What follows belongs to an exercise in optimizing a design on an open flow for small area and few clock cycles; a production flow would make more cautious choices. In this exercise RTL edits were held to simulation tests only and were not proved equivalent to the original. Not every run is shown, and edits may drop behaviour that the tests do not exercise.

Fig. 1: run 1, supply network
Pins as bars on the die edge.
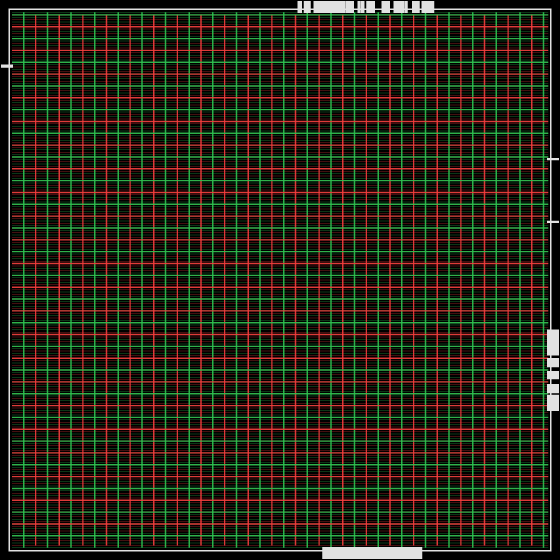
Fig. 2: run 1, placed cells, one colour a class
(1 px per um) Fill, decap, tap and diode cells in grey.
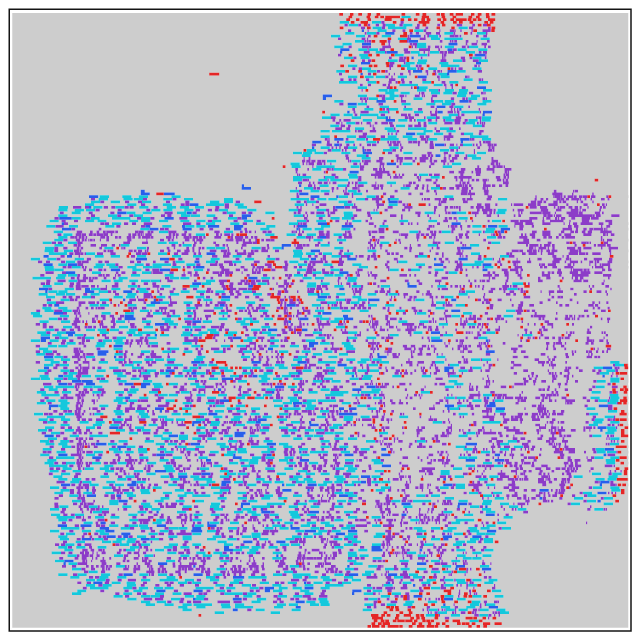
Fig. 3: run 1, clock distribution
(1 px per um)
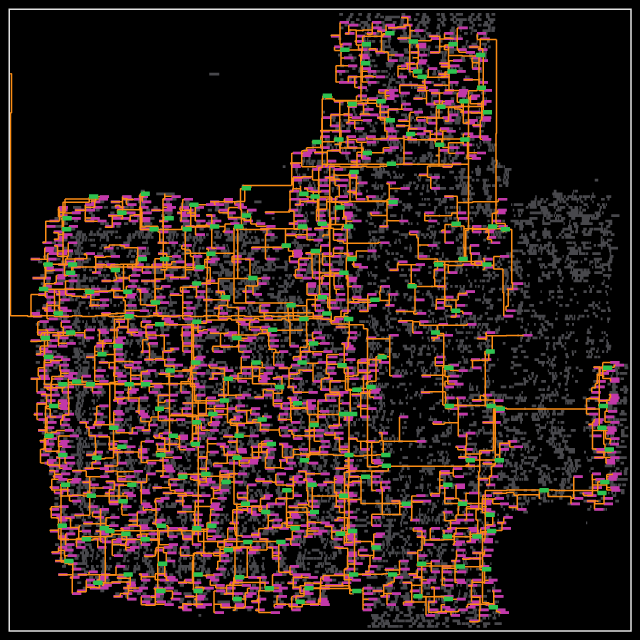
Fig. 4: run 1, routed metal, one colour a layer
(1 px per um)
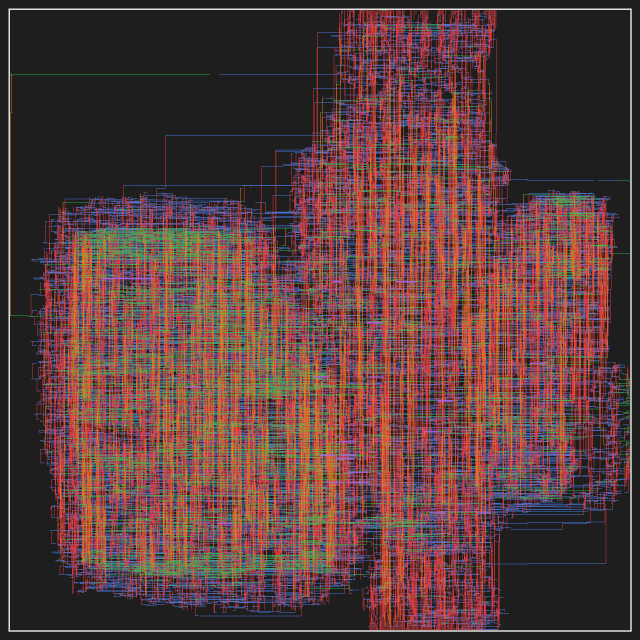
===== flow/design.v =====
`default_nettype none
module alu(
    input wire [31:0] In0,
    input wire [31:0] In1,
    input wire [3:0]    Op,
    output reg [31:0] Out,
    output reg                  OF
);
    wire signed [31:0] SIn0 = $signed(In0);
    wire signed [31:0] SIn1 = $signed(In1);
    wire signed [31:0] SOut = $signed(Out);
    always@(*)
    begin
        case (Op)
            4'h1 :
            begin
                Out = In0 & In1;
            end
            4'h2 :
            begin
                Out = In0 | In1;
            end
            4'h3 :
            begin
                Out = In0 ^ In1;
            end
            4'h4 :
            begin
                Out = In0 + In1;
            end
            4'h5 :
            begin
                Out = In0 + In1;
            end
            4'h6 :
            begin
                Out = In0 - In1;
            end
            4'h7 :
            begin
                Out = In0 - In1;
            end
            4'h8 :
            begin
                Out = In0 >> In1;
            end
            4'h9 :
            begin
                Out = In0 << In1;
            end
            default:
            begin
                Out = In0;
            end
        endcase
    end
    always@(*)
    begin
        OF = 1'b0;
        case(Op)
            4'h4:
            begin
                if(((SIn0 > 0) && (SIn1 > 0) && (SOut < 0)) || 
                    ((SIn0 < 0) && (SIn1 < 0) && (SOut > 0)))
                begin
                    OF = 1'b1;
                end
                else
                begin
                    OF = 1'b0;
                end
            end
            4'h6:
            begin
                if(((SIn0 < 0) && (SIn1 > 0) && (SOut > 0)) || 
                    ((SIn0 > 0) && (SIn1 < 0) && (SOut < 0)))
                begin
                    OF = 1'b1;
                end
                else
                begin
                    OF = 1'b0;
                end
            end
        endcase
    end
endmodule
module gpr(
    input  wire                     clk,
    input  wire                     reset_,
    input  wire [4:0]     RdAddr0,
    output wire [31:0]    RdData0,
    input  wire [4:0]     RdAddr1,
    output wire [31:0]    RdData1,
    input  wire                     WE_,
    input  wire [4:0]     WrAddr,
    input  wire [31:0]    WrData
);
    reg [31:0] GPR[0 : 32 - 1];
    integer i;
    assign RdData0 = ((WE_ == 1'b0) && (WrAddr == RdAddr0)) ? WrData : GPR[RdAddr0];
    assign RdData1 = ((WE_ == 1'b0) && (WrAddr == RdAddr1)) ? WrData : GPR[RdAddr1];
    always @(posedge clk or negedge reset_)
    begin
        if(reset_ == 1'b0)
        begin
            for(i = 0; i < 32; i = i + 1)
            begin
                GPR[i] <= 32'h0;
            end
        end
        else
        begin
            if(WE_ == 1'b0)
            begin
                GPR[WrAddr] <= WrData;
            end
        end
    end
endmodule
module bus_if(
    input wire                      clk,
    input wire                      reset_,
    input wire                      Stall,
    input wire                      Flush,
    output reg                      Busy,
    input wire [29:0]     Addr,
    input wire                      As_,
    input wire                      RW,
    input wire [31:0]     WrData,
    output reg [31:0]     RdData,
    input wire [31:0]     SPMRdData,
    output wire [11:0]     SPMAddr,
    output reg                      SPMAs_,
    output wire                     SPMRW,
    output wire [31:0]    SPMWrData,
    input wire [31:0]     BusRdData,
    input wire                      BusRdy_,
    input wire                      BusGrnt_,
    output reg                      BusReq_,
    output reg  [29:0]    BusAddr,
    output reg                      BusAs_,
    output reg                      BusRW,
    output reg  [31:0]    BusWrData
);
    reg  [1:0]    state;
    reg  [31:0]       RdBuf;
    wire [2:0] sIndex;
    assign sIndex = Addr[29:27];
    assign SPMAddr = Addr;
    assign SPMRW = RW;
    assign SPMWrData = WrData;
    always @(*)
    begin
        RdData = 32'h0;
        SPMAs_ = 1'b1;
        Busy = 1'b0;
        case(state)
            2'h0:
            begin 
                if((Flush == 1'b0) && (As_ == 1'b0))
                begin
                    if(sIndex == 1)
                    begin
                        if(Stall == 1'b0)
                        begin
                            SPMAs_ = 1'b0;
                            if(RW == 1'b1)
                            begin
                                RdData = SPMRdData;
                            end
                        end
                    end
                    else
                    begin
                        Busy = 1'b1;
                    end
                end
            end
            2'h1:
            begin 
                Busy = 1'b1;
            end
            2'h2:
            begin 
                if(BusRdy_ == 1'b0)
                begin
                    if(RW == 1'b1)
                    begin
                        RdData = BusRdData;
                    end
                end
                else
                begin
                    Busy = 1'b1;
                end
            end
            2'h3:
            begin 
                if(RW == 1'b1)
                begin
                    RdData = RdBuf;
                end
            end
        endcase
    end
    always @(posedge clk or negedge reset_)
    begin
        if(reset_ == 1'b0)
        begin
            state       <= 2'h0;
            BusReq_     <= 1'b1;
            BusAddr     <= 30'h0;
            BusAs_      <= 1'b1;
            BusRW       <= 1'b1;
            BusWrData   <= 32'h0;
            RdBuf       <= 32'h0;
        end
        else
        begin
            case (state)
                2'h0:
                begin
                    if((Flush == 1'b0) && (As_ == 1'b0) &&
                       (sIndex != 1))
                    begin
                        state       <= 2'h1;
                        BusReq_     <= 1'b0;
                        BusAddr     <= Addr;
                        BusRW       <= RW;
                        BusWrData   <= WrData;
                    end
                end
                2'h1:
                begin
                    if(BusGrnt_ == 1'b0)
                    begin
                        state   <= 2'h2;
                        BusAs_  <= 1'b0;
                    end
                end
                2'h2:
                begin
                    BusAs_ <= 1'b1;
                    if(BusRdy_ == 1'b0)
                    begin
                        BusReq_ <= 1'b1;
                        BusAddr <= 30'h0;
                        BusRW <= 1'b1;
                        BusWrData <= 32'h0;
                        if(BusRW == 1'b1)
                        begin
                            RdBuf <= BusRdData;
                        end
                        if(Stall == 1'b1)
                        begin
                            state <= 2'h3;
                        end
                        else
                        begin
                            state <= 2'h0;
                        end
                    end
                end
                2'h3:
                begin
                    if(Stall == 1'b0)
                    begin
                        state <= 2'h0;
                    end
                end
            endcase
        end
    end
endmodule
module if_reg(
    input wire                  clk,
    input wire                  reset_,
    input wire [31:0] Insn,
    input wire                  Stall,
    input wire                  Flush,
    input wire [29:0] NewPC,
    input wire                  BrTaken,
    input wire [29:0] BrAddr,
    output reg [29:0] IFPC,
    output reg [31:0] IFInsn,
    output reg                  IFEn
);
    always @(posedge clk or negedge reset_)
    begin
        if(reset_ == 1'b0)
        begin
            IFPC    <= 30'h0;
            IFInsn  <= 32'h0;
            IFEn    <= 1'b0;
        end
        else
        begin
            if(Stall == 1'b0)
            begin
                if(Flush == 1'b1)
                begin
                    IFPC    <= NewPC;
                    IFInsn  <= 32'h0;
                    IFEn    <= 1'b0;
                end
                else if (BrTaken == 1'b1)
                begin
                    IFPC    <= BrAddr;
                    IFInsn  <= Insn;
                    IFEn    <= 1'b1;
                end
                else
                begin
                    IFPC    <= IFPC + 1'd1;
                    IFInsn  <= Insn;
                    IFEn    <= 1'b1;
                end
            end
        end
    end
endmodule
module if_stage(
    input wire                      clk,
    input wire                      reset_,
    input wire                      Stall,
    input wire                      Flush,
    input wire [29:0]     NewPC,
    input wire                      BrTaken,
    input wire [29:0]     BrAddr,
    output wire [29:0]    IFPC,
    output wire [31:0]    IFInsn,
    output wire                     IFEn,
    output wire                     Busy,
    input wire [31:0]     SPMRdData,
    output wire [11:0]     SPMAddr,
    output wire                     SPMAs_,
    output wire                     SPMRW,
    output wire [31:0]    SPMWrData,
    input wire [31:0]     BusRdData,
    input wire                      BusRdy_,
    input wire                      BusGrnt_,
    output wire                     BusReq_,
    output wire [29:0]    BusAddr,
    output wire                     BusAs_,
    output wire                     BusRW,
    output wire [31:0]    BusWrData
);
    wire [31:0] Insn;
    bus_if BusIF(
        .clk(clk),
        .reset_(reset_),
        .Stall(Stall),
        .Flush(Flush),
        .Busy(Busy),
        .Addr(IFPC),
        .As_(1'b0),
        .RW(1'b1),
        .WrData(32'h0),
        .RdData(Insn),
        .SPMRdData(SPMRdData),
        .SPMAddr(SPMAddr),
        .SPMAs_(SPMAs_),
        .SPMRW(SPMRW),
        .SPMWrData(SPMWrData),
        .BusRdData(BusRdData),
        .BusRdy_(BusRdy_),
        .BusGrnt_(BusGrnt_),
        .BusReq_(BusReq_),
        .BusAddr(BusAddr),
        .BusAs_(BusAs_),
        .BusRW(BusRW),
        .BusWrData(BusWrData)
    );
    if_reg IFReg(
        .clk(clk),
        .reset_(reset_),
        .Insn(Insn),
        .Stall(Stall),
        .Flush(Flush),
        .NewPC(NewPC),
        .BrTaken(BrTaken),
        .BrAddr(BrAddr),
        .IFPC(IFPC),
        .IFInsn(IFInsn),
        .IFEn(IFEn)
    );
endmodule
module id_decoder(
    input  wire [29:0]    IFPC,
    input  wire [31:0]    IFInsn,
    input  wire                     IFEn,
    input  wire [31:0]    GPRRdData0,
    output wire [4:0]     GPRRdAddr0,
    input  wire [31:0]    GPRRdData1,
    output wire [4:0]     GPRRdAddr1,
    input  wire                     IDEn,
    input  wire [4:0]     IDDstAddr,
    input  wire                     IDGPRWE_,
    input  wire [1:0]       IDMemOp,
    input  wire                     EXEn,
    input  wire [4:0]     EXDstAddr,
    input  wire                     EXGPRWE_,
    input  wire [31:0]    EXFwdData,
    input  wire [31:0]    MemFwdData,
    input  wire [0:0] ExeMode,
    input  wire [31:0]    CRegRdData,
    output wire [4:0]     CRegRdAddr,
    output reg  [3:0]       ALUOp,
    output reg  [31:0]    ALUIn0,
    output reg  [31:0]    ALUIn1,
    output reg  [29:0]    BrAddr,
    output reg                      BrTaken,
    output reg                      BrFlag,
    output reg  [1:0]       MemOp,
    output wire [31:0]    MemWrData,
    output reg  [1:0]      CtrlOp,
    output reg  [4:0]     DstAddr,
    output reg                      GPRWE_,
    output reg  [2:0]      ExpCode,
    output reg                      LDHazard
);
    wire [5:0] Op = IFInsn[31:26];
    wire [4:0] RaAddr = IFInsn[25:21];
    wire [4:0] RbAddr = IFInsn[20:16];
    wire [4:0] RcAddr = IFInsn[15:11];
    wire [15:0] Imm = IFInsn[15:0];
    wire [31:0] ImmS = {{16{Imm[15]}}, Imm};
    wire [31:0] ImmU = {{16{1'b0}}, Imm};
    assign GPRRdAddr0 = RaAddr;
    assign GPRRdAddr1 = RbAddr;
    assign CRegRdAddr = RaAddr;
    reg [31:0] RaData;
    wire signed [31:0] SRaData = $signed(RaData);
    reg [31:0] RbData;
    wire signed [31:0] SRbData = $signed(RaData);
    assign MemWrData = RbData;
    wire [29:0] RetAddr = IFPC + 1'b1;
    wire [29:0] BrTarget = IFPC + ImmS[29:0];
    wire [29:0] JrTarget = RaData[31:2];
    always @(*)
    begin
        if((IDEn == 1'b1) && (IDGPRWE_ == 1'b0) && 
            (IDDstAddr == RaAddr))
        begin
            RaData = EXFwdData;      
        end
        else if((EXEn == 1'b1) && (EXGPRWE_ == 1'b0) && 
                (EXDstAddr == RaAddr))
        begin
            RaData = MemFwdData;     
        end
        else
        begin
            RaData = GPRRdData0;
        end
        if((IDEn == 1'b1) && (IDGPRWE_ == 1'b0) && 
            (IDDstAddr == RbAddr))
        begin
            RbData = EXFwdData;      
        end
        else if((EXEn == 1'b1) && (EXGPRWE_ == 1'b0) && 
                (EXDstAddr == RbAddr))
        begin
            RbData = MemFwdData;     
        end
        else
        begin
            RbData = GPRRdData1;
        end
    end
    always @(*)
    begin
        if((IDEn == 1'b1) && (IDMemOp == 2'h1) && 
            ((IDDstAddr == RaAddr) || (IDDstAddr == RbAddr)))
        begin
            LDHazard = 1'b1;
        end
        else
        begin
            LDHazard = 1'b0;
        end
    end
    always @(*)
    begin
        ALUOp = 4'h0;
        ALUIn0 = RaData;
        ALUIn1 = RbData;
        BrTaken = 1'b0;
        BrFlag = 1'b0;
        BrAddr = {30{1'b0}};
        MemOp = 2'h0;
        CtrlOp = 2'h0;
        DstAddr = RbAddr;
        GPRWE_ = 1'b1;
        ExpCode = 3'h0;
        if(IFEn == 1'b1)
        begin
            case (Op)
                6'h00:
                begin
                    ALUOp = 4'h1;
                    DstAddr = RcAddr;
                    GPRWE_ = 1'b0;
                end
                6'h01  :
                begin
                    ALUOp = 4'h1;
                    ALUIn1 = ImmU;
                    GPRWE_ = 1'b0;
                end
                6'h02   :
                begin
                    ALUOp = 4'h2;
                    DstAddr = RcAddr;
                    GPRWE_ = 1'b0;
                end
                6'h03   :
                begin
                    ALUOp = 4'h2;
                    ALUIn1 = ImmU;
                    GPRWE_ = 1'b0;
                end
                6'h04  :
                begin
                    ALUOp = 4'h3;
                    DstAddr = RcAddr;
                    GPRWE_ = 1'b0;
                end
                6'h05  :
                begin
                    ALUOp = 4'h3;
                    ALUIn1 = ImmU;
                    GPRWE_ = 1'b0;
                end
                6'h06 :
                begin
                    ALUOp = 4'h4;
                    DstAddr = RcAddr;
                    GPRWE_ = 1'b0;
                end
                6'h07 :
                begin
                    ALUOp = 4'h4;
                    ALUIn1 = ImmS;
                    GPRWE_ = 1'b0;
                end
                6'h08 :
                begin
                    ALUOp = 4'h5;
                    DstAddr = RcAddr;
                    GPRWE_ = 1'b0;
                end
                6'h09 :
                begin
                    ALUOp = 4'h5;
                    ALUIn1 = ImmS;               
                    GPRWE_ = 1'b0;
                end
                6'h0A :
                begin
                    ALUOp = 4'h6;
                    DstAddr = RcAddr;
                    GPRWE_ = 1'b0;
                end
                6'h0B :
                begin
                    ALUOp = 4'h7;
                    DstAddr = RcAddr;
                    GPRWE_ = 1'b0;
                end
                6'h0C :
                begin
                    ALUOp = 4'h8;
                    DstAddr = RcAddr;
                    GPRWE_ = 1'b0;
                end
                6'h0D :
                begin
                    ALUOp = 4'h8;
                    ALUIn1 = ImmU;
                    GPRWE_ = 1'b0;
                end
                6'h0E :
                begin
                    ALUOp = 4'h9;
                    DstAddr = RcAddr;
                    GPRWE_ = 1'b0;
                end
                6'h0F :
                begin
                    ALUOp = 4'h9;
                    ALUIn1 = ImmU;
                    GPRWE_ = 1'b0;
                end
                6'h10    :
                begin
                    BrAddr = BrTarget;
                    BrTaken = (RaData == RbData) ? 1'b1 : 1'b0;
                    BrFlag = 1'b1;
                end
                6'h11   :
                begin
                    BrAddr = BrTarget;
                    BrTaken = (RaData != RbData) ? 1'b1 : 1'b0;
                    BrFlag = 1'b1;
                end
                6'h12  :
                begin
                    BrAddr = BrTarget;
                    BrTaken = (SRaData < SRbData) ? 1'b1 : 1'b0;
                    BrFlag = 1'b1;
                end
                6'h13  :
                begin
                    BrAddr = BrTarget;
                    BrTaken = (RaData < RbData) ? 1'b1 : 1'b0;
                    BrFlag = 1'b1;
                end
                6'h14   :
                begin
                    BrAddr = JrTarget;
                    BrTaken = 1'b1;
                    BrFlag = 1'b1;
                end
                6'h15  :
                begin
                    ALUIn0 = {RetAddr, {2{1'b0}}};
                    BrAddr = JrTarget;
                    BrTaken = 1'b1;
                    BrFlag = 1'b1;
                    DstAddr = 5'd31;
                    GPRWE_ = 1'b0;
                end
                6'h16   :
                begin
                    ALUOp = 4'h5;
                    ALUIn1 = ImmS;
                    MemOp = 2'h1;
                    GPRWE_ = 1'b0;
                end
                6'h17   :
                begin
                    ALUOp = 4'h5;
                    ALUIn1 = ImmS;
                    MemOp = 2'h2;
                end
                6'h18  :
                begin
                    ExpCode = 3'h5;
                end
                6'h19  :
                begin
                    if(ExeMode == 1'b0)
                    begin
                        ALUIn0 = CRegRdData;
                        GPRWE_ = 1'b0;
                    end
                    else
                    begin
                        ExpCode = 3'h6;
                    end
                end
                6'h1A  :
                begin
                    if(ExeMode == 1'b0)
                    begin
                        CtrlOp = 2'h1;
                    end
                    else
                    begin
                        ExpCode = 3'h6;
                    end
                end
                6'h1B  :
                begin
                    if(ExeMode == 1'b0)
                    begin
                        CtrlOp = 2'h2;
                    end
                    else
                    begin
                        ExpCode = 3'h6;
                    end
                end
                default :
                begin
                    ExpCode = 3'h2;
                end
            endcase
        end
    end
endmodule
module id_reg(
    input  wire                     clk,
    input  wire                     reset_,
    input  wire [3:0]       ALUOp,
    input  wire [31:0]    ALUIn0,
    input  wire [31:0]    ALUIn1,
    input  wire                     BrFlag,
    input  wire [1:0]       MemOp,
    input  wire [31:0]    MemWrData,
    input  wire [1:0]      CtrlOp,
    input  wire [4:0]     DstAddr,
    input  wire                     GPRWE_,
    input  wire [2:0]      ExpCode,
    input  wire                     Stall,
    input  wire                     Flush,
    input  wire [29:0]    IFPC,
    input  wire                     IFEn,
    output reg  [29:0]    IDPC,
    output reg                      IDEn,
    output reg  [3:0]       IDALUOp,
    output reg  [31:0]    IDALUIn0,
    output reg  [31:0]    IDALUIn1,
    output reg                      IDBrFlag,
    output reg  [1:0]       IDMemOp,
    output reg  [31:0]    IDMemWrData,
    output reg  [1:0]      IDCtrlOp,
    output reg  [4:0]     IDDstAddr,
    output reg                      IDGPRWE_,
    output reg  [2:0]      IDExpCode
);
    always @(posedge clk or negedge reset_)
    begin
        if(reset_ == 1'b0)
        begin
            IDPC        <= 30'h0;
            IDEn        <= 1'b0;
            IDALUOp     <= 4'h0;
            IDALUIn0    <= 32'h0;
            IDALUIn1    <= 32'h0;
            IDBrFlag    <= 1'b0;
            IDMemOp     <= 2'h0;
            IDMemWrData <= 32'h0;
            IDCtrlOp    <= 2'h0;
            IDDstAddr   <= 5'h0;
            IDGPRWE_    <= 1'b1;
            IDExpCode   <= 3'h0;
        end
        else
        begin
            if(Stall == 1'b0)
            begin
                if(Flush == 1'b1)
                begin
                    IDPC        <= 30'h0;
                    IDEn        <= 1'b0;
                    IDALUOp     <= 4'h0;
                    IDALUIn0    <= 32'h0;
                    IDALUIn1    <= 32'h0;
                    IDBrFlag    <= 1'b0;
                    IDMemOp     <= 2'h0;
                    IDMemWrData <= 32'h0;
                    IDCtrlOp    <= 2'h0;
                    IDDstAddr   <= 5'h0;
                    IDGPRWE_    <= 1'b1;
                    IDExpCode   <= 3'h0;
                end
                else
                begin
                    IDPC        <= IFPC;
                    IDEn        <= IFEn;
                    IDALUOp     <= ALUOp;
                    IDALUIn0    <= ALUIn0;
                    IDALUIn1    <= ALUIn1;
                    IDBrFlag    <= BrFlag;
                    IDMemOp     <= MemOp;
                    IDMemWrData <= MemWrData;
                    IDCtrlOp    <= CtrlOp;
                    IDDstAddr   <= DstAddr;
                    IDGPRWE_    <= GPRWE_;
                    IDExpCode   <= ExpCode;
                end
            end
        end
    end
endmodule
module id_stage(
    input  wire                     clk,
    input  wire                     reset_,
    input  wire                     Stall,
    input  wire                     Flush,
    output wire [29:0]    IDPC,
    output wire                     IDEn,
    output wire [3:0]       IDALUOp,
    output wire [31:0]    IDALUIn0,
    output wire [31:0]    IDALUIn1,
    output wire                     IDBrFlag,
    output wire [1:0]       IDMemOp,
    output wire [31:0]    IDMemWrData,
    output wire [1:0]      IDCtrlOp,
    output wire [4:0]     IDDstAddr,
    output wire                     IDGPRWE_,
    output wire [2:0]      IDExpCode,
    input  wire                     IFEn,
    input  wire [29:0]    IFPC,
    input  wire [31:0]    IFInsn,
    input  wire [31:0]    GPRRdData0,
    input  wire [31:0]    GPRRdData1,
    output wire [4:0]     GPRRdAddr0,
    output wire [4:0]     GPRRdAddr1,
    input  wire [0:0] ExeMode,
    input  wire [31:0]    CRegRdData,
    output wire [4:0]     CRegRdAddr,
    input  wire                     EXEn,
    input  wire [31:0]    EXFwdData,
    input  wire [4:0]     EXDstAddr,
    input  wire                     EXGPRWE_,
    input  wire [31:0]    MemFwdData,
    output wire [29:0]    BrAddr,
    output wire                     BrTaken,
    output wire                     LDHazard
);
    wire [3:0] ALUOp;
    wire [31:0] ALUIn0;
    wire [31:0] ALUIn1;
    wire BrFlag;
    wire [1:0] MemOp;
    wire [31:0] MemWrData;
    wire [1:0] CtrlOp;
    wire [4:0] DstAddr;
    wire GPRWE_;
    wire [2:0] ExpCode;
    id_decoder IDDecoder(
        .IFPC          (IFPC),
        .IFInsn        (IFInsn),
        .IFEn          (IFEn),
        .GPRRdData0    (GPRRdData0),
        .GPRRdAddr0    (GPRRdAddr0),
        .GPRRdData1    (GPRRdData1),
        .GPRRdAddr1    (GPRRdAddr1),
        .IDEn          (IDEn),
        .IDDstAddr     (IDDstAddr),
        .IDGPRWE_      (IDGPRWE_),
        .IDMemOp       (IDMemOp),
        .EXEn          (EXEn),
        .EXDstAddr     (EXDstAddr),
        .EXGPRWE_      (EXGPRWE_),
        .EXFwdData     (EXFwdData),
        .MemFwdData    (MemFwdData),
        .ExeMode       (ExeMode),
        .CRegRdData    (CRegRdData),
        .CRegRdAddr    (CRegRdAddr),
        .ALUOp         (ALUOp),
        .ALUIn0        (ALUIn0),
        .ALUIn1        (ALUIn1),
        .BrAddr        (BrAddr),
        .BrTaken       (BrTaken),
        .BrFlag        (BrFlag),
        .MemOp         (MemOp),
        .MemWrData     (MemWrData),
        .CtrlOp        (CtrlOp),
        .DstAddr       (DstAddr),
        .GPRWE_        (GPRWE_),
        .ExpCode       (ExpCode),
        .LDHazard      (LDHazard)
    );
    id_reg IDReg(
        .clk           (clk),
        .reset_        (reset_),
        .ALUOp         (ALUOp),
        .ALUIn0        (ALUIn0),
        .ALUIn1        (ALUIn1),
        .BrFlag        (BrFlag),
        .MemOp         (MemOp),
        .MemWrData     (MemWrData),
        .CtrlOp        (CtrlOp),
        .DstAddr       (DstAddr),
        .GPRWE_        (GPRWE_),
        .ExpCode       (ExpCode),
        .Stall         (Stall),
        .Flush         (Flush),
        .IFPC          (IFPC),
        .IFEn          (IFEn),
        .IDPC          (IDPC),
        .IDEn          (IDEn),
        .IDALUOp       (IDALUOp),
        .IDALUIn0      (IDALUIn0),
        .IDALUIn1      (IDALUIn1),
        .IDBrFlag      (IDBrFlag),
        .IDMemOp       (IDMemOp),
        .IDMemWrData   (IDMemWrData),
        .IDCtrlOp      (IDCtrlOp),
        .IDDstAddr     (IDDstAddr),
        .IDGPRWE_      (IDGPRWE_),
        .IDExpCode     (IDExpCode)
    );
endmodule
module ex_reg(
    input wire                  clk,
    input wire                  reset_,
    input wire [31:0] ALUOut,
    input wire                  ALUOF,
    input wire                  Stall,
    input wire                  Flush,
    input wire                  IntDetect,
    input wire [29:0] IDPC,
    input wire                  IDEn,
    input wire                  IDBrFlag,
    input wire [1:0]    IDMemOp,
    input wire [31:0] IDMemWrData,
    input wire [1:0]   IDCtrlOp,
    input wire [4:0]  IDDstAddr,
    input wire                  IDGPRWE_,
    input wire [2:0]   IDExpCode,
    output reg [29:0] EXPC,
    output reg                  EXEn,
    output reg                  EXBrFlag,
    output reg [1:0]    EXMemOp,
    output reg [31:0] EXMemWrData,
    output reg [1:0]   EXCtrlOp,
    output reg [4:0]  EXDstAddr,
    output reg                  EXGPRWE_,
    output reg [2:0]   EXExpCode,
    output reg [31:0] EXOut
);
    always @(posedge clk or negedge reset_)
    begin
        if(reset_ == 1'b0)
        begin
            EXPC        <= 30'h0;
            EXEn        <= 1'b0;
            EXBrFlag    <= 1'b0;
            EXMemOp     <= 2'h0;
            EXMemWrData <= 32'h0;
            EXCtrlOp    <= 2'h0;
            EXDstAddr   <= 5'd0;
            EXGPRWE_    <= 1'b1;
            EXExpCode   <= 3'h0;
            EXOut       <= 32'h0;
        end 
        else
        begin
            if(Stall == 1'b0)
            begin
                if(Flush == 1'b1)
                begin
                    EXPC        <= 30'h0;
                    EXEn        <= 1'b0;
                    EXBrFlag    <= 1'b0;
                    EXMemOp     <= 2'h0;
                    EXMemWrData <= 32'h0;
                    EXCtrlOp    <= 2'h0;
                    EXDstAddr   <= 5'd0;
                    EXGPRWE_    <= 1'b1;
                    EXExpCode   <= 3'h0;
                    EXOut       <= 32'h0;
                end
                else if(IntDetect == 1'b1)
                begin
                    EXPC        <= IDPC;
                    EXEn        <= IDEn;
                    EXBrFlag    <= IDBrFlag;
                    EXMemOp     <= 2'h0;
                    EXMemWrData <= 32'h0;
                    EXCtrlOp    <= 2'h0;
                    EXDstAddr   <= 5'd0;
                    EXGPRWE_    <= 1'b1;
                    EXExpCode   <= 3'h1;
                    EXOut       <= 32'h0;
                end
                else if(ALUOF == 1'b1)
                begin
                    EXPC        <= IDPC;
                    EXEn        <= IDEn;
                    EXBrFlag    <= IDBrFlag;
                    EXMemOp     <= 2'h0;
                    EXMemWrData <= 32'h0;
                    EXCtrlOp    <= 2'h0;
                    EXDstAddr   <= 5'd0;
                    EXGPRWE_    <= 1'b1;
                    EXExpCode   <= 3'h3;
                    EXOut       <= 32'h0;
                end
                else
                begin
                    EXPC        <= IDPC;
                    EXEn        <= IDEn;
                    EXBrFlag    <= IDBrFlag;
                    EXMemOp     <= IDMemOp;
                    EXMemWrData <= IDMemWrData;
                    EXCtrlOp    <= IDCtrlOp;
                    EXDstAddr   <= IDDstAddr;
                    EXGPRWE_    <= IDGPRWE_;
                    EXExpCode   <= IDExpCode;
                    EXOut       <= ALUOut;
                end
            end
        end
    end
endmodule
module ex_stage(
    input  wire                     clk,
    input  wire                     reset_,
    input  wire                     IntDetect,
    input  wire                     Stall,
    input  wire                     Flush,
    output wire [29:0]    EXPC,
    output wire                     EXEn,
    output wire                     EXBrFlag,
    output wire [1:0]       EXMemOp,
    output wire [31:0]    EXMemWrData,
    output wire [1:0]      EXCtrlOp,
    output wire                     EXGPRWE_,
    output wire [2:0]      EXExpCode,
    output wire [31:0]    EXOut,
    output wire [31:0]    EXFwdData,
    output wire [4:0]     EXDstAddr,
    input  wire [29:0]    IDPC,
    input  wire                     IDEn,
    input  wire [3:0]       IDALUOp,
    input  wire [31:0]    IDALUIn0,
    input  wire [31:0]    IDALUIn1,
    input  wire                     IDBrFlag,
    input  wire [1:0]       IDMemOp,
    input  wire [31:0]    IDMemWrData,
    input  wire [1:0]      IDCtrlOp,
    input  wire [4:0]     IDDstAddr,
    input  wire                     IDGPRWE_,
    input  wire [2:0]      IDExpCode
);
    wire [31:0] ALUOut;
    assign EXFwdData = ALUOut;
    wire ALUOF;
    alu ALU(
        .In0 (IDALUIn0),
        .In1 (IDALUIn1),
        .Op  (IDALUOp),
        .Out (ALUOut),
        .OF  (ALUOF)
    );
    ex_reg EXReg(
        .clk            (clk),
        .reset_         (reset_),
        .ALUOut         (ALUOut),
        .ALUOF          (ALUOF),
        .Stall          (Stall),
        .Flush          (Flush),
        .IntDetect      (IntDetect),
        .IDPC           (IDPC),
        .IDEn           (IDEn),
        .IDBrFlag       (IDBrFlag),
        .IDMemOp        (IDMemOp),
        .IDMemWrData    (IDMemWrData),
        .IDCtrlOp       (IDCtrlOp),
        .IDDstAddr      (IDDstAddr),
        .IDGPRWE_       (IDGPRWE_),
        .IDExpCode      (IDExpCode),
        .EXPC           (EXPC),
        .EXEn           (EXEn),
        .EXBrFlag       (EXBrFlag),
        .EXMemOp        (EXMemOp),
        .EXMemWrData    (EXMemWrData),
        .EXCtrlOp       (EXCtrlOp),
        .EXDstAddr      (EXDstAddr),
        .EXGPRWE_       (EXGPRWE_),
        .EXExpCode      (EXExpCode),
        .EXOut          (EXOut)
    );
endmodule
module mem_ctrl(
    input  wire                     EXEn,
    input  wire [1:0]       EXMemOp,
    input  wire [31:0]    EXMemWrData,
    input  wire [31:0]    EXOut,
    input  wire [31:0]    RdData,
    output wire [29:0]    Addr,
    output reg                      As_,
    output reg                      RW,
    output wire [31:0]    WrData,
    output reg  [31:0]    Out,
    output reg                      MissAlign
);
    wire [1:0] Offset;
    assign WrData = EXMemWrData;
    assign Addr = EXOut[31:2];
    assign Offset = EXOut[1:0];
    always@(*)
    begin
        MissAlign = 1'b0;
        Out = 32'h0;
        As_ = 1'b1;
        RW = 1'b1;
        if(EXEn == 1'b1)
        begin
            case (EXMemOp)
                2'h1:
                begin
                    if(Offset == 2'b00)
                    begin
                        Out = RdData;
                        As_ = 1'b0;
                    end
                    else
                    begin
                        MissAlign = 1'b1;
                    end
                end
                2'h2:
                begin
                    if(Offset == 2'b00)
                    begin
                        RW = 1'b0;
                        As_ = 1'b0;
                    end
                    else
                    begin
                        MissAlign = 1'b1;
                    end
                end
                default:
                begin
                    Out = EXOut;
                end
            endcase
        end
    end
endmodule
module mem_reg(
    input  wire                     clk,
    input  wire                     reset_,
    input  wire [31:0]    Out,
    input  wire                     MissAlign,
    input  wire                     Stall,
    input  wire                     Flush,
    input  wire [29:0]    EXPC,
    input  wire                     EXEn,
    input  wire                     EXBrFlag,
    input  wire [1:0]      EXCtrlOp,
    input  wire [4:0]     EXDstAddr,
    input  wire                     EXGPRWE_,
    input  wire [2:0]      EXExpCode,
    output reg  [29:0]    MemPC,
    output reg                      MemEn,
    output reg                      MemBrFlag,
    output reg  [1:0]      MemCtrlOp,
    output reg  [4:0]     MemDstAddr,
    output reg                      MemGPRWE_,
    output reg  [2:0]      MemExpCode,
    output reg  [31:0]    MemOut
);
    always @(posedge clk or negedge reset_)
    begin
        if(reset_ == 1'b0)
        begin
            MemPC       <= 30'h0;
            MemEn       <= 1'b0;
            MemBrFlag   <= 1'b0;
            MemCtrlOp   <= 2'h0;
            MemDstAddr  <= 5'h0;
            MemGPRWE_   <= 1'b1;
            MemExpCode  <= 3'h0;
            MemOut      <= 32'h0;
        end
        else
        begin
            if(Stall == 1'b0)
            begin
                if(Flush == 1'b1)
                begin
                    MemPC       <= 30'h0;
                    MemEn       <= 1'b0;
                    MemBrFlag   <= 1'b0;
                    MemCtrlOp   <= 2'h0;
                    MemDstAddr  <= 5'h0;
                    MemGPRWE_   <= 1'b1;
                    MemExpCode  <= 3'h0;
                    MemOut      <= 32'h0;
                end
                else if(MissAlign == 1'b1)
                begin
                    MemPC       <= EXPC;
                    MemEn       <= EXEn;
                    MemBrFlag   <= EXBrFlag;
                    MemCtrlOp   <= 2'h0;
                    MemDstAddr  <= 5'h0;
                    MemGPRWE_   <= 1'b1;
                    MemExpCode  <= 3'h4;
                    MemOut      <= 32'h0;
                end
                else
                begin
                    MemPC       <= EXPC;
                    MemEn       <= EXEn;
                    MemBrFlag   <= EXBrFlag;
                    MemCtrlOp   <= EXCtrlOp;
                    MemDstAddr  <= EXDstAddr;
                    MemGPRWE_   <= EXGPRWE_; 
                    MemExpCode  <= EXExpCode;
                    MemOut      <= Out;
                end
            end
        end
    end
endmodule
module mem_stage(
    input  wire                     clk,
    input  wire                     reset_,
    input  wire                     Stall,
    input  wire                     Flush,
    output wire [31:0]    MemFwdData,
    output wire [29:0]    MemPC,
    output wire                     MemEn,
    output wire                     MemBrFlag,
    output wire [1:0]      MemCtrlOp,
    output wire [4:0]     MemDstAddr,
    output wire                     MemGPRWE_,
    output wire [2:0]      MemExpCode,
    output wire [31:0]    MemOut,
    output wire                     Busy,
    input  wire [31:0]    SPMRdData,
    output wire [11:0]     SPMAddr,
    output wire                     SPMAs_,
    output wire                     SPMRW,
    output wire [31:0]    SPMWrData,
    input  wire [31:0]    BusRdData,
    input  wire                     BusRdy_,
    input  wire                     BusGrnt_,
    output wire                     BusReq_,
    output wire [29:0]    BusAddr,
    output wire                     BusAs_,
    output wire                     BusRW,
    output wire [31:0]    BusWrData,
    input  wire                     EXEn,
    input  wire [1:0]       EXMemOp,
    input  wire [31:0]    EXMemWrData,
    input  wire [31:0]    EXOut,
    input  wire [29:0]    EXPC,
    input  wire                     EXBrFlag,
    input  wire [1:0]      EXCtrlOp,
    input  wire [4:0]     EXDstAddr,
    input  wire                     EXGPRWE_,
    input  wire [2:0]      EXExpCode
);
    wire [29:0] Addr;
    wire As_;
    wire RW;
    wire [31:0] WrData;
    wire [31:0] RdData;
    wire MissAlign;
    bus_if BusIf(
        .clk(clk),
        .reset_(reset_),
        .Stall(Stall),
        .Flush(Flush),
        .Busy(Busy),
        .Addr(Addr),
        .As_(As_),
        .RW(RW),
        .WrData(WrData),
        .RdData(RdData),
        .SPMRdData(SPMRdData),
        .SPMAddr(SPMAddr),
        .SPMAs_(SPMAs_),
        .SPMRW(SPMRW),
        .SPMWrData(SPMWrData),
        .BusRdData(BusRdData),
        .BusRdy_(BusRdy_),
        .BusGrnt_(BusGrnt_),
        .BusReq_(BusReq_),
        .BusAddr(BusAddr),
        .BusAs_(BusAs_),
        .BusRW(BusRW),
        .BusWrData(BusWrData)
    );
    mem_ctrl MemCtrl(
        .EXEn(EXEn),
        .EXMemOp(EXMemOp),
        .EXMemWrData(EXMemWrData),
        .EXOut(EXOut),
        .RdData(RdData),
        .Addr(Addr),
        .As_(As_),
        .RW(RW),
        .WrData(WrData),
        .Out(MemFwdData),
        .MissAlign(MissAlign)
    );
    mem_reg MemReg(
        .clk(clk),
        .reset_(reset_),
        .Out(MemFwdData),
        .MissAlign(MissAlign),
        .Stall(Stall),
        .Flush(Flush),
        .EXPC(EXPC),
        .EXEn(EXEn),
        .EXBrFlag(EXBrFlag),
        .EXCtrlOp(EXCtrlOp),
        .EXDstAddr(EXDstAddr),
        .EXGPRWE_(EXGPRWE_),
        .EXExpCode(EXExpCode),
        .MemPC(MemPC),
        .MemEn(MemEn),
        .MemBrFlag(MemBrFlag),
        .MemCtrlOp(MemCtrlOp),
        .MemDstAddr(MemDstAddr),
        .MemGPRWE_(MemGPRWE_),
        .MemExpCode(MemExpCode),
        .MemOut(MemOut)
    );
endmodule
module ctrl(
    input  wire clk,
    input  wire reset_,
    input  wire [4:0]     CRegRdAddr,
    output reg  [31:0]    CRegRdData,
    output reg  [0:0] ExeMode,
    input  wire [7:0]      IRQ,
    output reg                      IntDetect,
    input  wire [29:0]    IDPC,
    input  wire [29:0]    MemPC,
    input  wire                     MemEn,
    input  wire                     MemBrFlag,
    input  wire [1:0]      MemCtrlOp,
    input  wire [4:0]     MemDstAddr,
    input  wire [2:0]      MemExpCode,
    input  wire [31:0]    MemOut,
    input  wire                     IFBusy,
    input  wire                     LDHazard,
    input  wire                     MemBusy,
    output wire                     IFStall,
    output wire                     IDStall,
    output wire                     EXStall,
    output wire                     MemStall,
    output wire                     IFFlush,
    output wire                     IDFlush,
    output wire                     EXFlush,
    output wire                     MemFlush,
    output reg  [29:0]    NewPC
);
    reg                     IntEn;
    reg                     PreExeMode;
    reg                     PreIntEn;
    reg [29:0]    EPC;
    reg [29:0]    ExpVector;
    reg [2:0]      ExpCode;
    reg                     DlyFlag;
    reg [7:0]    Mask;
    reg [29:0]    PrePC;
    reg                     BrFlag;
    wire Stall = IFBusy | MemBusy;
    assign IFStall  = Stall;
    assign IDStall  = Stall;
    assign EXStall  = Stall;
    assign MemStall = Stall;
    reg Flush;
    assign IFFlush  = Flush;
    assign IDFlush  = Flush | LDHazard;
    assign EXFlush  = Flush;
    assign MemFlush = Flush;
    always @(*)
    begin
        NewPC = 30'h0;
        Flush = 1'b0;
        if(MemEn == 1'b1)
        begin
            if(MemExpCode != 3'h0)
            begin
                NewPC = ExpVector;
                Flush = 1'b1;
            end
            else if(MemCtrlOp == 2'h2)
            begin
                NewPC = EPC;
                Flush = 1'b1;
            end
            else if(MemCtrlOp == 2'h1)
            begin
                NewPC = MemPC;
                Flush = 1'b1;
            end
        end
    end
    always @(*)
    begin
        if((IntEn == 1'b1) && (|((~Mask) & IRQ) == 1'b1))
        begin
            IntDetect = 1'b1;
        end
        else 
        begin
            IntDetect = 1'b0;
        end
    end
    always @(*)
    begin
        case(CRegRdAddr)
            5'h0     :
            begin
                CRegRdData = {{32 - 2{1'b0}}, IntEn, ExeMode};
            end
            5'h1 :
            begin
                CRegRdData = {{32 - 2{1'b0}}, PreIntEn, PreExeMode};
            end
            5'h2         :
            begin
                CRegRdData = {IDPC, 2'h0};
            end
            5'h3        :
            begin
                CRegRdData = {EPC, 2'h0};
            end
            5'h4 :
            begin
                CRegRdData = {ExpVector, 2'h0};
            end
            5'h5      :
            begin
                CRegRdData = {{32 - 3{1'b0}}, DlyFlag, ExpCode};
            end
            5'h6   :
            begin
                CRegRdData = {{32 - 8{1'b0}}, Mask};
            end
            5'h7        :
            begin
                CRegRdData = {{32 - 8{1'b0}}, IRQ};
            end
            5'h1d   :
            begin
                CRegRdData = $unsigned(8192);
            end
            5'h1e   :
            begin
                CRegRdData = $unsigned(16384);
            end
            5'h1f    :
            begin
                CRegRdData = {8'd18, 8'd8, 8'd1, 8'd0};
            end
            default:
            begin
                CRegRdData = 32'h0;
            end
        endcase
    end
    always @(posedge clk or negedge reset_)
    begin
        if(reset_ == 1'b0)
        begin
            ExeMode     <= 1'b0;
            IntEn       <= 1'b0;
            PreExeMode  <= 1'b0;
            PreIntEn    <= 1'b0;
            ExpCode     <= 3'h0;
            Mask        <= {8{1'b1}};
            DlyFlag     <= 1'b0;
            EPC         <= 30'h0;
            ExpVector   <= 30'h0;
            PrePC       <= 30'h0;
            BrFlag      <= 1'b0;
        end
        else
        begin
            if((MemEn == 1'b1) && (Stall == 1'b0))
            begin
                PrePC <= MemPC;
                BrFlag <= MemBrFlag;
                if(MemExpCode != 3'h0)
                begin
                    ExeMode     <= 1'b0;
                    IntEn       <= 1'b0;
                    PreExeMode  <= ExeMode;
                    PreIntEn    <= IntEn;
                    ExpCode     <= MemExpCode;
                    DlyFlag     <= BrFlag;
                    EPC         <= PrePC;
                end
                else if(MemCtrlOp == 2'h2)
                begin
                    ExeMode     <= PreExeMode;
                    IntEn       <= PreIntEn;
                end
                else if(MemCtrlOp == 2'h1)
                begin
                    case (MemDstAddr)
                        5'h0:
                        begin
                            ExeMode     <= MemOut[0];
                            IntEn       <= MemOut[1];
                        end
                        5'h1:
                        begin
                            PreExeMode  <= MemOut[0];
                            PreIntEn    <= MemOut[1];
                        end
                        5'h3:
                        begin
                            EPC         <= MemOut[31:2];
                        end
                        5'h4:
                        begin
                            ExpVector   <= MemOut[31:2];
                        end
                        5'h5:
                        begin
                            DlyFlag     <= MemOut[3];
                            ExpCode     <= MemOut[2:0];
                        end
                        5'h6:
                        begin
                            Mask        <= MemOut[7:0];
                        end
                    endcase
                end
            end
        end
    end
endmodule
module cpu(
    input  wire                     clk,
    input  wire                     reset_,
    input  wire [31:0]    M0BusRdData,
    input  wire                     M0BusRdy_,
    input  wire                     M0BusGrnt_,
    output wire                     M0BusReq_,
    output wire [29:0]    M0BusAddr,
    output wire                     M0BusAs_,
    input  wire [31:0]    M1BusRdData,
    input  wire                     M1BusRdy_,
    input  wire                     M1BusGrnt_,
    output wire                     M1BusReq_,
    output wire [29:0]    M1BusAddr,
    output wire                     M1BusAs_,
    output wire                     M1BusRW,
    output wire [31:0]    M1BusWrData,
    input  wire [31:0]    IFSPMRdData,
    output wire [11:0]     IFSPMAddr,
    output wire                     IFSPMAs_,
    input  wire [31:0]    MemSPMRdData,
    output wire [11:0]     MemSPMAddr,
    output wire                     MemSPMAs_,
    output wire                     MemSPMRW,
    output wire [31:0]    MemSPMWrData
);
    wire [7:0]      IRQ = 8'h0;
    wire                     M0BusRW;
    wire [31:0]    M0BusWrData;
    wire IFStall;
    wire IFFlush;
    wire [29:0]   NewPC;
    wire                    BrTaken;
    wire [29:0]   BrAddr;
    wire [29:0]   IFPC;
    wire [31:0]   IFInsn;
    wire                    IFEn;
    wire                    IFBusy;
    wire                    IFSPMRW;
    wire [31:0]   IFSPMWrData;
    if_stage IFStage(
        .clk(clk),
        .reset_(reset_),
        .Stall(IFStall),
        .Flush(IFFlush),
        .NewPC(NewPC),
        .BrTaken(BrTaken),
        .BrAddr(BrAddr),
        .IFPC(IFPC),
        .IFInsn(IFInsn),
        .IFEn(IFEn),
        .Busy(IFBusy),
        .SPMRdData(IFSPMRdData),
        .SPMAddr(IFSPMAddr),
        .SPMAs_(IFSPMAs_),
        .SPMRW(IFSPMRW),
        .SPMWrData(IFSPMWrData),
        .BusRdData(M0BusRdData),
        .BusRdy_(M0BusRdy_),
        .BusGrnt_(M0BusGrnt_),
        .BusReq_(M0BusReq_),
        .BusAddr(M0BusAddr),
        .BusAs_(M0BusAs_),
        .BusRW(M0BusRW),
        .BusWrData(M0BusWrData)
    );
    wire                     IDStall;
    wire                     IDFlush;
    wire [29:0]    IDPC;
    wire                     IDEn;
    wire [3:0]       IDALUOp;
    wire [31:0]    IDALUIn0;
    wire [31:0]    IDALUIn1;
    wire                     IDBrFlag;
    wire [1:0]       IDMemOp;
    wire [31:0]    IDMemWrData;
    wire [1:0]      IDCtrlOp;
    wire [4:0]     IDDstAddr;
    wire                     IDGPRWE_;
    wire [2:0]      IDExpCode;
    wire [31:0]    GPRRdData0;
    wire [31:0]    GPRRdData1;
    wire [4:0]     GPRRdAddr0;
    wire [4:0]     GPRRdAddr1;
    wire [0:0] ExeMode;
    wire [31:0]    CRegRdData;
    wire [4:0]     CRegRdAddr;
    wire                     EXEn;
    wire [31:0]    EXFwdData;
    wire [4:0]     EXDstAddr;
    wire                     EXGPRWE_;
    wire [31:0]    MemFwdData;
    wire                     LDHazard;
    id_stage IDStage(
        .clk(clk),
        .reset_(reset_),
        .Stall(IDStall),
        .Flush(IDFlush),
        .IDPC(IDPC),
        .IDEn(IDEn),
        .IDALUOp(IDALUOp),
        .IDALUIn0(IDALUIn0),
        .IDALUIn1(IDALUIn1),
        .IDBrFlag(IDBrFlag),
        .IDMemOp(IDMemOp),
        .IDMemWrData(IDMemWrData),
        .IDCtrlOp(IDCtrlOp),
        .IDDstAddr(IDDstAddr),
        .IDGPRWE_(IDGPRWE_),
        .IDExpCode(IDExpCode),
        .IFEn(IFEn),
        .IFPC(IFPC),
        .IFInsn(IFInsn),
        .GPRRdData0(GPRRdData0),
        .GPRRdData1(GPRRdData1),
        .GPRRdAddr0(GPRRdAddr0),
        .GPRRdAddr1(GPRRdAddr1),
        .ExeMode(ExeMode),
        .CRegRdData(CRegRdData),
        .CRegRdAddr(CRegRdAddr),
        .EXEn(EXEn),
        .EXFwdData(EXFwdData),
        .EXDstAddr(EXDstAddr),
        .EXGPRWE_(EXGPRWE_),
        .MemFwdData(MemFwdData),
        .BrAddr(BrAddr),
        .BrTaken(BrTaken),
        .LDHazard(LDHazard)
    );
    wire                     IntDetect;
    wire                     EXStall;
    wire                     EXFlush;
    wire [29:0]    EXPC;
    wire                     EXBrFlag;
    wire [1:0]       EXMemOp;
    wire [31:0]    EXMemWrData;
    wire [1:0]      EXCtrlOp;
    wire [2:0]      EXExpCode;
    wire [31:0]    EXOut;
    ex_stage EXStage(
        .clk(clk),
        .reset_(reset_),
        .IntDetect(IntDetect),
        .Stall(EXStall),
        .Flush(EXFlush),
        .EXPC(EXPC),
        .EXEn(EXEn),
        .EXBrFlag(EXBrFlag),
        .EXMemOp(EXMemOp),
        .EXMemWrData(EXMemWrData),
        .EXCtrlOp(EXCtrlOp),
        .EXDstAddr(EXDstAddr),
        .EXGPRWE_(EXGPRWE_),
        .EXExpCode(EXExpCode),
        .EXOut(EXOut),
        .EXFwdData(EXFwdData),
        .IDPC(IDPC),
        .IDEn(IDEn),
        .IDALUOp(IDALUOp),
        .IDALUIn0(IDALUIn0),
        .IDALUIn1(IDALUIn1),
        .IDBrFlag(IDBrFlag),
        .IDMemOp(IDMemOp),
        .IDMemWrData(IDMemWrData),
        .IDCtrlOp(IDCtrlOp),
        .IDDstAddr(IDDstAddr),
        .IDGPRWE_(IDGPRWE_),
        .IDExpCode(IDExpCode)
    );
    wire                     MemStall;
    wire                     MemFlush;
    wire [29:0]    MemPC;
    wire                     MemEn;
    wire                     MemBrFlag;
    wire [1:0]      MemCtrlOp;
    wire [4:0]     MemDstAddr;
    wire                     MemGPRWE_;
    wire [2:0]      MemExpCode;
    wire [31:0]    MemOut;
    wire                     MemBusy;
    mem_stage MemStage(
        .clk(clk),
        .reset_(reset_),
        .Stall(MemStall),
        .Flush(MemFlush),
        .MemFwdData(MemFwdData),
        .MemPC(MemPC),
        .MemEn(MemEn),
        .MemBrFlag(MemBrFlag),
        .MemCtrlOp(MemCtrlOp),
        .MemDstAddr(MemDstAddr),
        .MemGPRWE_(MemGPRWE_),
        .MemExpCode(MemExpCode),
        .MemOut(MemOut),
        .Busy(MemBusy),
        .SPMRdData(MemSPMRdData),
        .SPMAddr(MemSPMAddr),
        .SPMAs_(MemSPMAs_),
        .SPMRW(MemSPMRW),
        .SPMWrData(MemSPMWrData),
        .BusRdData(M1BusRdData),
        .BusRdy_(M1BusRdy_),
        .BusGrnt_(M1BusGrnt_),
        .BusReq_(M1BusReq_),
        .BusAddr(M1BusAddr),
        .BusAs_(M1BusAs_),
        .BusRW(M1BusRW),
        .BusWrData(M1BusWrData),
        .EXEn(EXEn),
        .EXMemOp(EXMemOp),
        .EXMemWrData(EXMemWrData),
        .EXOut(EXOut),
        .EXPC(EXPC),
        .EXBrFlag(EXBrFlag),
        .EXCtrlOp(EXCtrlOp),
        .EXDstAddr(EXDstAddr),
        .EXGPRWE_(EXGPRWE_),
        .EXExpCode(EXExpCode)
    );
    ctrl CtrlModule(
        .clk(clk),
        .reset_(reset_),
        .CRegRdAddr(CRegRdAddr),
        .CRegRdData(CRegRdData),
        .ExeMode(ExeMode),
        .IRQ(IRQ),
        .IntDetect(IntDetect),
        .IDPC(IDPC),
        .MemPC(MemPC),
        .MemEn(MemEn),
        .MemBrFlag(MemBrFlag),
        .MemCtrlOp(MemCtrlOp),
        .MemDstAddr(MemDstAddr),
        .MemExpCode(MemExpCode),
        .MemOut(MemOut),
        .IFBusy(IFBusy),
        .LDHazard(LDHazard),
        .MemBusy(MemBusy),
        .IFStall(IFStall),
        .IDStall(IDStall),
        .EXStall(EXStall),
        .MemStall(MemStall),
        .IFFlush (IFFlush),
        .IDFlush(IDFlush),
        .EXFlush(EXFlush),
        .MemFlush(MemFlush),
        .NewPC(NewPC)
    );
    gpr GPR(
        .clk(clk),
        .reset_(reset_),
        .RdAddr0(GPRRdAddr0),
        .RdData0(GPRRdData0),
        .RdAddr1(GPRRdAddr1),
        .RdData1(GPRRdData1),
        .WE_(MemGPRWE_),
        .WrAddr(MemDstAddr),
        .WrData(MemOut)
    );
endmodule

===== flow/run.sh =====
#!/bin/bash
# synth_recipe.tcl (not shown) runs the flow's synth.tcl, then flattens the netlist and writes it again
# the make line also repeats each setting of config.mk as NAME=value (left out here)
make -C /OpenROAD-flow-scripts/flow DESIGN_CONFIG=/design/flow/config.mk WORK_HOME=/design/flow/orfs CLKGATE_MAP_FILE= SYNTH_SCRIPT=/design/flow/synth_recipe.tcl finish

===== flow/config.mk =====
export PLATFORM = sky130hd
export DESIGN_NAME = cpu
export DESIGN_NICKNAME = cpu
export VERILOG_FILES = /design/flow/design.v
export SDC_FILE = /design/flow/constraint.sdc
export NUM_CORES = 4
export LEC_CHECK = 0
export CAP_MARGIN = 20
export CORE_MARGIN = 2
export CORE_UTILIZATION = 25
export PLACE_DENSITY = 0.45
export SLEW_MARGIN = 20

===== flow/constraint.sdc =====
create_clock -name core_clock -period 11.0 [get_ports {clk}]
set_input_delay 2.2000 -clock core_clock [delete_from_list [all_inputs] [get_ports {clk}]]
set_output_delay 2.2000 -clock core_clock [all_outputs]
set_load 0.01 [all_outputs]

==> summary.txt, run 1 <==
crit path to IFStage.IFReg.IFPC[23]; Hold Slack 469 ps; synthesis warning total 11; die outline width between 600 and 700 um; port bufs slightly below 300; CP required roughly 12000 ps; initial antenna violation count 50; number of synthesized register bits 1688; Post-Syn Area per Cell between 10 and 15 um2; critical path peak fanout 23; post-CTS sizing 0; top cells by count, synth dfrtp_1, mux2_2, nand2_1; fraction of registers with async set/reset 100%; Fin Setup TNS 0 ps; Clk Latency, worst-skew pair slightly below 1000 ps; Die H 620 um; Slew @ Worst Pin between 1000 and 1500 ps; hold endpoint EXStage.EXReg.EXPC[12]; FF-to-FF End IFStage.IFReg.IFPC[23]; area share of the largest cell type after synthesis between 40 and 50%; status complete, no violations; Setup crit start IDStage.IDReg.IDALUOp[2]; Synth Flop Type dfrtp_1; mapped cell area roughly 0.095 mm2; hold-fix buffers at CTS 0; CTS root buf clkbuf_16; Synth Area in Simple Gates 11.2%; cell with the most instances after synthesis dfrtp_1; clock-pin transition on the worst setup and hold timing paths approximately 60 ps; row count approximately 230; Initial DRC Count around 12000; critical path's slowest cell a2111oi_0
## Picture notes: Fig. 1
red -> VDD
green -> VSS
met1 rails = 227
signal pins = 290
rows = 226

## Picture notes: Fig. 2
red -> other buffers and delay cells  # cells 733
purple -> all other logic  # cells 6839
cyan -> flip-flops  # cells 1688
blue -> clock drivers and dummy loads  # cells 371

## Picture notes: Fig. 3
magenta -> flip-flops  # count 1688
orange -> clock wires  # length 27.5 mm
green -> cells driving clock nets  # count 204
flops lie = widely spread

## Picture notes: Fig. 4
orange -> met4  # wire length 48.4 mm
green -> met3  # wire length 54.6 mm
red -> met2  # wire length 251 mm
purple -> met5  # wire length 325 um
blue -> met1  # wire length 215 mm

run 1: final cells by class:
| type | instances | area share [%] |
|---|---|---|
| diodes | 22 | 0.0491 |
| repair buffers | 733 | 5.99 |
| inverters | 140 | 0.469 |
| multi-input cells | 6699 | 44.0 |
| clock inverters | 67 | 0.777 |
| clock buffers | 304 | 5.36 |
| well taps | 5016 | 5.60 |
| flip-flops and latches | 1688 | 37.7 |
run 1: per-stage QoR:
stage          instances  worst slack (ps)
2_1_floorplan       9441              3280
3_3_place_gp       14270              1810
3_5_place_dp       14276              1910
4_1_cts            14647              2080
5_1_grt            14648              1350
6_report           14669              1930
run 1: routing by layer:
metal  vias to the layer above  GRT usage, %  wire (um)
li1                      35327             -          -
met1                     45830          34.4     215000
met2                      5857          44.3     251000
met3                      1804          7.44      54600
met4                        41          20.3      48400
met5                         -             0        324
## Run 2: files that changed since run 1, shown whole
==> flow/design.v <==
`default_nettype none
module gpr(
    input  wire                     clk,
    input  wire [4:0]     RdAddr0,
    output reg  [31:0]    RdData0,
    input  wire [4:0]     RdAddr1,
    output reg  [31:0]    RdData1,
    input  wire                     WE,
    input  wire [4:0]     WrAddr,
    input  wire [31:0]    WrData
);
    reg [31:0] GPR [0 : 32 - 1];
    wire [32-1:0] Sel0 = {{32-1{1'b0}}, 1'b1} << RdAddr0;
    wire [32-1:0] Sel1 = {{32-1{1'b0}}, 1'b1} << RdAddr1;
    integer i;
    always @(*)
    begin
        RdData0 = 32'h0;
        RdData1 = 32'h0;
        for (i = 0; i < 32; i = i + 1)
        begin
            RdData0 = RdData0 | ({32{Sel0[i]}} & GPR[i]);
            RdData1 = RdData1 | ({32{Sel1[i]}} & GPR[i]);
        end
    end
    always @(posedge clk)
    begin
        if (WE)
        begin
            GPR[WrAddr] <= WrData;
        end
    end
endmodule
module cpu(
    input  wire                     clk,
    input  wire                     reset_,
    input  wire [31:0]    M0BusRdData,
    input  wire                     M0BusRdy_,
    input  wire                     M0BusGrnt_,
    output wire                     M0BusReq_,
    output wire [29:0]    M0BusAddr,
    output wire                     M0BusAs_,
    input  wire [31:0]    M1BusRdData,
    input  wire                     M1BusRdy_,
    input  wire                     M1BusGrnt_,
    output wire                     M1BusReq_,
    output wire [29:0]    M1BusAddr,
    output wire                     M1BusAs_,
    output wire                     M1BusRW,
    output wire [31:0]    M1BusWrData,
    input  wire [31:0]    IFSPMRdData,
    output wire [11:0]     IFSPMAddr,
    output wire                     IFSPMAs_,
    input  wire [31:0]    MemSPMRdData,
    output wire [11:0]     MemSPMAddr,
    output wire                     MemSPMAs_,
    output wire                     MemSPMRW,
    output wire [31:0]    MemSPMWrData
);
    localparam ST_IDLE = 2'd0;
    localparam ST_REQ  = 2'd1;
    localparam ST_ACC  = 2'd2;
    localparam ST_WAIT = 2'd3;
    reg  [29:0]    PC;
    reg  [31:0]    IR;
    reg                      IRV;
    reg  [1:0]               M0St;
    reg  [1:0]               M1St;
    reg                      ExeMode;
    reg                      IntEn;
    reg                      PreExeMode;
    reg                      PreIntEn;
    reg  [2:0]      ExpCode;
    reg                      DlyFlag;
    reg  [7:0]    Mask;
    reg  [29:0]    EPC;
    reg  [29:0]    ExpVector;
    reg  [29:0]    PrePC;
    reg                      BrFlag;
    reg                      LdPend;
    reg  [4:0]     LdDst;
    reg  [31:0]    LdAddr;
    wire                     PCSpm = (PC[29:27] == 1);
    wire                     FetchRdy = PCSpm | ((M0St == ST_WAIT) & ~M0BusRdy_);
    wire [31:0]    FetchInsn = PCSpm ? IFSPMRdData : M0BusRdData;
    wire [29:0]    PCInc = PC + 1'b1;
    assign IFSPMAddr = PC[11:0];
    assign IFSPMAs_  = ~PCSpm;
    assign M0BusReq_ = (M0St == ST_IDLE) ? PCSpm : 1'b0;
    assign M0BusAs_  = ~(M0St == ST_ACC);
    assign M0BusAddr = PC;
    wire [5:0]       Op  = IR[31:26];
    wire [4:0]     RaA = IR[25:21];
    wire [4:0]     RbA = IR[20:16];
    wire [4:0]     RcA = IR[15:11];
    wire [15:0]      Imm = IR[15:0];
    wire [31:0]    ImmS = {{16{Imm[15]}}, Imm};
    wire [31:0]    ImmU = {{16{1'b0}}, Imm};
    wire IsAlu  = (Op[5:4] == 2'b00);
    wire IsR    = IsAlu & (~Op[0] | (Op == 6'h0B));
    wire IsImmS = (Op == 6'h07) | (Op == 6'h09) |
                  (Op == 6'h16) | (Op == 6'h17);
    wire IsCmp  = (Op[5:2] == 4'b0100);                  
    wire IsBr   = IsCmp | (Op == 6'h14) | (Op == 6'h15);
    wire IsCall = (Op == 6'h15);
    wire IsLd   = (Op == 6'h16);
    wire IsSt   = (Op == 6'h17);
    wire IsMem  = IsLd | IsSt;
    wire IsRdcr = (Op == 6'h19);
    wire IsWrcr = (Op == 6'h1A);
    wire IsExrt = (Op == 6'h1B);
    wire IsTrap = (Op == 6'h18);
    wire IsUndef = Op[5] | (Op[4:2] == 3'b111);
    wire IsAdds = (Op == 6'h06) | (Op == 6'h07);
    wire IsSubs = (Op == 6'h0A);
    wire IsSub  = (Op == 6'h0A) | (Op == 6'h0B) | IsCmp;
    wire IsShl  = (Op[5:1] == 5'b00111);
    wire IsShift = (Op[5:2] == 4'b0011);
    wire [31:0] GPRRaD;
    wire [31:0] GPRRbD;
    wire MatchA = LdPend & (RaA == LdDst);
    wire MatchB = LdPend & (RbA == LdDst);
    wire Squash = MatchA | MatchB;
    wire Valid  = IRV & ~Squash;
    wire [31:0] RaD = MatchA ? LdAddr : GPRRaD;
    wire [31:0] RbD = MatchB ? LdAddr : GPRRbD;
    wire                  GPRWE;
    wire [4:0]  GPRWrAddr = IsCall ? 5'd31 : (IsR ? RcA : RbA);
    wire [31:0] GPRWrData;
    gpr GPR(
        .clk(clk),
        .RdAddr0(RaA),
        .RdData0(GPRRaD),
        .RdAddr1(RbA),
        .RdData1(GPRRbD),
        .WE(GPRWE),
        .WrAddr(GPRWrAddr),
        .WrData(GPRWrData)
    );
    wire [31:0] In1 = (IsR | IsCmp) ? RbD : (IsImmS ? ImmS : ImmU);
    wire [31:0] AddB = IsSub ? ~In1 : In1;
    wire [32:0] SumC = {1'b0, RaD} + {1'b0, AddB} + {{32{1'b0}}, IsSub};
    wire [31:0] Sum = SumC[31:0];
    wire                  Eq = (Sum == 32'h0);
    wire                  Lt = ~SumC[32];
    wire In0Pos = ~RaD[31] & (|RaD);
    wire In0Neg = RaD[31];
    wire In1Pos = ~In1[31] & (|In1);
    wire In1Neg = In1[31];
    wire OutPos = ~Sum[31] & ~Eq;
    wire OutNeg = Sum[31];
    wire OF = (IsAdds & ((In0Pos & In1Pos & OutNeg) | (In0Neg & In1Neg & OutPos))) |
              (IsSubs & ((In0Neg & In1Pos & OutPos) | (In0Pos & In1Neg & OutNeg)));
    function [31:0] rev32;
        input [31:0] x;
        integer k;
        begin
            for (k = 0; k < 32; k = k + 1)
                rev32[k] = x[32 - 1 - k];
        end
    endfunction
    wire [31:0] ShIn  = IsShl ? rev32(RaD) : RaD;
    wire [31:0] ShR   = ShIn >> In1[4:0];
    wire [31:0] ShOut = (|In1[31:5]) ? 32'h0 :
                                  (IsShl ? rev32(ShR) : ShR);
    reg [31:0] CRegRd;
    always @(*)
    begin
        case (RaA)
            5'h0     : CRegRd = {30'h0, IntEn, ExeMode};
            5'h1 : CRegRd = {30'h0, PreIntEn, PreExeMode};
            5'h2         : CRegRd = {PC, 2'h0};
            5'h3        : CRegRd = {EPC, 2'h0};
            5'h4 : CRegRd = {ExpVector, 2'h0};
            5'h5      : CRegRd = {28'h0, DlyFlag, ExpCode};
            5'h6   : CRegRd = {24'h0, Mask};
            5'h1d   : CRegRd = $unsigned(8192);
            5'h1e   : CRegRd = $unsigned(16384);
            5'h1f    : CRegRd = {8'd18, 8'd8, 8'd1, 8'd0};
            default               : CRegRd = 32'h0;
        endcase
    end
    wire MisAlign = IsMem & (Sum[1:0] != 2'b00);
    wire MemInSpm = (Sum[31:29] == 3'b001);
    wire MemGo    = Valid & IsMem & ~MisAlign;
    wire BusMem   = MemGo & ~MemInSpm;
    wire M1Done   = (M1St == ST_WAIT) & ~M1BusRdy_;
    assign MemSPMAs_    = ~(MemGo & MemInSpm);
    assign MemSPMAddr   = Sum[13:2];
    assign MemSPMRW     = ~IsSt;
    assign MemSPMWrData = RbD;
    assign M1BusReq_    = (M1St == ST_IDLE) ? ~BusMem : 1'b0;
    assign M1BusAs_     = ~(M1St == ST_ACC);
    assign M1BusAddr    = Sum[31:2];
    assign M1BusRW      = ~IsSt;
    assign M1BusWrData  = RbD;
    wire [31:0] LoadData = MemInSpm ? MemSPMRdData : M1BusRdData;
    wire Priv = ExeMode & (IsRdcr | IsWrcr | IsExrt);
    wire Exc  = Valid & (IsUndef | IsTrap | Priv | OF | MisAlign);
    wire Exrt = Valid & IsExrt;
    wire [2:0] ExcCode = IsUndef ? 3'h2 :
                                  IsTrap  ? 3'h5 :
                                  Priv    ? 3'h6 :
                                  OF      ? 3'h3 :
                                            3'h4;
    wire Taken = IsBr & ((Op == 6'h10)   ?  Eq :
                         (Op == 6'h11)  ? ~Eq :
                         (Op == 6'h13) ?  Lt :
                         (Op == 6'h12) ? 1'b0 : 1'b1);
    wire [29:0] BrTarget = IsCmp ? (PC + ImmS[29:0]) : RaD[31:2];
    reg [31:0] Result;
    always @(*)
    begin
        case (Op[3:1])
            3'b000:  Result = RaD & In1;
            3'b001:  Result = RaD | In1;
            3'b010:  Result = RaD ^ In1;
            3'b110,
            3'b111:  Result = ShOut;
            default: Result = Sum;
        endcase
        if (IsCall) Result = {PCInc, 2'h0};
        if (IsLd)   Result = LoadData;
        if (IsRdcr) Result = CRegRd;
    end
    wire NeedFetch = IsBr | Exc | Exrt;
    wire Commit = IRV & (~NeedFetch | FetchRdy) & (~BusMem | M1Done);
    wire Redirect = Commit & (Exc | Exrt | Taken);
    wire [29:0] NewPC = Exc ? ExpVector : (Exrt ? EPC : BrTarget);
    assign GPRWE = Commit & Valid & ~Exc & (IsAlu | IsCall | IsLd | IsRdcr);
    assign GPRWrData = Result;
    always @(posedge clk or negedge reset_)
    begin
        if (reset_ == 1'b0)
        begin
            PC   <= 30'h0;
            IRV  <= 1'b0;
            M0St <= ST_IDLE;
            M1St <= ST_IDLE;
        end
        else
        begin
            if (Redirect)
            begin
                PC  <= NewPC;
                IRV <= ~(Exc | Exrt);
            end
            else if (FetchRdy & (~IRV | Commit))
            begin
                PC  <= PCInc;
                IRV <= 1'b1;
            end
            else if (Commit)
            begin
                IRV <= 1'b0;
            end
            case (M0St)
                ST_IDLE: if (~PCSpm) M0St <= M0BusGrnt_ ? ST_REQ : ST_ACC;
                ST_REQ:  if (~M0BusGrnt_) M0St <= ST_ACC;
                ST_ACC:  M0St <= ST_WAIT;
                ST_WAIT: if (~M0BusRdy_) M0St <= ST_IDLE;
            endcase
            case (M1St)
                ST_IDLE: if (BusMem) M1St <= M1BusGrnt_ ? ST_REQ : ST_ACC;
                ST_REQ:  if (~M1BusGrnt_) M1St <= ST_ACC;
                ST_ACC:  M1St <= ST_WAIT;
                ST_WAIT: if (~M1BusRdy_) M1St <= ST_IDLE;
            endcase
        end
    end
    always @(posedge clk)
    begin
        if (FetchRdy & (~IRV | Commit))
        begin
            IR <= FetchInsn;
        end
    end
    always @(posedge clk or negedge reset_)
    begin
        if (reset_ == 1'b0)
        begin
            LdPend <= 1'b0;
        end
        else if (Commit)
        begin
            LdPend <= Valid & IsLd & ~Exc;
        end
    end
    always @(posedge clk)
    begin
        if (Commit)
        begin
            LdDst  <= RbA;
            LdAddr <= Sum;
        end
    end
    always @(posedge clk or negedge reset_)
    begin
        if (reset_ == 1'b0)
        begin
            ExeMode     <= 1'b0;
            IntEn       <= 1'b0;
            PreExeMode  <= 1'b0;
            PreIntEn    <= 1'b0;
            ExpCode     <= 3'h0;
            Mask        <= {8{1'b1}};
            DlyFlag     <= 1'b0;
            EPC         <= 30'h0;
            ExpVector   <= 30'h0;
            PrePC       <= 30'h0;
            BrFlag      <= 1'b0;
        end
        else if (Commit & Valid)
        begin
            PrePC  <= PC;
            BrFlag <= IsBr;
            if (Exc)
            begin
                ExeMode     <= 1'b0;
                IntEn       <= 1'b0;
                PreExeMode  <= ExeMode;
                PreIntEn    <= IntEn;
                ExpCode     <= ExcCode;
                DlyFlag     <= BrFlag;
                EPC         <= PrePC;
            end
            else if (IsExrt)
            begin
                ExeMode     <= PreExeMode;
                IntEn       <= PreIntEn;
            end
            else if (IsWrcr)
            begin
                case (RbA)
                    5'h0:
                    begin
                        ExeMode     <= RaD[0];
                        IntEn       <= RaD[1];
                    end
                    5'h1:
                    begin
                        PreExeMode  <= RaD[0];
                        PreIntEn    <= RaD[1];
                    end
                    5'h3:        EPC       <= RaD[31:2];
                    5'h4: ExpVector <= RaD[31:2];
                    5'h5:
                    begin
                        DlyFlag     <= RaD[3];
                        ExpCode     <= RaD[2:0];
                    end
                    5'h6:   Mask      <= RaD[7:0];
                    default: ;
                endcase
            end
        end
    end
endmodule
==> run 2 against run 1 <==
  * Now fails the layout checks on setup timing
  * Core utilization increased by 1.2 points
  * Critical path depth decreased by 7
  * Worst setup slack got worse by 2100 ps
  * Die area decreased by 28%
  * Global-route usage increased by 2.8 points
  * Wire length decreased by 20%
  * Final cell count decreased by 29%
  * Area after synthesis decreased by 28%
  * Via count decreased by 25%
  * Synthesized cell count decreased by 34%
  * Critical endpoint is now M1BusReq_
==> summary.txt, run 2 <==
mapped cell area 0.0687 mm2; synthesis warning total 2; met1 WL ~170000 um; clock-pin transition on the worst setup and hold timing paths roughly 60 ps; Setup crit start IR[19]; Synth Flop Type edfxtp_1; Avg WL per Cell 44.1 um; initial antenna violation count 53; placed insts 10012; Fin Setup TNS -150 ps; port bufs around 290; fraction of registers with async set/reset 11.6%; crit path to M1BusReq_; FF-to-FF End GPR.GPR[11][11]; # nets final about 7000; final setup fails 1; type of origin of the critical path register; top cells by count, synth edfxtp_1, and3_1, clkbuf_1; Initial DRC Count 12273; Clk Latency, worst-skew pair ~880 ps; number of synthesized register bits roughly 1200; Post-synth EDFFs ~1100; met1 usage a little under two fifths; commonest cells after routing, fill and taps aside edfxtp_1, and3_1, buf_4; routed wl met2 approximately 190000 um; met3 usage between 10% and 20%; post-CTS sizing 12; Slew @ Worst Pin 1340 ps; critical path peak fanout 22; HP Class register to register; GRT Max-Usage Layer met2; die outline width about 530 um; first-pass GRT wire length 592000 um; hold endpoint Mask[4]; Fail Reasons setup timing; CP required 8800 ps; Die H 528 um; WL met3 about 59000 um; setup ws final -150 ps; critical path's slowest cell a21oi_1; max FFs per register 1024; CTS root buf clkbuf_16; hold-fix buffers at CTS 0; number of cells produced by synthesis between 6000 and 7000; status finished with violations; row count 192; non-filler instance count after layout 10352
run 2: cell families after synthesis:
| logic type | synth area share [%] |
|---|---|
| buf+inv | 4.48 |
| simple gates | 17.5 |
| mux | 4.56 |
| xor+xnor | 1.42 |
| flops | 53.0 |
| compound gates | 16.5 |
| fa+ha+maj | 2.52 |
run 2: final cells by class:
type	instances	share of cell area, %
timing repair buffer	780	8.64
antenna	42	0.125
clock inverter	93	1.38
tap	3589	5.34
sequential	1236	43.3
clock buffer	177	4.53
multi-input combinational	4324	36.2
inverter	111	0.496
run 2: through the flow:
stage	setup slack [ps]	hold slack (ps)
finish	-150	464
global route	-10.1	483
CTS	15.3	467
detailed placement	477	460
global placement	-526	455
floorplan	1230	445
run 2: worst min-delay path: cells and delay by family, from the launching register on:
family	cells	cell delay (ps)
AOI/OAI and AO/OA	1	50
and+or+nand+nor	1	40
DFF	1	360
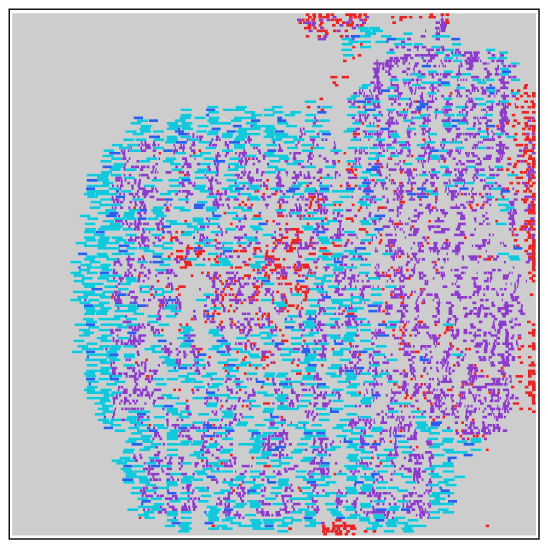
Fig. 5. Placed cells, one colour a class (run 2).
(1 px per um) Fill, decap, tap and diode cells in grey.
red -> other buffers and delay cells  # cells 780
cyan -> flip-flops  # cells 1236
blue -> clock drivers and dummy loads  # cells 270
purple -> all other logic  # cells 4435

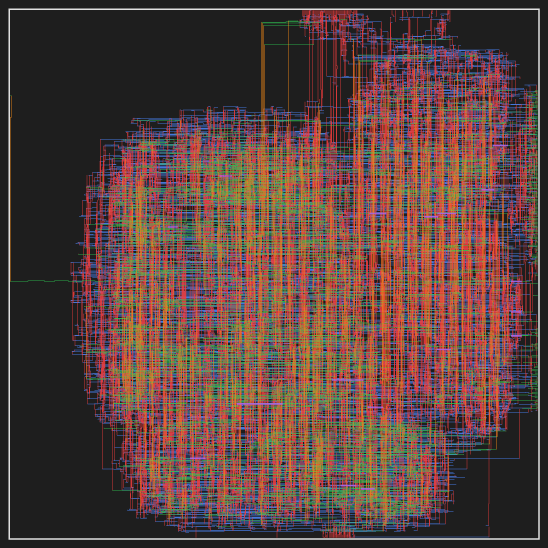
Fig. 6. Routed metal, one colour a layer (run 2).
(1 px per um)
red -> met2  # wire length 190 mm
blue -> met1  # wire length 168 mm
green -> met3  # wire length 58.5 mm
orange -> met4  # wire length 39.8 mm
purple -> met5  # wire length 258 um

## Run 3: what changed since run 2
--- a/flow/design.v
+++ b/flow/design.v
@@ -147,10 +147,10 @@
     wire In0Neg = RaD[31];
     wire In1Pos = ~In1[31] & (|In1);
     wire In1Neg = In1[31];
-    wire OutPos = ~Sum[31] & ~Eq;
     wire OutNeg = Sum[31];
-    wire OF = (IsAdds & ((In0Pos & In1Pos & OutNeg) | (In0Neg & In1Neg & OutPos))) |
-              (IsSubs & ((In0Neg & In1Pos & OutPos) | (In0Pos & In1Neg & OutNeg)));
+    wire BothMin = (RaD == 32'h8000_0000) & (In1 == 32'h8000_0000);
+    wire OF = (IsAdds & ((In0Pos & In1Pos & OutNeg) | (In0Neg & In1Neg & ~OutNeg & ~BothMin))) |
+              (IsSubs & ((In0Neg & In1Pos & ~OutNeg) | (In0Pos & In1Neg & OutNeg)));
     function [31:0] rev32;
         input [31:0] x;
         integer k;
@@ -181,7 +181,12 @@
         endcase
     end
     wire MisAlign = IsMem & (Sum[1:0] != 2'b00);
-    wire MemInSpm = (Sum[31:29] == 3'b001);
+    wire [16:0] LoSum = {1'b0, RaD[15:0]} + {1'b0, Imm};
+    wire        HiInc = ~Imm[15] &  LoSum[16] & (&RaD[28:16]);
+    wire        HiDec =  Imm[15] & ~LoSum[16] & ~(|RaD[28:16]);
+    wire MemInSpm = ((RaD[31:29] == 3'b001) & ~HiInc & ~HiDec) |
+                    ((RaD[31:29] == 3'b000) &  HiInc) |
+                    ((RaD[31:29] == 3'b010) &  HiDec);
     wire MemGo    = Valid & IsMem & ~MisAlign;
     wire BusMem   = MemGo & ~MemInSpm;
     wire M1Done   = (M1St == ST_WAIT) & ~M1BusRdy_;
@@ -191,7 +196,7 @@
     assign MemSPMWrData = RbD;
     assign M1BusReq_    = (M1St == ST_IDLE) ? ~BusMem : 1'b0;
     assign M1BusAs_     = ~(M1St == ST_ACC);
-    assign M1BusAddr    = Sum[31:2];
+    assign M1BusAddr    = M1Addr;
     assign M1BusRW      = ~IsSt;
     assign M1BusWrData  = RbD;
     wire [31:0] LoadData = MemInSpm ? MemSPMRdData : M1BusRdData;
@@ -268,6 +273,11 @@
             endcase
         end
     end
+    reg [29:0] M1Addr;
+    always @(posedge clk)
+    begin
+        M1Addr <= Sum[31:2];
+    end
     always @(posedge clk)
     begin
         if (FetchRdy & (~IRV | Commit))
==> flow/flow/run.sh (new file) <==
#!/bin/bash
# Layout flow: the standard synthesis (unchanged), then a second technology mapping of
# the combinational logic only, for area (flip-flops are kept exactly as synthesis made
# them), then the standard layout from the floorplan on. Each tool's output goes to a
# log file of its own in the work folder.
set -euo pipefail
W=$(pwd)
R=$W/orfs/results/$FLOW_PLATFORM/cpu/base

bash standard.sh synth > $W/log_1_standard_synth.log 2>&1
cp $R/1_2_yosys.v $W/standard_1_2_yosys.v

export REMAP_DIR=$W
export REMAP_LIB=$FLOW_HOME/platforms/$FLOW_PLATFORM/lib/sky130_fd_sc_hd__tt_025C_1v80.lib
export REMAP_IN=$W/standard_1_2_yosys.v
export REMAP_OUT=$W/remapped_1_2_yosys.v
export REMAP_SEQ="$(grep -oE 'sky130_fd_sc_hd__(df|edf|sdf|dl)[a-z0-9]*_[0-9]+' $REMAP_IN | sort -u | sed 's/^/=/' | tr '\n' ' ')"
export REMAP_DONT="$(sed -n '/DONT_USE_CELLS += /,/^$/p' $FLOW_HOME/platforms/$FLOW_PLATFORM/config.mk | grep -oE 'sky130_fd_sc_hd__[a-z0-9_]+' | sed 's/^/-dont_use /' | tr '\n' ' ')"
yosys -c $W/flow/remap.tcl > $W/log_2_remap.log 2>&1

cp $REMAP_OUT $R/1_2_yosys.v
touch $R/1_2_yosys.v
bash standard.sh finish > $W/log_3_standard_layout.log 2>&1
==> flow/flow/remap.abc (new file) <==
&get -n
&st
&dch -f
&nf -R 1000 -p -C 32 -F 8 -A 4
&put
==> flow/flow/remap.tcl (new file) <==
# Second technology mapping of the combinational logic of the standard synthesis.
# Every flip-flop instance stays as it is (name, cell type, connections); only the
# gates between them are mapped again, for area.
yosys read_liberty -ignore_miss_func $::env(REMAP_LIB)
yosys read_verilog $::env(REMAP_IN)
yosys hierarchy -top $::env(FLOW_TOP)
yosys blackbox {*}$::env(REMAP_SEQ)
yosys flatten
yosys opt -purge
yosys abc -liberty $::env(REMAP_LIB) {*}$::env(REMAP_DONT) -script $::env(REMAP_DIR)/flow/remap.abc
yosys opt_clean -purge
yosys write_verilog -noattr -nohex -nodec $::env(REMAP_DIR)/remap_tmp.v
# read the mapped netlist back against the library's cells only
yosys design -reset
yosys read_liberty -lib $::env(REMAP_LIB)
yosys read_verilog $::env(REMAP_DIR)/remap_tmp.v
yosys hierarchy -top $::env(FLOW_TOP)
yosys splitnets
yosys opt_clean -purge
yosys hilomap -singleton -hicell sky130_fd_sc_hd__conb_1 HI -locell sky130_fd_sc_hd__conb_1 LO
yosys insbuf -buf sky130_fd_sc_hd__buf_4 A X
yosys tee -o $::env(REMAP_DIR)/remap_stat.txt stat -liberty $::env(REMAP_LIB)
yosys check -assert -mapped
yosys write_verilog -noattr -nohex -nodec $::env(REMAP_OUT)
==> flow/standard.sh (new file) <==
#!/bin/bash
# synth_recipe.tcl (not shown) runs the flow's synth.tcl, then flattens the netlist and writes it again
# the make line also repeats each setting of config.mk as NAME=value (left out here)
make -C /OpenROAD-flow-scripts/flow DESIGN_CONFIG=/design/flow/config.mk WORK_HOME=/design/flow/orfs CLKGATE_MAP_FILE= SYNTH_SCRIPT=/design/flow/synth_recipe.tcl "${@:-finish}"
removed: flow/run.sh
==> run 3 against run 2 <==
  * The run now finishes clean
  * Die area is 12% lower
  * Wire length is 13% lower
  * Via count is 12% lower
  * Synthesized cell count is 21% lower
  * Non-clock buffer count is 58 lower
  * Final area is 8.2% lower
  * Largest cell class unchanged
==> summary.txt, run 3 <==
placed insts roughly 9000; initial antenna violation count 30; # nets final between 5000 and 6000; CTS root buf clkbuf_16; final setup fails 0; max FFs per register about 1000; hold-fix buffers at CTS 0; # clk buffers between 150 and 200; Fin Setup TNS 0 ps; Non-clock buffers, area share 9.01%; port bufs between 200 and 300; critical path's slowest cell o32ai_2; clock-pin transition on the worst setup and hold timing paths ~70 ps; non-clock buffer count 722; CP required 8800 ps; pre-CTS worst setup slack roughly 250 ps; Seq cells between 1000 and 1500; Hold Slack slightly below 500 ps; Post-Syn Area per Cell 12.2 um2; multi-input gates ~3600; Non-clk invs between 60 and 70; status complete, no violations; Slew @ Worst Pin 1260 ps; first-pass GRT wire length about 520000 um; synthesis warning total 2; Initial DRC Count approximately 13000; multi-input combinational area share 30.8%; setup ws final roughly 270 ps; HP Class register to register; critical path peak fanout 14; Seq/total area roughly 48%; Leading cell kind flip-flops and latches; commonest cells after routing, fill and taps aside edfxtp_1, nand2_1, nor2_1; Avg WL per Cell approximately 44 um; mapped cell area slightly above 0.06 mm2; type of origin of the critical path register; Taps Inserted 3185
## run 3: worst max-delay path by stage
| stage | slack, ps | to | startpoint | cells after the start |
|---|---|---|---|---|
| final | 270 | M1BusReq_ | IR[23] | 21 |
| after global routing | 10 | PC[27] | IR[23] | 46 |
| after CTS | 150 | MemSPMAddr[11] | IR[19] | 26 |
| after detailed placement | 250 | PC[13] | IR[19] | 46 |
| after global placement | 270 | PC[13] | IR[19] | 46 |
| after floorplan | 100 | PC[13] | IR[28] | 36 |
## run 3: repair_timing
action	4_1_cts	5_1_grt
buffers inserted	0	1
endpoints found under the setup margin	0	671
resized for setup	0	4
## run 3: per-layer routing
metal	vias to the layer above	track usage, %	routed length (um)
met3	1473	10.4	51700
met2	5460	45.0	165000
met1	29285	40.5	152000
li1	22245	-	-
met5	-	0.352	272
met4	29	18.5	29600
## run 3: worst reg2reg max path, delay by kind of cell (launching register included)
family	cells	cell delay, ps
and+or+nand+nor	22	5480
xor gates and xnor gates	2	380
adders and majority gates	1	410
DFF	1	540
buffers and inverters	5	1810
AOI/OAI and AO/OA	10	1950
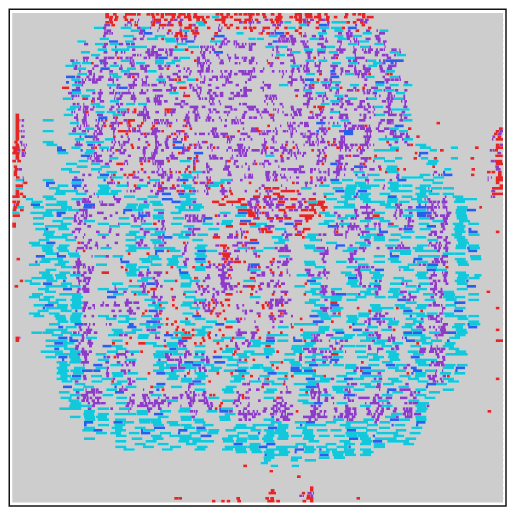
Fig. 7. Placed cells, one colour a class (run 3).
(1 px per um) Fill, decap, tap and diode cells in grey.
cyan -> flip-flops  # cells 1266
blue -> clock drivers and dummy loads  # cells 278
red -> other buffers and delay cells  # cells 722
purple -> all other logic  # cells 3613

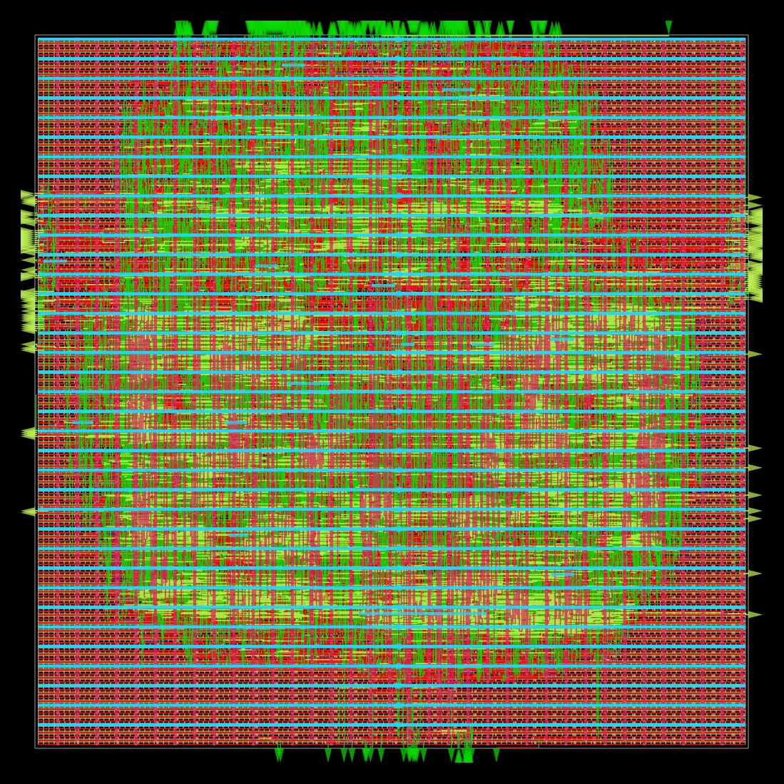
Fig. 8. Full-chip view from the flow's report step (run 3).
row count: 180
die outline width: 495 um
Die ar.: 0.245 mm2
non-filler instance count after layout: 9083
Post-Route WL: 398000 um

## Run 4: what changed since run 3
--- a/flow/design.v
+++ b/flow/design.v
@@ -66,6 +66,9 @@
     reg                      IRV;
     reg  [1:0]               M0St;
     reg  [1:0]               M1St;
+    reg  [29:0]    M1Addr;
+    reg                      M1RW;
+    reg  [31:0]    M1WrData;
     reg                      ExeMode;
     reg                      IntEn;
     reg                      PreExeMode;
@@ -78,15 +81,15 @@
     reg  [29:0]    PrePC;
     reg                      BrFlag;
     reg                      LdPend;
+    reg                      OvfDone;
+    reg                      OvfR;
     reg  [4:0]     LdDst;
-    reg  [31:0]    LdAddr;
     wire                     PCSpm = (PC[29:27] == 1);
     wire                     FetchRdy = PCSpm | ((M0St == ST_WAIT) & ~M0BusRdy_);
     wire [31:0]    FetchInsn = PCSpm ? IFSPMRdData : M0BusRdData;
     wire [29:0]    PCInc = PC + 1'b1;
     assign IFSPMAddr = PC[11:0];
     assign IFSPMAs_  = ~PCSpm;
-    assign M0BusReq_ = (M0St == ST_IDLE) ? PCSpm : 1'b0;
     assign M0BusAs_  = ~(M0St == ST_ACC);
     assign M0BusAddr = PC;
     wire [5:0]       Op  = IR[31:26];
@@ -116,12 +119,15 @@
     wire IsSub  = (Op == 6'h0A) | (Op == 6'h0B) | IsCmp;
     wire IsShl  = (Op[5:1] == 5'b00111);
     wire IsShift = (Op[5:2] == 4'b0011);
+    wire M0Start = ~PCSpm & ~(IRV & IsMem) & (M1St == ST_IDLE);
+    assign M0BusReq_ = (M0St == ST_IDLE) ? ~M0Start : 1'b0;
     wire [31:0] GPRRaD;
     wire [31:0] GPRRbD;
     wire MatchA = LdPend & (RaA == LdDst);
     wire MatchB = LdPend & (RbA == LdDst);
     wire Squash = MatchA | MatchB;
     wire Valid  = IRV & ~Squash;
+    wire [31:0] LdAddr = {M1Addr, 2'h0};
     wire [31:0] RaD = MatchA ? LdAddr : GPRRaD;
     wire [31:0] RbD = MatchB ? LdAddr : GPRRbD;
     wire                  GPRWE;
@@ -141,7 +147,7 @@
     wire [31:0] AddB = IsSub ? ~In1 : In1;
     wire [32:0] SumC = {1'b0, RaD} + {1'b0, AddB} + {{32{1'b0}}, IsSub};
     wire [31:0] Sum = SumC[31:0];
-    wire                  Eq = (Sum == 32'h0);
+    wire                  Eq = (RaD == RbD);
     wire                  Lt = ~SumC[32];
     wire In0Pos = ~RaD[31] & (|RaD);
     wire In0Neg = RaD[31];
@@ -197,11 +203,13 @@
     assign M1BusReq_    = (M1St == ST_IDLE) ? ~BusMem : 1'b0;
     assign M1BusAs_     = ~(M1St == ST_ACC);
     assign M1BusAddr    = M1Addr;
-    assign M1BusRW      = ~IsSt;
-    assign M1BusWrData  = RbD;
+    assign M1BusRW      = M1RW;
+    assign M1BusWrData  = M1WrData;
+    wire BusMemDone = IsSt ? (M1St == ST_IDLE) : (M1Done & M1RW);
     wire [31:0] LoadData = MemInSpm ? MemSPMRdData : M1BusRdData;
     wire Priv = ExeMode & (IsRdcr | IsWrcr | IsExrt);
-    wire Exc  = Valid & (IsUndef | IsTrap | Priv | OF | MisAlign);
+    wire IsAddSub = IsAdds | IsSubs;
+    wire Exc  = Valid & (IsUndef | IsTrap | Priv | (IsAddSub & OvfR) | MisAlign);
     wire Exrt = Valid & IsExrt;
     wire [2:0] ExcCode = IsUndef ? 3'h2 :
                                   IsTrap  ? 3'h5 :
@@ -213,6 +221,9 @@
                          (Op == 6'h13) ?  Lt :
                          (Op == 6'h12) ? 1'b0 : 1'b1);
     wire [29:0] BrTarget = IsCmp ? (PC + ImmS[29:0]) : RaD[31:2];
+    wire FetchIsBr = (FetchInsn[31:28] == 4'b0100) | (FetchInsn[31:27] == 5'b01010);
+    wire FetchHits = (FetchInsn[25:21] == RbA) | (FetchInsn[20:16] == RbA);
+    wire LdAddrBusy = (M1St != ST_IDLE) & (~FetchRdy | (FetchIsBr & FetchHits));
     reg [31:0] Result;
     always @(*)
     begin
@@ -228,8 +239,11 @@
         if (IsLd)   Result = LoadData;
         if (IsRdcr) Result = CRegRd;
     end
-    wire NeedFetch = IsBr | Exc | Exrt;
-    wire Commit = IRV & (~NeedFetch | FetchRdy) & (~BusMem | M1Done);
+    wire Commit = IRV & (~IsBr | FetchRdy) &
+                  (~(Exc | Exrt) | FetchRdy | (M0St == ST_IDLE)) &
+                  (~BusMem | BusMemDone) &
+                  ~(Valid & IsLd & ~Exc & ~BusMem & LdAddrBusy) &
+                  ~(Valid & IsAddSub & ~OvfDone);
     wire Redirect = Commit & (Exc | Exrt | Taken);
     wire [29:0] NewPC = Exc ? ExpVector : (Exrt ? EPC : BrTarget);
     assign GPRWE = Commit & Valid & ~Exc & (IsAlu | IsCall | IsLd | IsRdcr);
@@ -260,7 +274,7 @@
                 IRV <= 1'b0;
             end
             case (M0St)
-                ST_IDLE: if (~PCSpm) M0St <= M0BusGrnt_ ? ST_REQ : ST_ACC;
+                ST_IDLE: if (M0Start) M0St <= M0BusGrnt_ ? ST_REQ : ST_ACC;
                 ST_REQ:  if (~M0BusGrnt_) M0St <= ST_ACC;
                 ST_ACC:  M0St <= ST_WAIT;
                 ST_WAIT: if (~M0BusRdy_) M0St <= ST_IDLE;
@@ -273,10 +287,14 @@
             endcase
         end
     end
-    reg [29:0] M1Addr;
     always @(posedge clk)
     begin
-        M1Addr <= Sum[31:2];
+        if ((M1St == ST_IDLE) & IRV & ~Squash)
+        begin
+            M1Addr   <= Sum[31:2];
+            M1RW     <= ~IsSt;
+            M1WrData <= RbD;
+        end
     end
     always @(posedge clk)
     begin
@@ -301,11 +319,25 @@
         if (Commit)
         begin
             LdDst  <= RbA;
-            LdAddr <= Sum;
         end
     end
     always @(posedge clk or negedge reset_)
     begin
+        if (reset_ == 1'b0)
+        begin
+            OvfDone <= 1'b0;
+        end
+        else
+        begin
+            OvfDone <= IRV & Valid & IsAddSub & ~Commit;
+        end
+    end
+    always @(posedge clk)
+    begin
+        OvfR <= OF;
+    end
+    always @(posedge clk or negedge reset_)
+    begin
         if (reset_ == 1'b0)
         begin
             ExeMode     <= 1'b0;
--- a/flow/flow/run.sh
+++ b/flow/flow/run.sh
@@ -1,8 +1,8 @@
 #!/bin/bash
 # Layout flow: the standard synthesis (unchanged), then a second technology mapping of
 # the combinational logic only, for area (flip-flops are kept exactly as synthesis made
-# them), then the standard layout from the floorplan on. Each tool's output goes to a
-# log file of its own in the work folder.
+# them), then the standard layout from the floorplan on, with small port buffers and
+
 set -euo pipefail
 W=$(pwd)
 R=$W/orfs/results/$FLOW_PLATFORM/cpu/base
@@ -20,4 +20,7 @@
 
 cp $REMAP_OUT $R/1_2_yosys.v
 touch $R/1_2_yosys.v
-bash standard.sh finish > $W/log_3_standard_layout.log 2>&1
+
+# every port still gets its buffer, a small one
+PORTBUF="-buffer_cell sky130_fd_sc_hd__buf_1"
+bash standard.sh "BUFFER_PORTS_ARGS=$PORTBUF" finish > $W/log_3_standard_layout.log 2>&1
==> run 4 against run 3 <==
  * Highest routed layer unchanged
  * Final cell count is 0.46% higher
  * Critical path type unchanged
  * Fmax is 0.47% lower
  * Register-to-register slack better by 220 ps
  * Critical endpoint is now MemSPMAs_
  * Clock skew is 21 ps higher
==> summary.txt, run 4 <==
status complete, no violations; synthesis warning total 2; Post-Route WL ~430000 um; commonest cells after routing, fill and taps aside edfxtp_1, nand2_1, buf_4; Hold Slack around 480 ps; non-filler instance count after layout 9125; row count 181; mapped cell area 0.0610 mm2; pre-CTS worst setup slack 290 ps; number of global-route vias before repair around 56000; # nets final 5918; initial antenna violation count 30; critical path peak fanout 38; Setup crit start IR[21]; number of cells produced by synthesis 4942; Avg WL per Cell approximately 47 um; clock-pin transition on the worst setup and hold timing paths about 50 ps; pin count of the biggest net entering global routing 71; final hold vios 0; Slew @ Worst Pin ~1300 ps; placed insts slightly below 9000; Max-Slew Margin vs Limit between 10% and 20%; clk buf depth 3; RD Place Congestion 1.04; die outline width about 500 um; hold-fix buffers at CTS 0; port bufs just under 300; final setup fails 0; TritonCTS Buffers around 150; setup ws final around 220 ps; Post-Syn Area per Cell around 12 um2; Die ar. around 0.25 mm2; post-placement cell area 0.0708 mm2; type of origin of the critical path register; max FFs per register 1024; H-Tree Level Count 4; CP required between 8000 and 9000 ps; Fin Setup TNS 0 ps; CTS root buf clkbuf_16; synthesized net count 5076; critical path's slowest cell buf_4; first-pass GRT wire length 550000 um; Initial DRC Count between 10000 and 15000; Clk Latency, worst-skew pair 870 ps; Die H about 500 um; CP top delay family buffers and inverters; HP Class register to register
run 4: routing by layer:
layer,global-route usage (%),routed length [um],share of wire (%),up-vias
met4,20.3,33800,7.9,18
met3,12.0,57800,14,1588
met5,0,154,0.036,-
met1,41.1,157000,37,30353
li1,-,-,-,22423
met2,48.6,178000,42,5919
run 4: area by class of cell:
cell class / instances / area [um2] / area share (%)
antenna: 15 / 37.5 / 0.0493
sequential: 1269 / 37400 / 49.1
tap: 3202 / 4010 / 5.26
clock inverter: 102 / 1300 / 1.71
multi-input combinational: 3534 / 24100 / 31.7
clock buffer: 175 / 3920 / 5.15
inverter: 67 / 251 / 0.330
timing repair buffer: 761 / 5090 / 6.69
run 4: final timing paths:
kind / to / cells past startpoint
worst min-delay path: PrePC[25] / 1
max in group asynchronous: ExpVector[3] / 3
worst max register to register: ExpCode[1] / 49
min in group asynchronous: PrePC[24] / 1
worst max-delay path: MemSPMAs_ / 26
worst min register to register: PrePC[25] / 1
run 4: what timing repair did:
action / in CTS / in global routing
buffers inserted: 0 / 3
gates resized for setup: 0 / 6
hold endpoints to repair: 0 / 0
endpoints found under the setup margin: 0 / 40
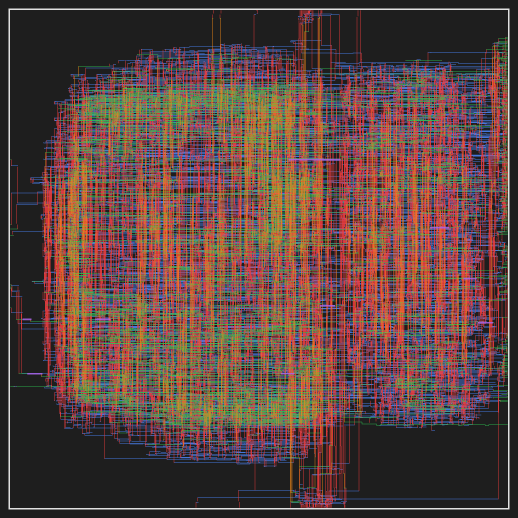
Fig. 9. Routed metal, one colour a layer (run 4).
(1 px per um)
green -> met3  # wire length 57.8 mm
purple -> met5  # wire length 154 um
orange -> met4  # wire length 33.8 mm
red -> met2  # wire length 178 mm
blue -> met1  # wire length 157 mm

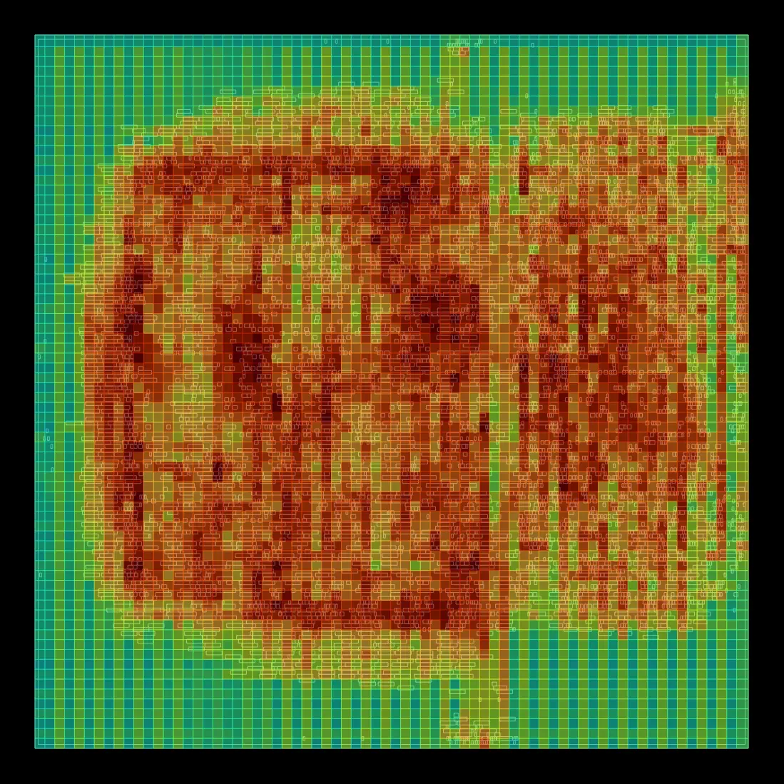
Fig. 10. Routing congestion map (run 4).
gr usage total: 33.0%
utilization after layout: 31.3%

## Run 5: what changed since run 4
--- a/flow/config.mk
+++ b/flow/config.mk
@@ -7,6 +7,6 @@
 export LEC_CHECK = 0
 export CAP_MARGIN = 20
 export CORE_MARGIN = 2
-export CORE_UTILIZATION = 25
-export PLACE_DENSITY = 0.45
+export CORE_UTILIZATION = 35
+export PLACE_DENSITY = 0.55
 export SLEW_MARGIN = 20
==> run 5 against run 4 <==
  * Flip-flop and latch count unchanged
  * Critical endpoint is now ExpCode[1]
  * Clock-buffer cell count decreased by 12
  * Worst setup slack improved by 180 ps
  * Area after synthesis unchanged
  * Final cell count decreased by 10%
  * Sequential share of layout area increased by 1.3 points
  * Worst hold slack about the same
  * Non-clock buffer count decreased by 7
  * Fmax increased by 1.7%
==> summary.txt, run 5 <==
pin count of the biggest net entering global routing 66; Post-Syn Area per Cell 12.3 um2; Die H around 420 um; # nets final between 5000 and 6000; critical path peak fanout 12; Slew @ Worst Pin around 1400 ps; reg-to-reg slack, setup roughly 400 ps; Clk Latency, worst-skew pair ~870 ps; clock-pin transition on the worst setup and hold timing paths around 60 ps; synthesized net count about 5100; Initial DRC Count between 15000 and 20000; Max-Slew Margin vs Limit between 7 and 8%; crit path to ExpCode[1]; via count about 60000; row count between 150 and 200; FF-to-FF End ExpCode[1]; die outline width around 420 um; CP top delay family compound AO/OA/AOI/OAI gates; CP required between 10000 and 15000 ps; initial antenna violation count 31; HP Class register to register; first-pass GRT wire length slightly above 500000 um; multi-input logic area about 0.024 mm2; Fin Setup TNS 0 ps; mapped cell area around 0.06 mm2; Setup crit start IR[24]; max FFs per register slightly above 1000; final hold vios 0; worst path bufs/invs 8; final setup fails 0; Hold Path Cell Cnt 1; TritonCTS Buffers ~140; Worst path most repeated cell buf_4; commonest cells after routing, fill and taps aside edfxtp_1, nand2_1, buf_4; critical path's slowest cell edfxtp_1; register area between 0.03 and 0.04 mm2; Stages on worst setup path 47; status complete, no violations; H-Tree Level Count 4; Post-Route WL 395000 um; utilization after layout a little over two fifths; port bufs between 200 and 300; RD Place Congestion ~1.1; post-placement cell area around 0.07 mm2; number of cells produced by synthesis ~5000
run 5: changes by cell type in the layout (fill, tap and decap cells not counted), moves of 3 or more:
cell and change:
nor2_2 -4, o21ai_1 +3, clkinv_1 +5, clkbuf_16 -12, clkinv_2 -3, buf_12 -6, nor2_1 +4, bufinv_16 -11
diode_2 -6, inv_6 -5
run 5: stage by stage:
step,hold slack (ps),std cells,worst slack (ps)
finish,481,8210,399
global route,505,8202,24.0
CTS,486,8192,674
detailed placement,471,7940,741
global placement,462,7939,655
floorplan,453,4942,22.7
run 5: per-layer routing:
layer | GRT usage (%) | up-vias | share of wire, %
li1 | - | 22351 | -
met1 | 51.6 | 29651 | 34
met2 | 61.0 | 6323 | 41
met3 | 17.6 | 1926 | 15
met4 | 32.4 | 26 | 9.9
met5 | 0.215 | - | 0.076
run 5: layout make-up:
class                      instances  area share (%)
timing repair buffer             754            6.67
inverter                          67           0.339
sequential                      1269            50.4
tap                             2325            3.92
clock buffer                     163            4.91
multi-input combinational       3534            32.4
antenna                            9          0.0304
clock inverter                    89            1.31
run 5: repair_timing:
item / CTS / global route
setup endpoints to repair: 0 / 72
gates resized for setup: 0 / 3
hold buffers: 0 / 0
buffers inserted: 0 / 8
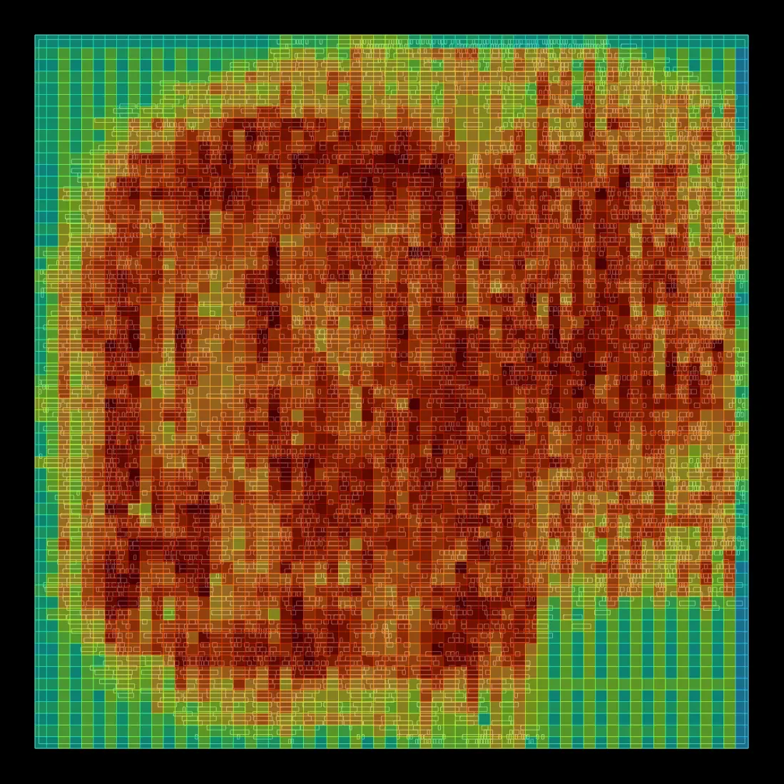
Fig. 11. Routing congestion map (run 5).
gr usage total: 42.9%
GR Util met2: 61.0%
Avg WL per Cell: 48.1 um
met1 usage: 51.6%
GRT Max-Usage Layer: met2

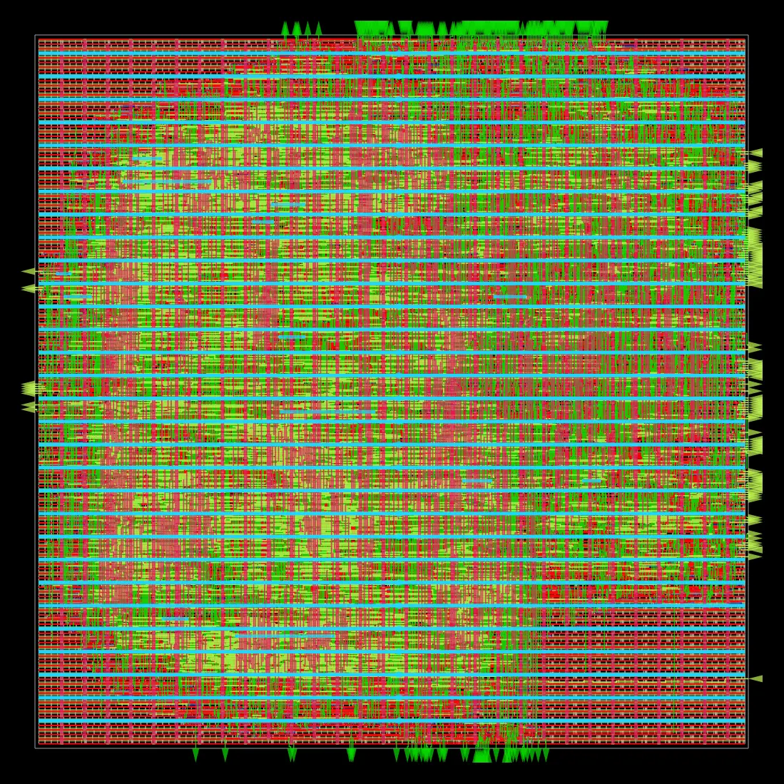
Fig. 12. Full-chip view from the flow's report step (run 5).
non-filler instance count after layout: 8210
Die ar.: 0.178 mm2

## Run 6: what changed since run 5
--- a/flow/flow/run.sh
+++ b/flow/flow/run.sh
@@ -23,4 +23,5 @@
 
 # every port still gets its buffer, a small one
 PORTBUF="-buffer_cell sky130_fd_sc_hd__buf_1"
-bash standard.sh "BUFFER_PORTS_ARGS=$PORTBUF" finish > $W/log_3_standard_layout.log 2>&1
+CTSARGS="-sink_clustering_enable -repair_clock_nets -dont_use_dummy_load"
+bash standard.sh "BUFFER_PORTS_ARGS=$PORTBUF" "CTS_ARGS=$CTSARGS" finish > $W/log_3_standard_layout.log 2>&1
==> run 6 against run 5 <==
  * Still clean on timing, DRC and antenna
  * Final area shrank 1.5%
  * Fmax grew 0.39%
  * Via count shrank 0.70%
  * Clock-buffer cell count shrank 22
  * First-iteration DRC count shrank 5.2%
  * Core utilization shrank 0.63 points
  * Highest routed layer unchanged
==> summary.txt, run 6 <==
status complete, no violations; HP Class register to register; first-pass GRT wire length between 500000 and 600000 um; critical path peak fanout 12; critical path capture point type register; Die H roughly 420 um; Clk Latency, worst-skew pair ~870 ps; type of origin of the critical path register; synthesis warning total 2; clk buf depth 3; via count between 50000 and 60000; Post-Syn Area per Cell about 12 um2; CP required between 10000 and 15000 ps; Worst Reg-to-Reg Cells 51; Initial DRC Count between 10000 and 15000; Hold Path Cell Cnt 1; number of cells produced by synthesis 4942; initial antenna violation count 17; H-Tree Level Count 4; die outline width 422 um; clock-pin transition on the worst setup and hold timing paths approximately 50 ps; Die ar. about 0.18 mm2; setup ws final about 440 ps; final setup fails 0; final hold vios 0; Post-Route WL just under 400000 um; Hold Slack between 400 and 500 ps; P&R area growth vs syn 19.7%; crit path to ExpCode[1]; number of global-route vias before repair between 50000 and 60000; pin count of the biggest net entering global routing between 60 and 70; hold-fix buffers at CTS 0; Slew @ Worst Pin approximately 1200 ps; FF-to-FF End ExpCode[1]; utilization after layout 42.1%; port bufs about 290; Avg WL per Cell 48.7 um; post-placement cell area approximately 0.069 mm2; Max-Slew Margin vs Limit between 15 and 20%; commonest cells after routing, fill and taps aside edfxtp_1, nand2_1, buf_4; TritonCTS Buffers 141; reg-to-reg slack, setup 440 ps; placed insts between 7000 and 8000; Worst path most repeated cell buf_4; pre-CTS worst setup slack roughly 740 ps; synthesized net count 5076; CTS root buf clkbuf_16; critical path's slowest cell edfxtp_1; RD Place Congestion 1.09; # nets final just under 6000; gr usage total between 40% and 50%; mapped cell area approximately 0.061 mm2; row count ~150
[run 6: area by class of cell]
cell class                      instances  area (um2)  area share, %
Sequential cell                      1269       37400           51.2
Multi-Input combinational cell       3534       24000           32.9
Tap cell                             2325        2910           3.98
Inverter                               67         251          0.344
Clock buffer                          141        3530           4.83
Antenna cell                           12        30.0         0.0411
Timing Repair Buffer                  752        4930           6.75
[run 6: critical path, delay by kind of cell (launching register included)]
kind / cells / cell delay [ps]
fa+ha+maj: 2 / 430
simple gates: 20 / 3130
compound gates: 19 / 4350
buf+inv: 9 / 1550
flops: 1 / 590
xor+xnor: 1 / 350
[run 6: what timing repair did]
item	in CTS	in global routing
setup buffers	0	6
gates resized for setup	0	5
setup endpoints to repair	0	72
[run 6: per-layer routing]
metal | wire length (um) | vias to the layer above | GRT usage, %
met5 | 172 | - | 0
met4 | 40000 | 18 | 33.4
met3 | 59000 | 1916 | 17.2
met2 | 159000 | 6246 | 60.5
met1 | 136000 | 29407 | 51.7
li1 | - | 22267 | -
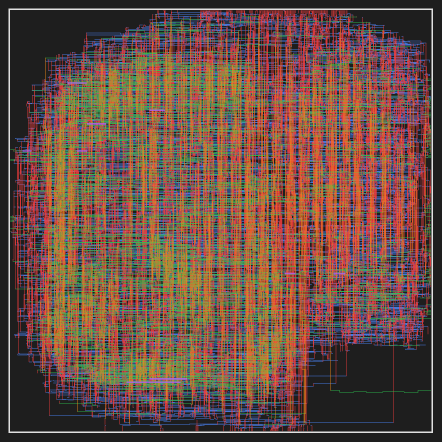
Fig. 13. Routed metal, one colour a layer (run 6).
(1 px per um)
green -> met3  # wire length 59.0 mm
purple -> met5  # wire length 173 um
orange -> met4  # wire length 40.0 mm
red -> met2  # wire length 159 mm
blue -> met1  # wire length 136 mm

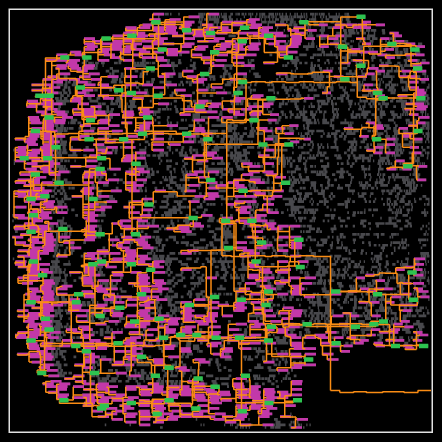
Fig. 14. Clock distribution (run 6).
(1 px per um)
orange -> clock wires  # length 17100 um
green -> cells driving clock nets  # count 141
magenta -> flip-flops  # count 1269
routed clock nets = 142

## Run 7: what changed since run 6
--- a/flow/config.mk
+++ b/flow/config.mk
@@ -7,6 +7,6 @@
 export LEC_CHECK = 0
 export CAP_MARGIN = 20
 export CORE_MARGIN = 2
-export CORE_UTILIZATION = 35
-export PLACE_DENSITY = 0.55
+export CORE_UTILIZATION = 40
+export PLACE_DENSITY = 0.6
 export SLEW_MARGIN = 20
==> run 7 against run 6 <==
  * Global-route usage is 5.4 points higher
  * Final cell count is 3.8% lower
  * Clock skew is 51 ps lower
  * Sequential share of layout area is 0.22 points higher
  * Critical path depth is 25 lower
  * Worst setup slack worse by 100 ps
  * Non-clock buffer count is 18 lower
  * Final area is 0.44% lower
  * Die area is 12% lower
  * Core utilization is 5.9 points higher
  * Critical path type is now register to primary output
  * Critical endpoint is now MemSPMAs_
  * Highest routed layer unchanged
==> summary.txt, run 7 <==
Post-Route WL 388000 um; final hold vios 0; max FFs per register around 1000; clk buf depth 3; status complete, no violations; row count roughly 140; critical path peak fanout 38; first-pass GRT wire length between 500000 and 600000 um; placed insts between 7000 and 8000; synthesized net count ~5100; Avg WL per Cell 49.8 um; Max-Slew Margin vs Limit 14.4%; utilization after layout 47.9%; critical path capture point type primary output; mapped cell area approximately 0.06 mm2; Clk Latency, worst-skew pair 810 ps; via count between 60000 and 70000; RD Place Congestion 1.08; pin count of the biggest net entering global routing just over 70; clock-pin transition on the worst setup and hold timing paths 60 ps; Setup crit start IR[22]; CTS root buf clkbuf_16; non-filler instance count after layout about 7800; Die H roughly 390 um; register area roughly 0.037 mm2; number of global-route vias before repair between 50000 and 60000; setup ws final 338 ps; pre-CTS worst setup slack between 400 and 500 ps; synthesis warning total 2; post-placement cell area 0.0689 mm2; P&R area growth vs syn 19.2%; port bufs roughly 290; CP required between 8000 and 9000 ps; TritonCTS Buffers ~140; die outline width around 390 um; # nets final slightly below 6000; Fin Setup TNS 0 ps; met1 usage between 60% and 70%; Post-CTS Setup Inserts 0; H-Tree Level Count 4; Post-Syn Area per Cell roughly 12 um2; post-CTS sizing 0
[run 7: area by class of cell]
| class | count | share of cell area, % |
|---|---|---|
| multi-input combinational | 3534 | 33.1 |
| sequential | 1269 | 51.4 |
| clock buffer | 143 | 4.92 |
| antenna | 19 | 0.0654 |
| timing repair buffer | 734 | 6.64 |
| inverter | 67 | 0.346 |
| tap | 2030 | 3.49 |
[run 7: path summary, 6_finish.rpt]
check                                  endpoint  slack, ps  cells after the start
max in group asynchronous              PrePC[6]       7580                      3
worst max-delay path                  MemSPMAs_        340                     26
worst min register to register        PrePC[17]        480                      1
worst max register to register  GPR.GPR[11][23]        390                     34
min in group asynchronous               EPC[26]       1480                      1
worst min-delay path                  PrePC[17]        480                      1
[run 7: worst max-delay path: stages, from the launching register on]
cell      delay [ps]
edfxtp_1         800
nand2_1          570
nor3_4           680
buf_4            510
buf_4            410
a222oi_1         200
nand4_1          170
nor4b_1          100
a41oi_4          570
buf_4            290
nand2_1          100
o21ai_0          100
o21ai_0          110
maj3_1           390
nor2_1           120
o22ai_1           80
o21ai_0           80
o21ai_0          100
a21oi_1          120
a221oi_1          60
a21oi_1          200
a41oi_1          110
or3_1            510
o311ai_4         400
buf_4            650
nand2_1           90
buf_1            160
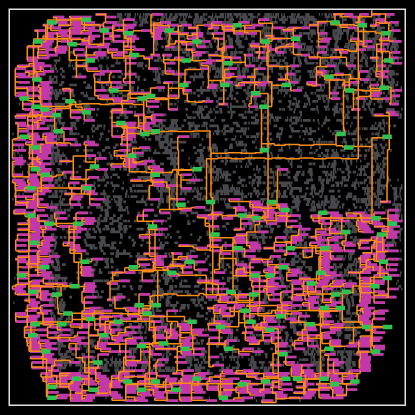
Fig. 15. Clock distribution (run 7).
(1 px per um)
orange -> clock wires  # length 16300 um
magenta -> flip-flops  # count 1269
green -> cells driving clock nets  # count 143
routed clock nets = 144

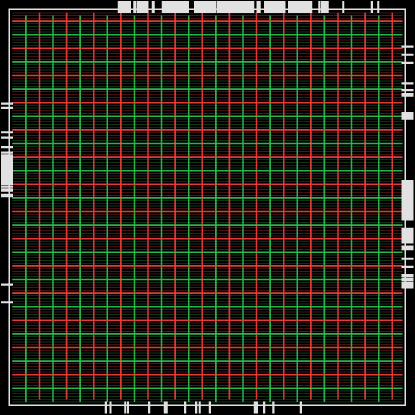
Fig. 16. Supply network (run 7).
(1 px per um) Pins as bars on the die edge.
green -> VSS
red -> VDD
rows = 143
met4 straps = 28
signal pins = 290
met1 rails = 144

==> static timing again, ports no longer ideal <==
No port has a modelled driver above. Below, the same layouts with a new extraction and two added sets of constraints.
Step 1: set_driving_cell puts a clkbuf_16 on clk and a buf_2 on each other input, an assumption about the parent block.
Step 2 also shifts input and output timing later by t, the mid clock arrival at the registers, as if the neighbouring blocks saw the same clock.
a / b / c = ideal ports / drivers / drivers and shift; a / b = the first two.
| run | t (ns) | slack for setup (ns) | worst register clock-pin slew, ns |
|---|---|---|---|
| run 1 | 1.040 | 1.928 / 1.928 / 1.838 | 0.08 / 0.08 |
| run 2 | 0.926 | -0.150 / -0.242 / 0.684 | 0.07 / 0.07 |
| run 3 | 0.913 | 0.269 / 0.180 / 0.342 | 0.07 / 0.07 |
| run 4 | 0.917 | 0.218 / 0.128 / 0.555 | 0.07 / 0.07 |
| run 5 | 0.913 | 0.399 / 0.399 / 0.399 | 0.07 / 0.07 |
| run 6 | 0.886 | 0.440 / 0.440 / 0.440 | 0.07 / 0.07 |
| run 7 | 0.859 | 0.338 / 0.247 / 0.395 | 0.07 / 0.07 |
For run 1, which loses most, drivers alone change the setup slack by 0.000 ns; drivers and shift together by -0.090 ns.
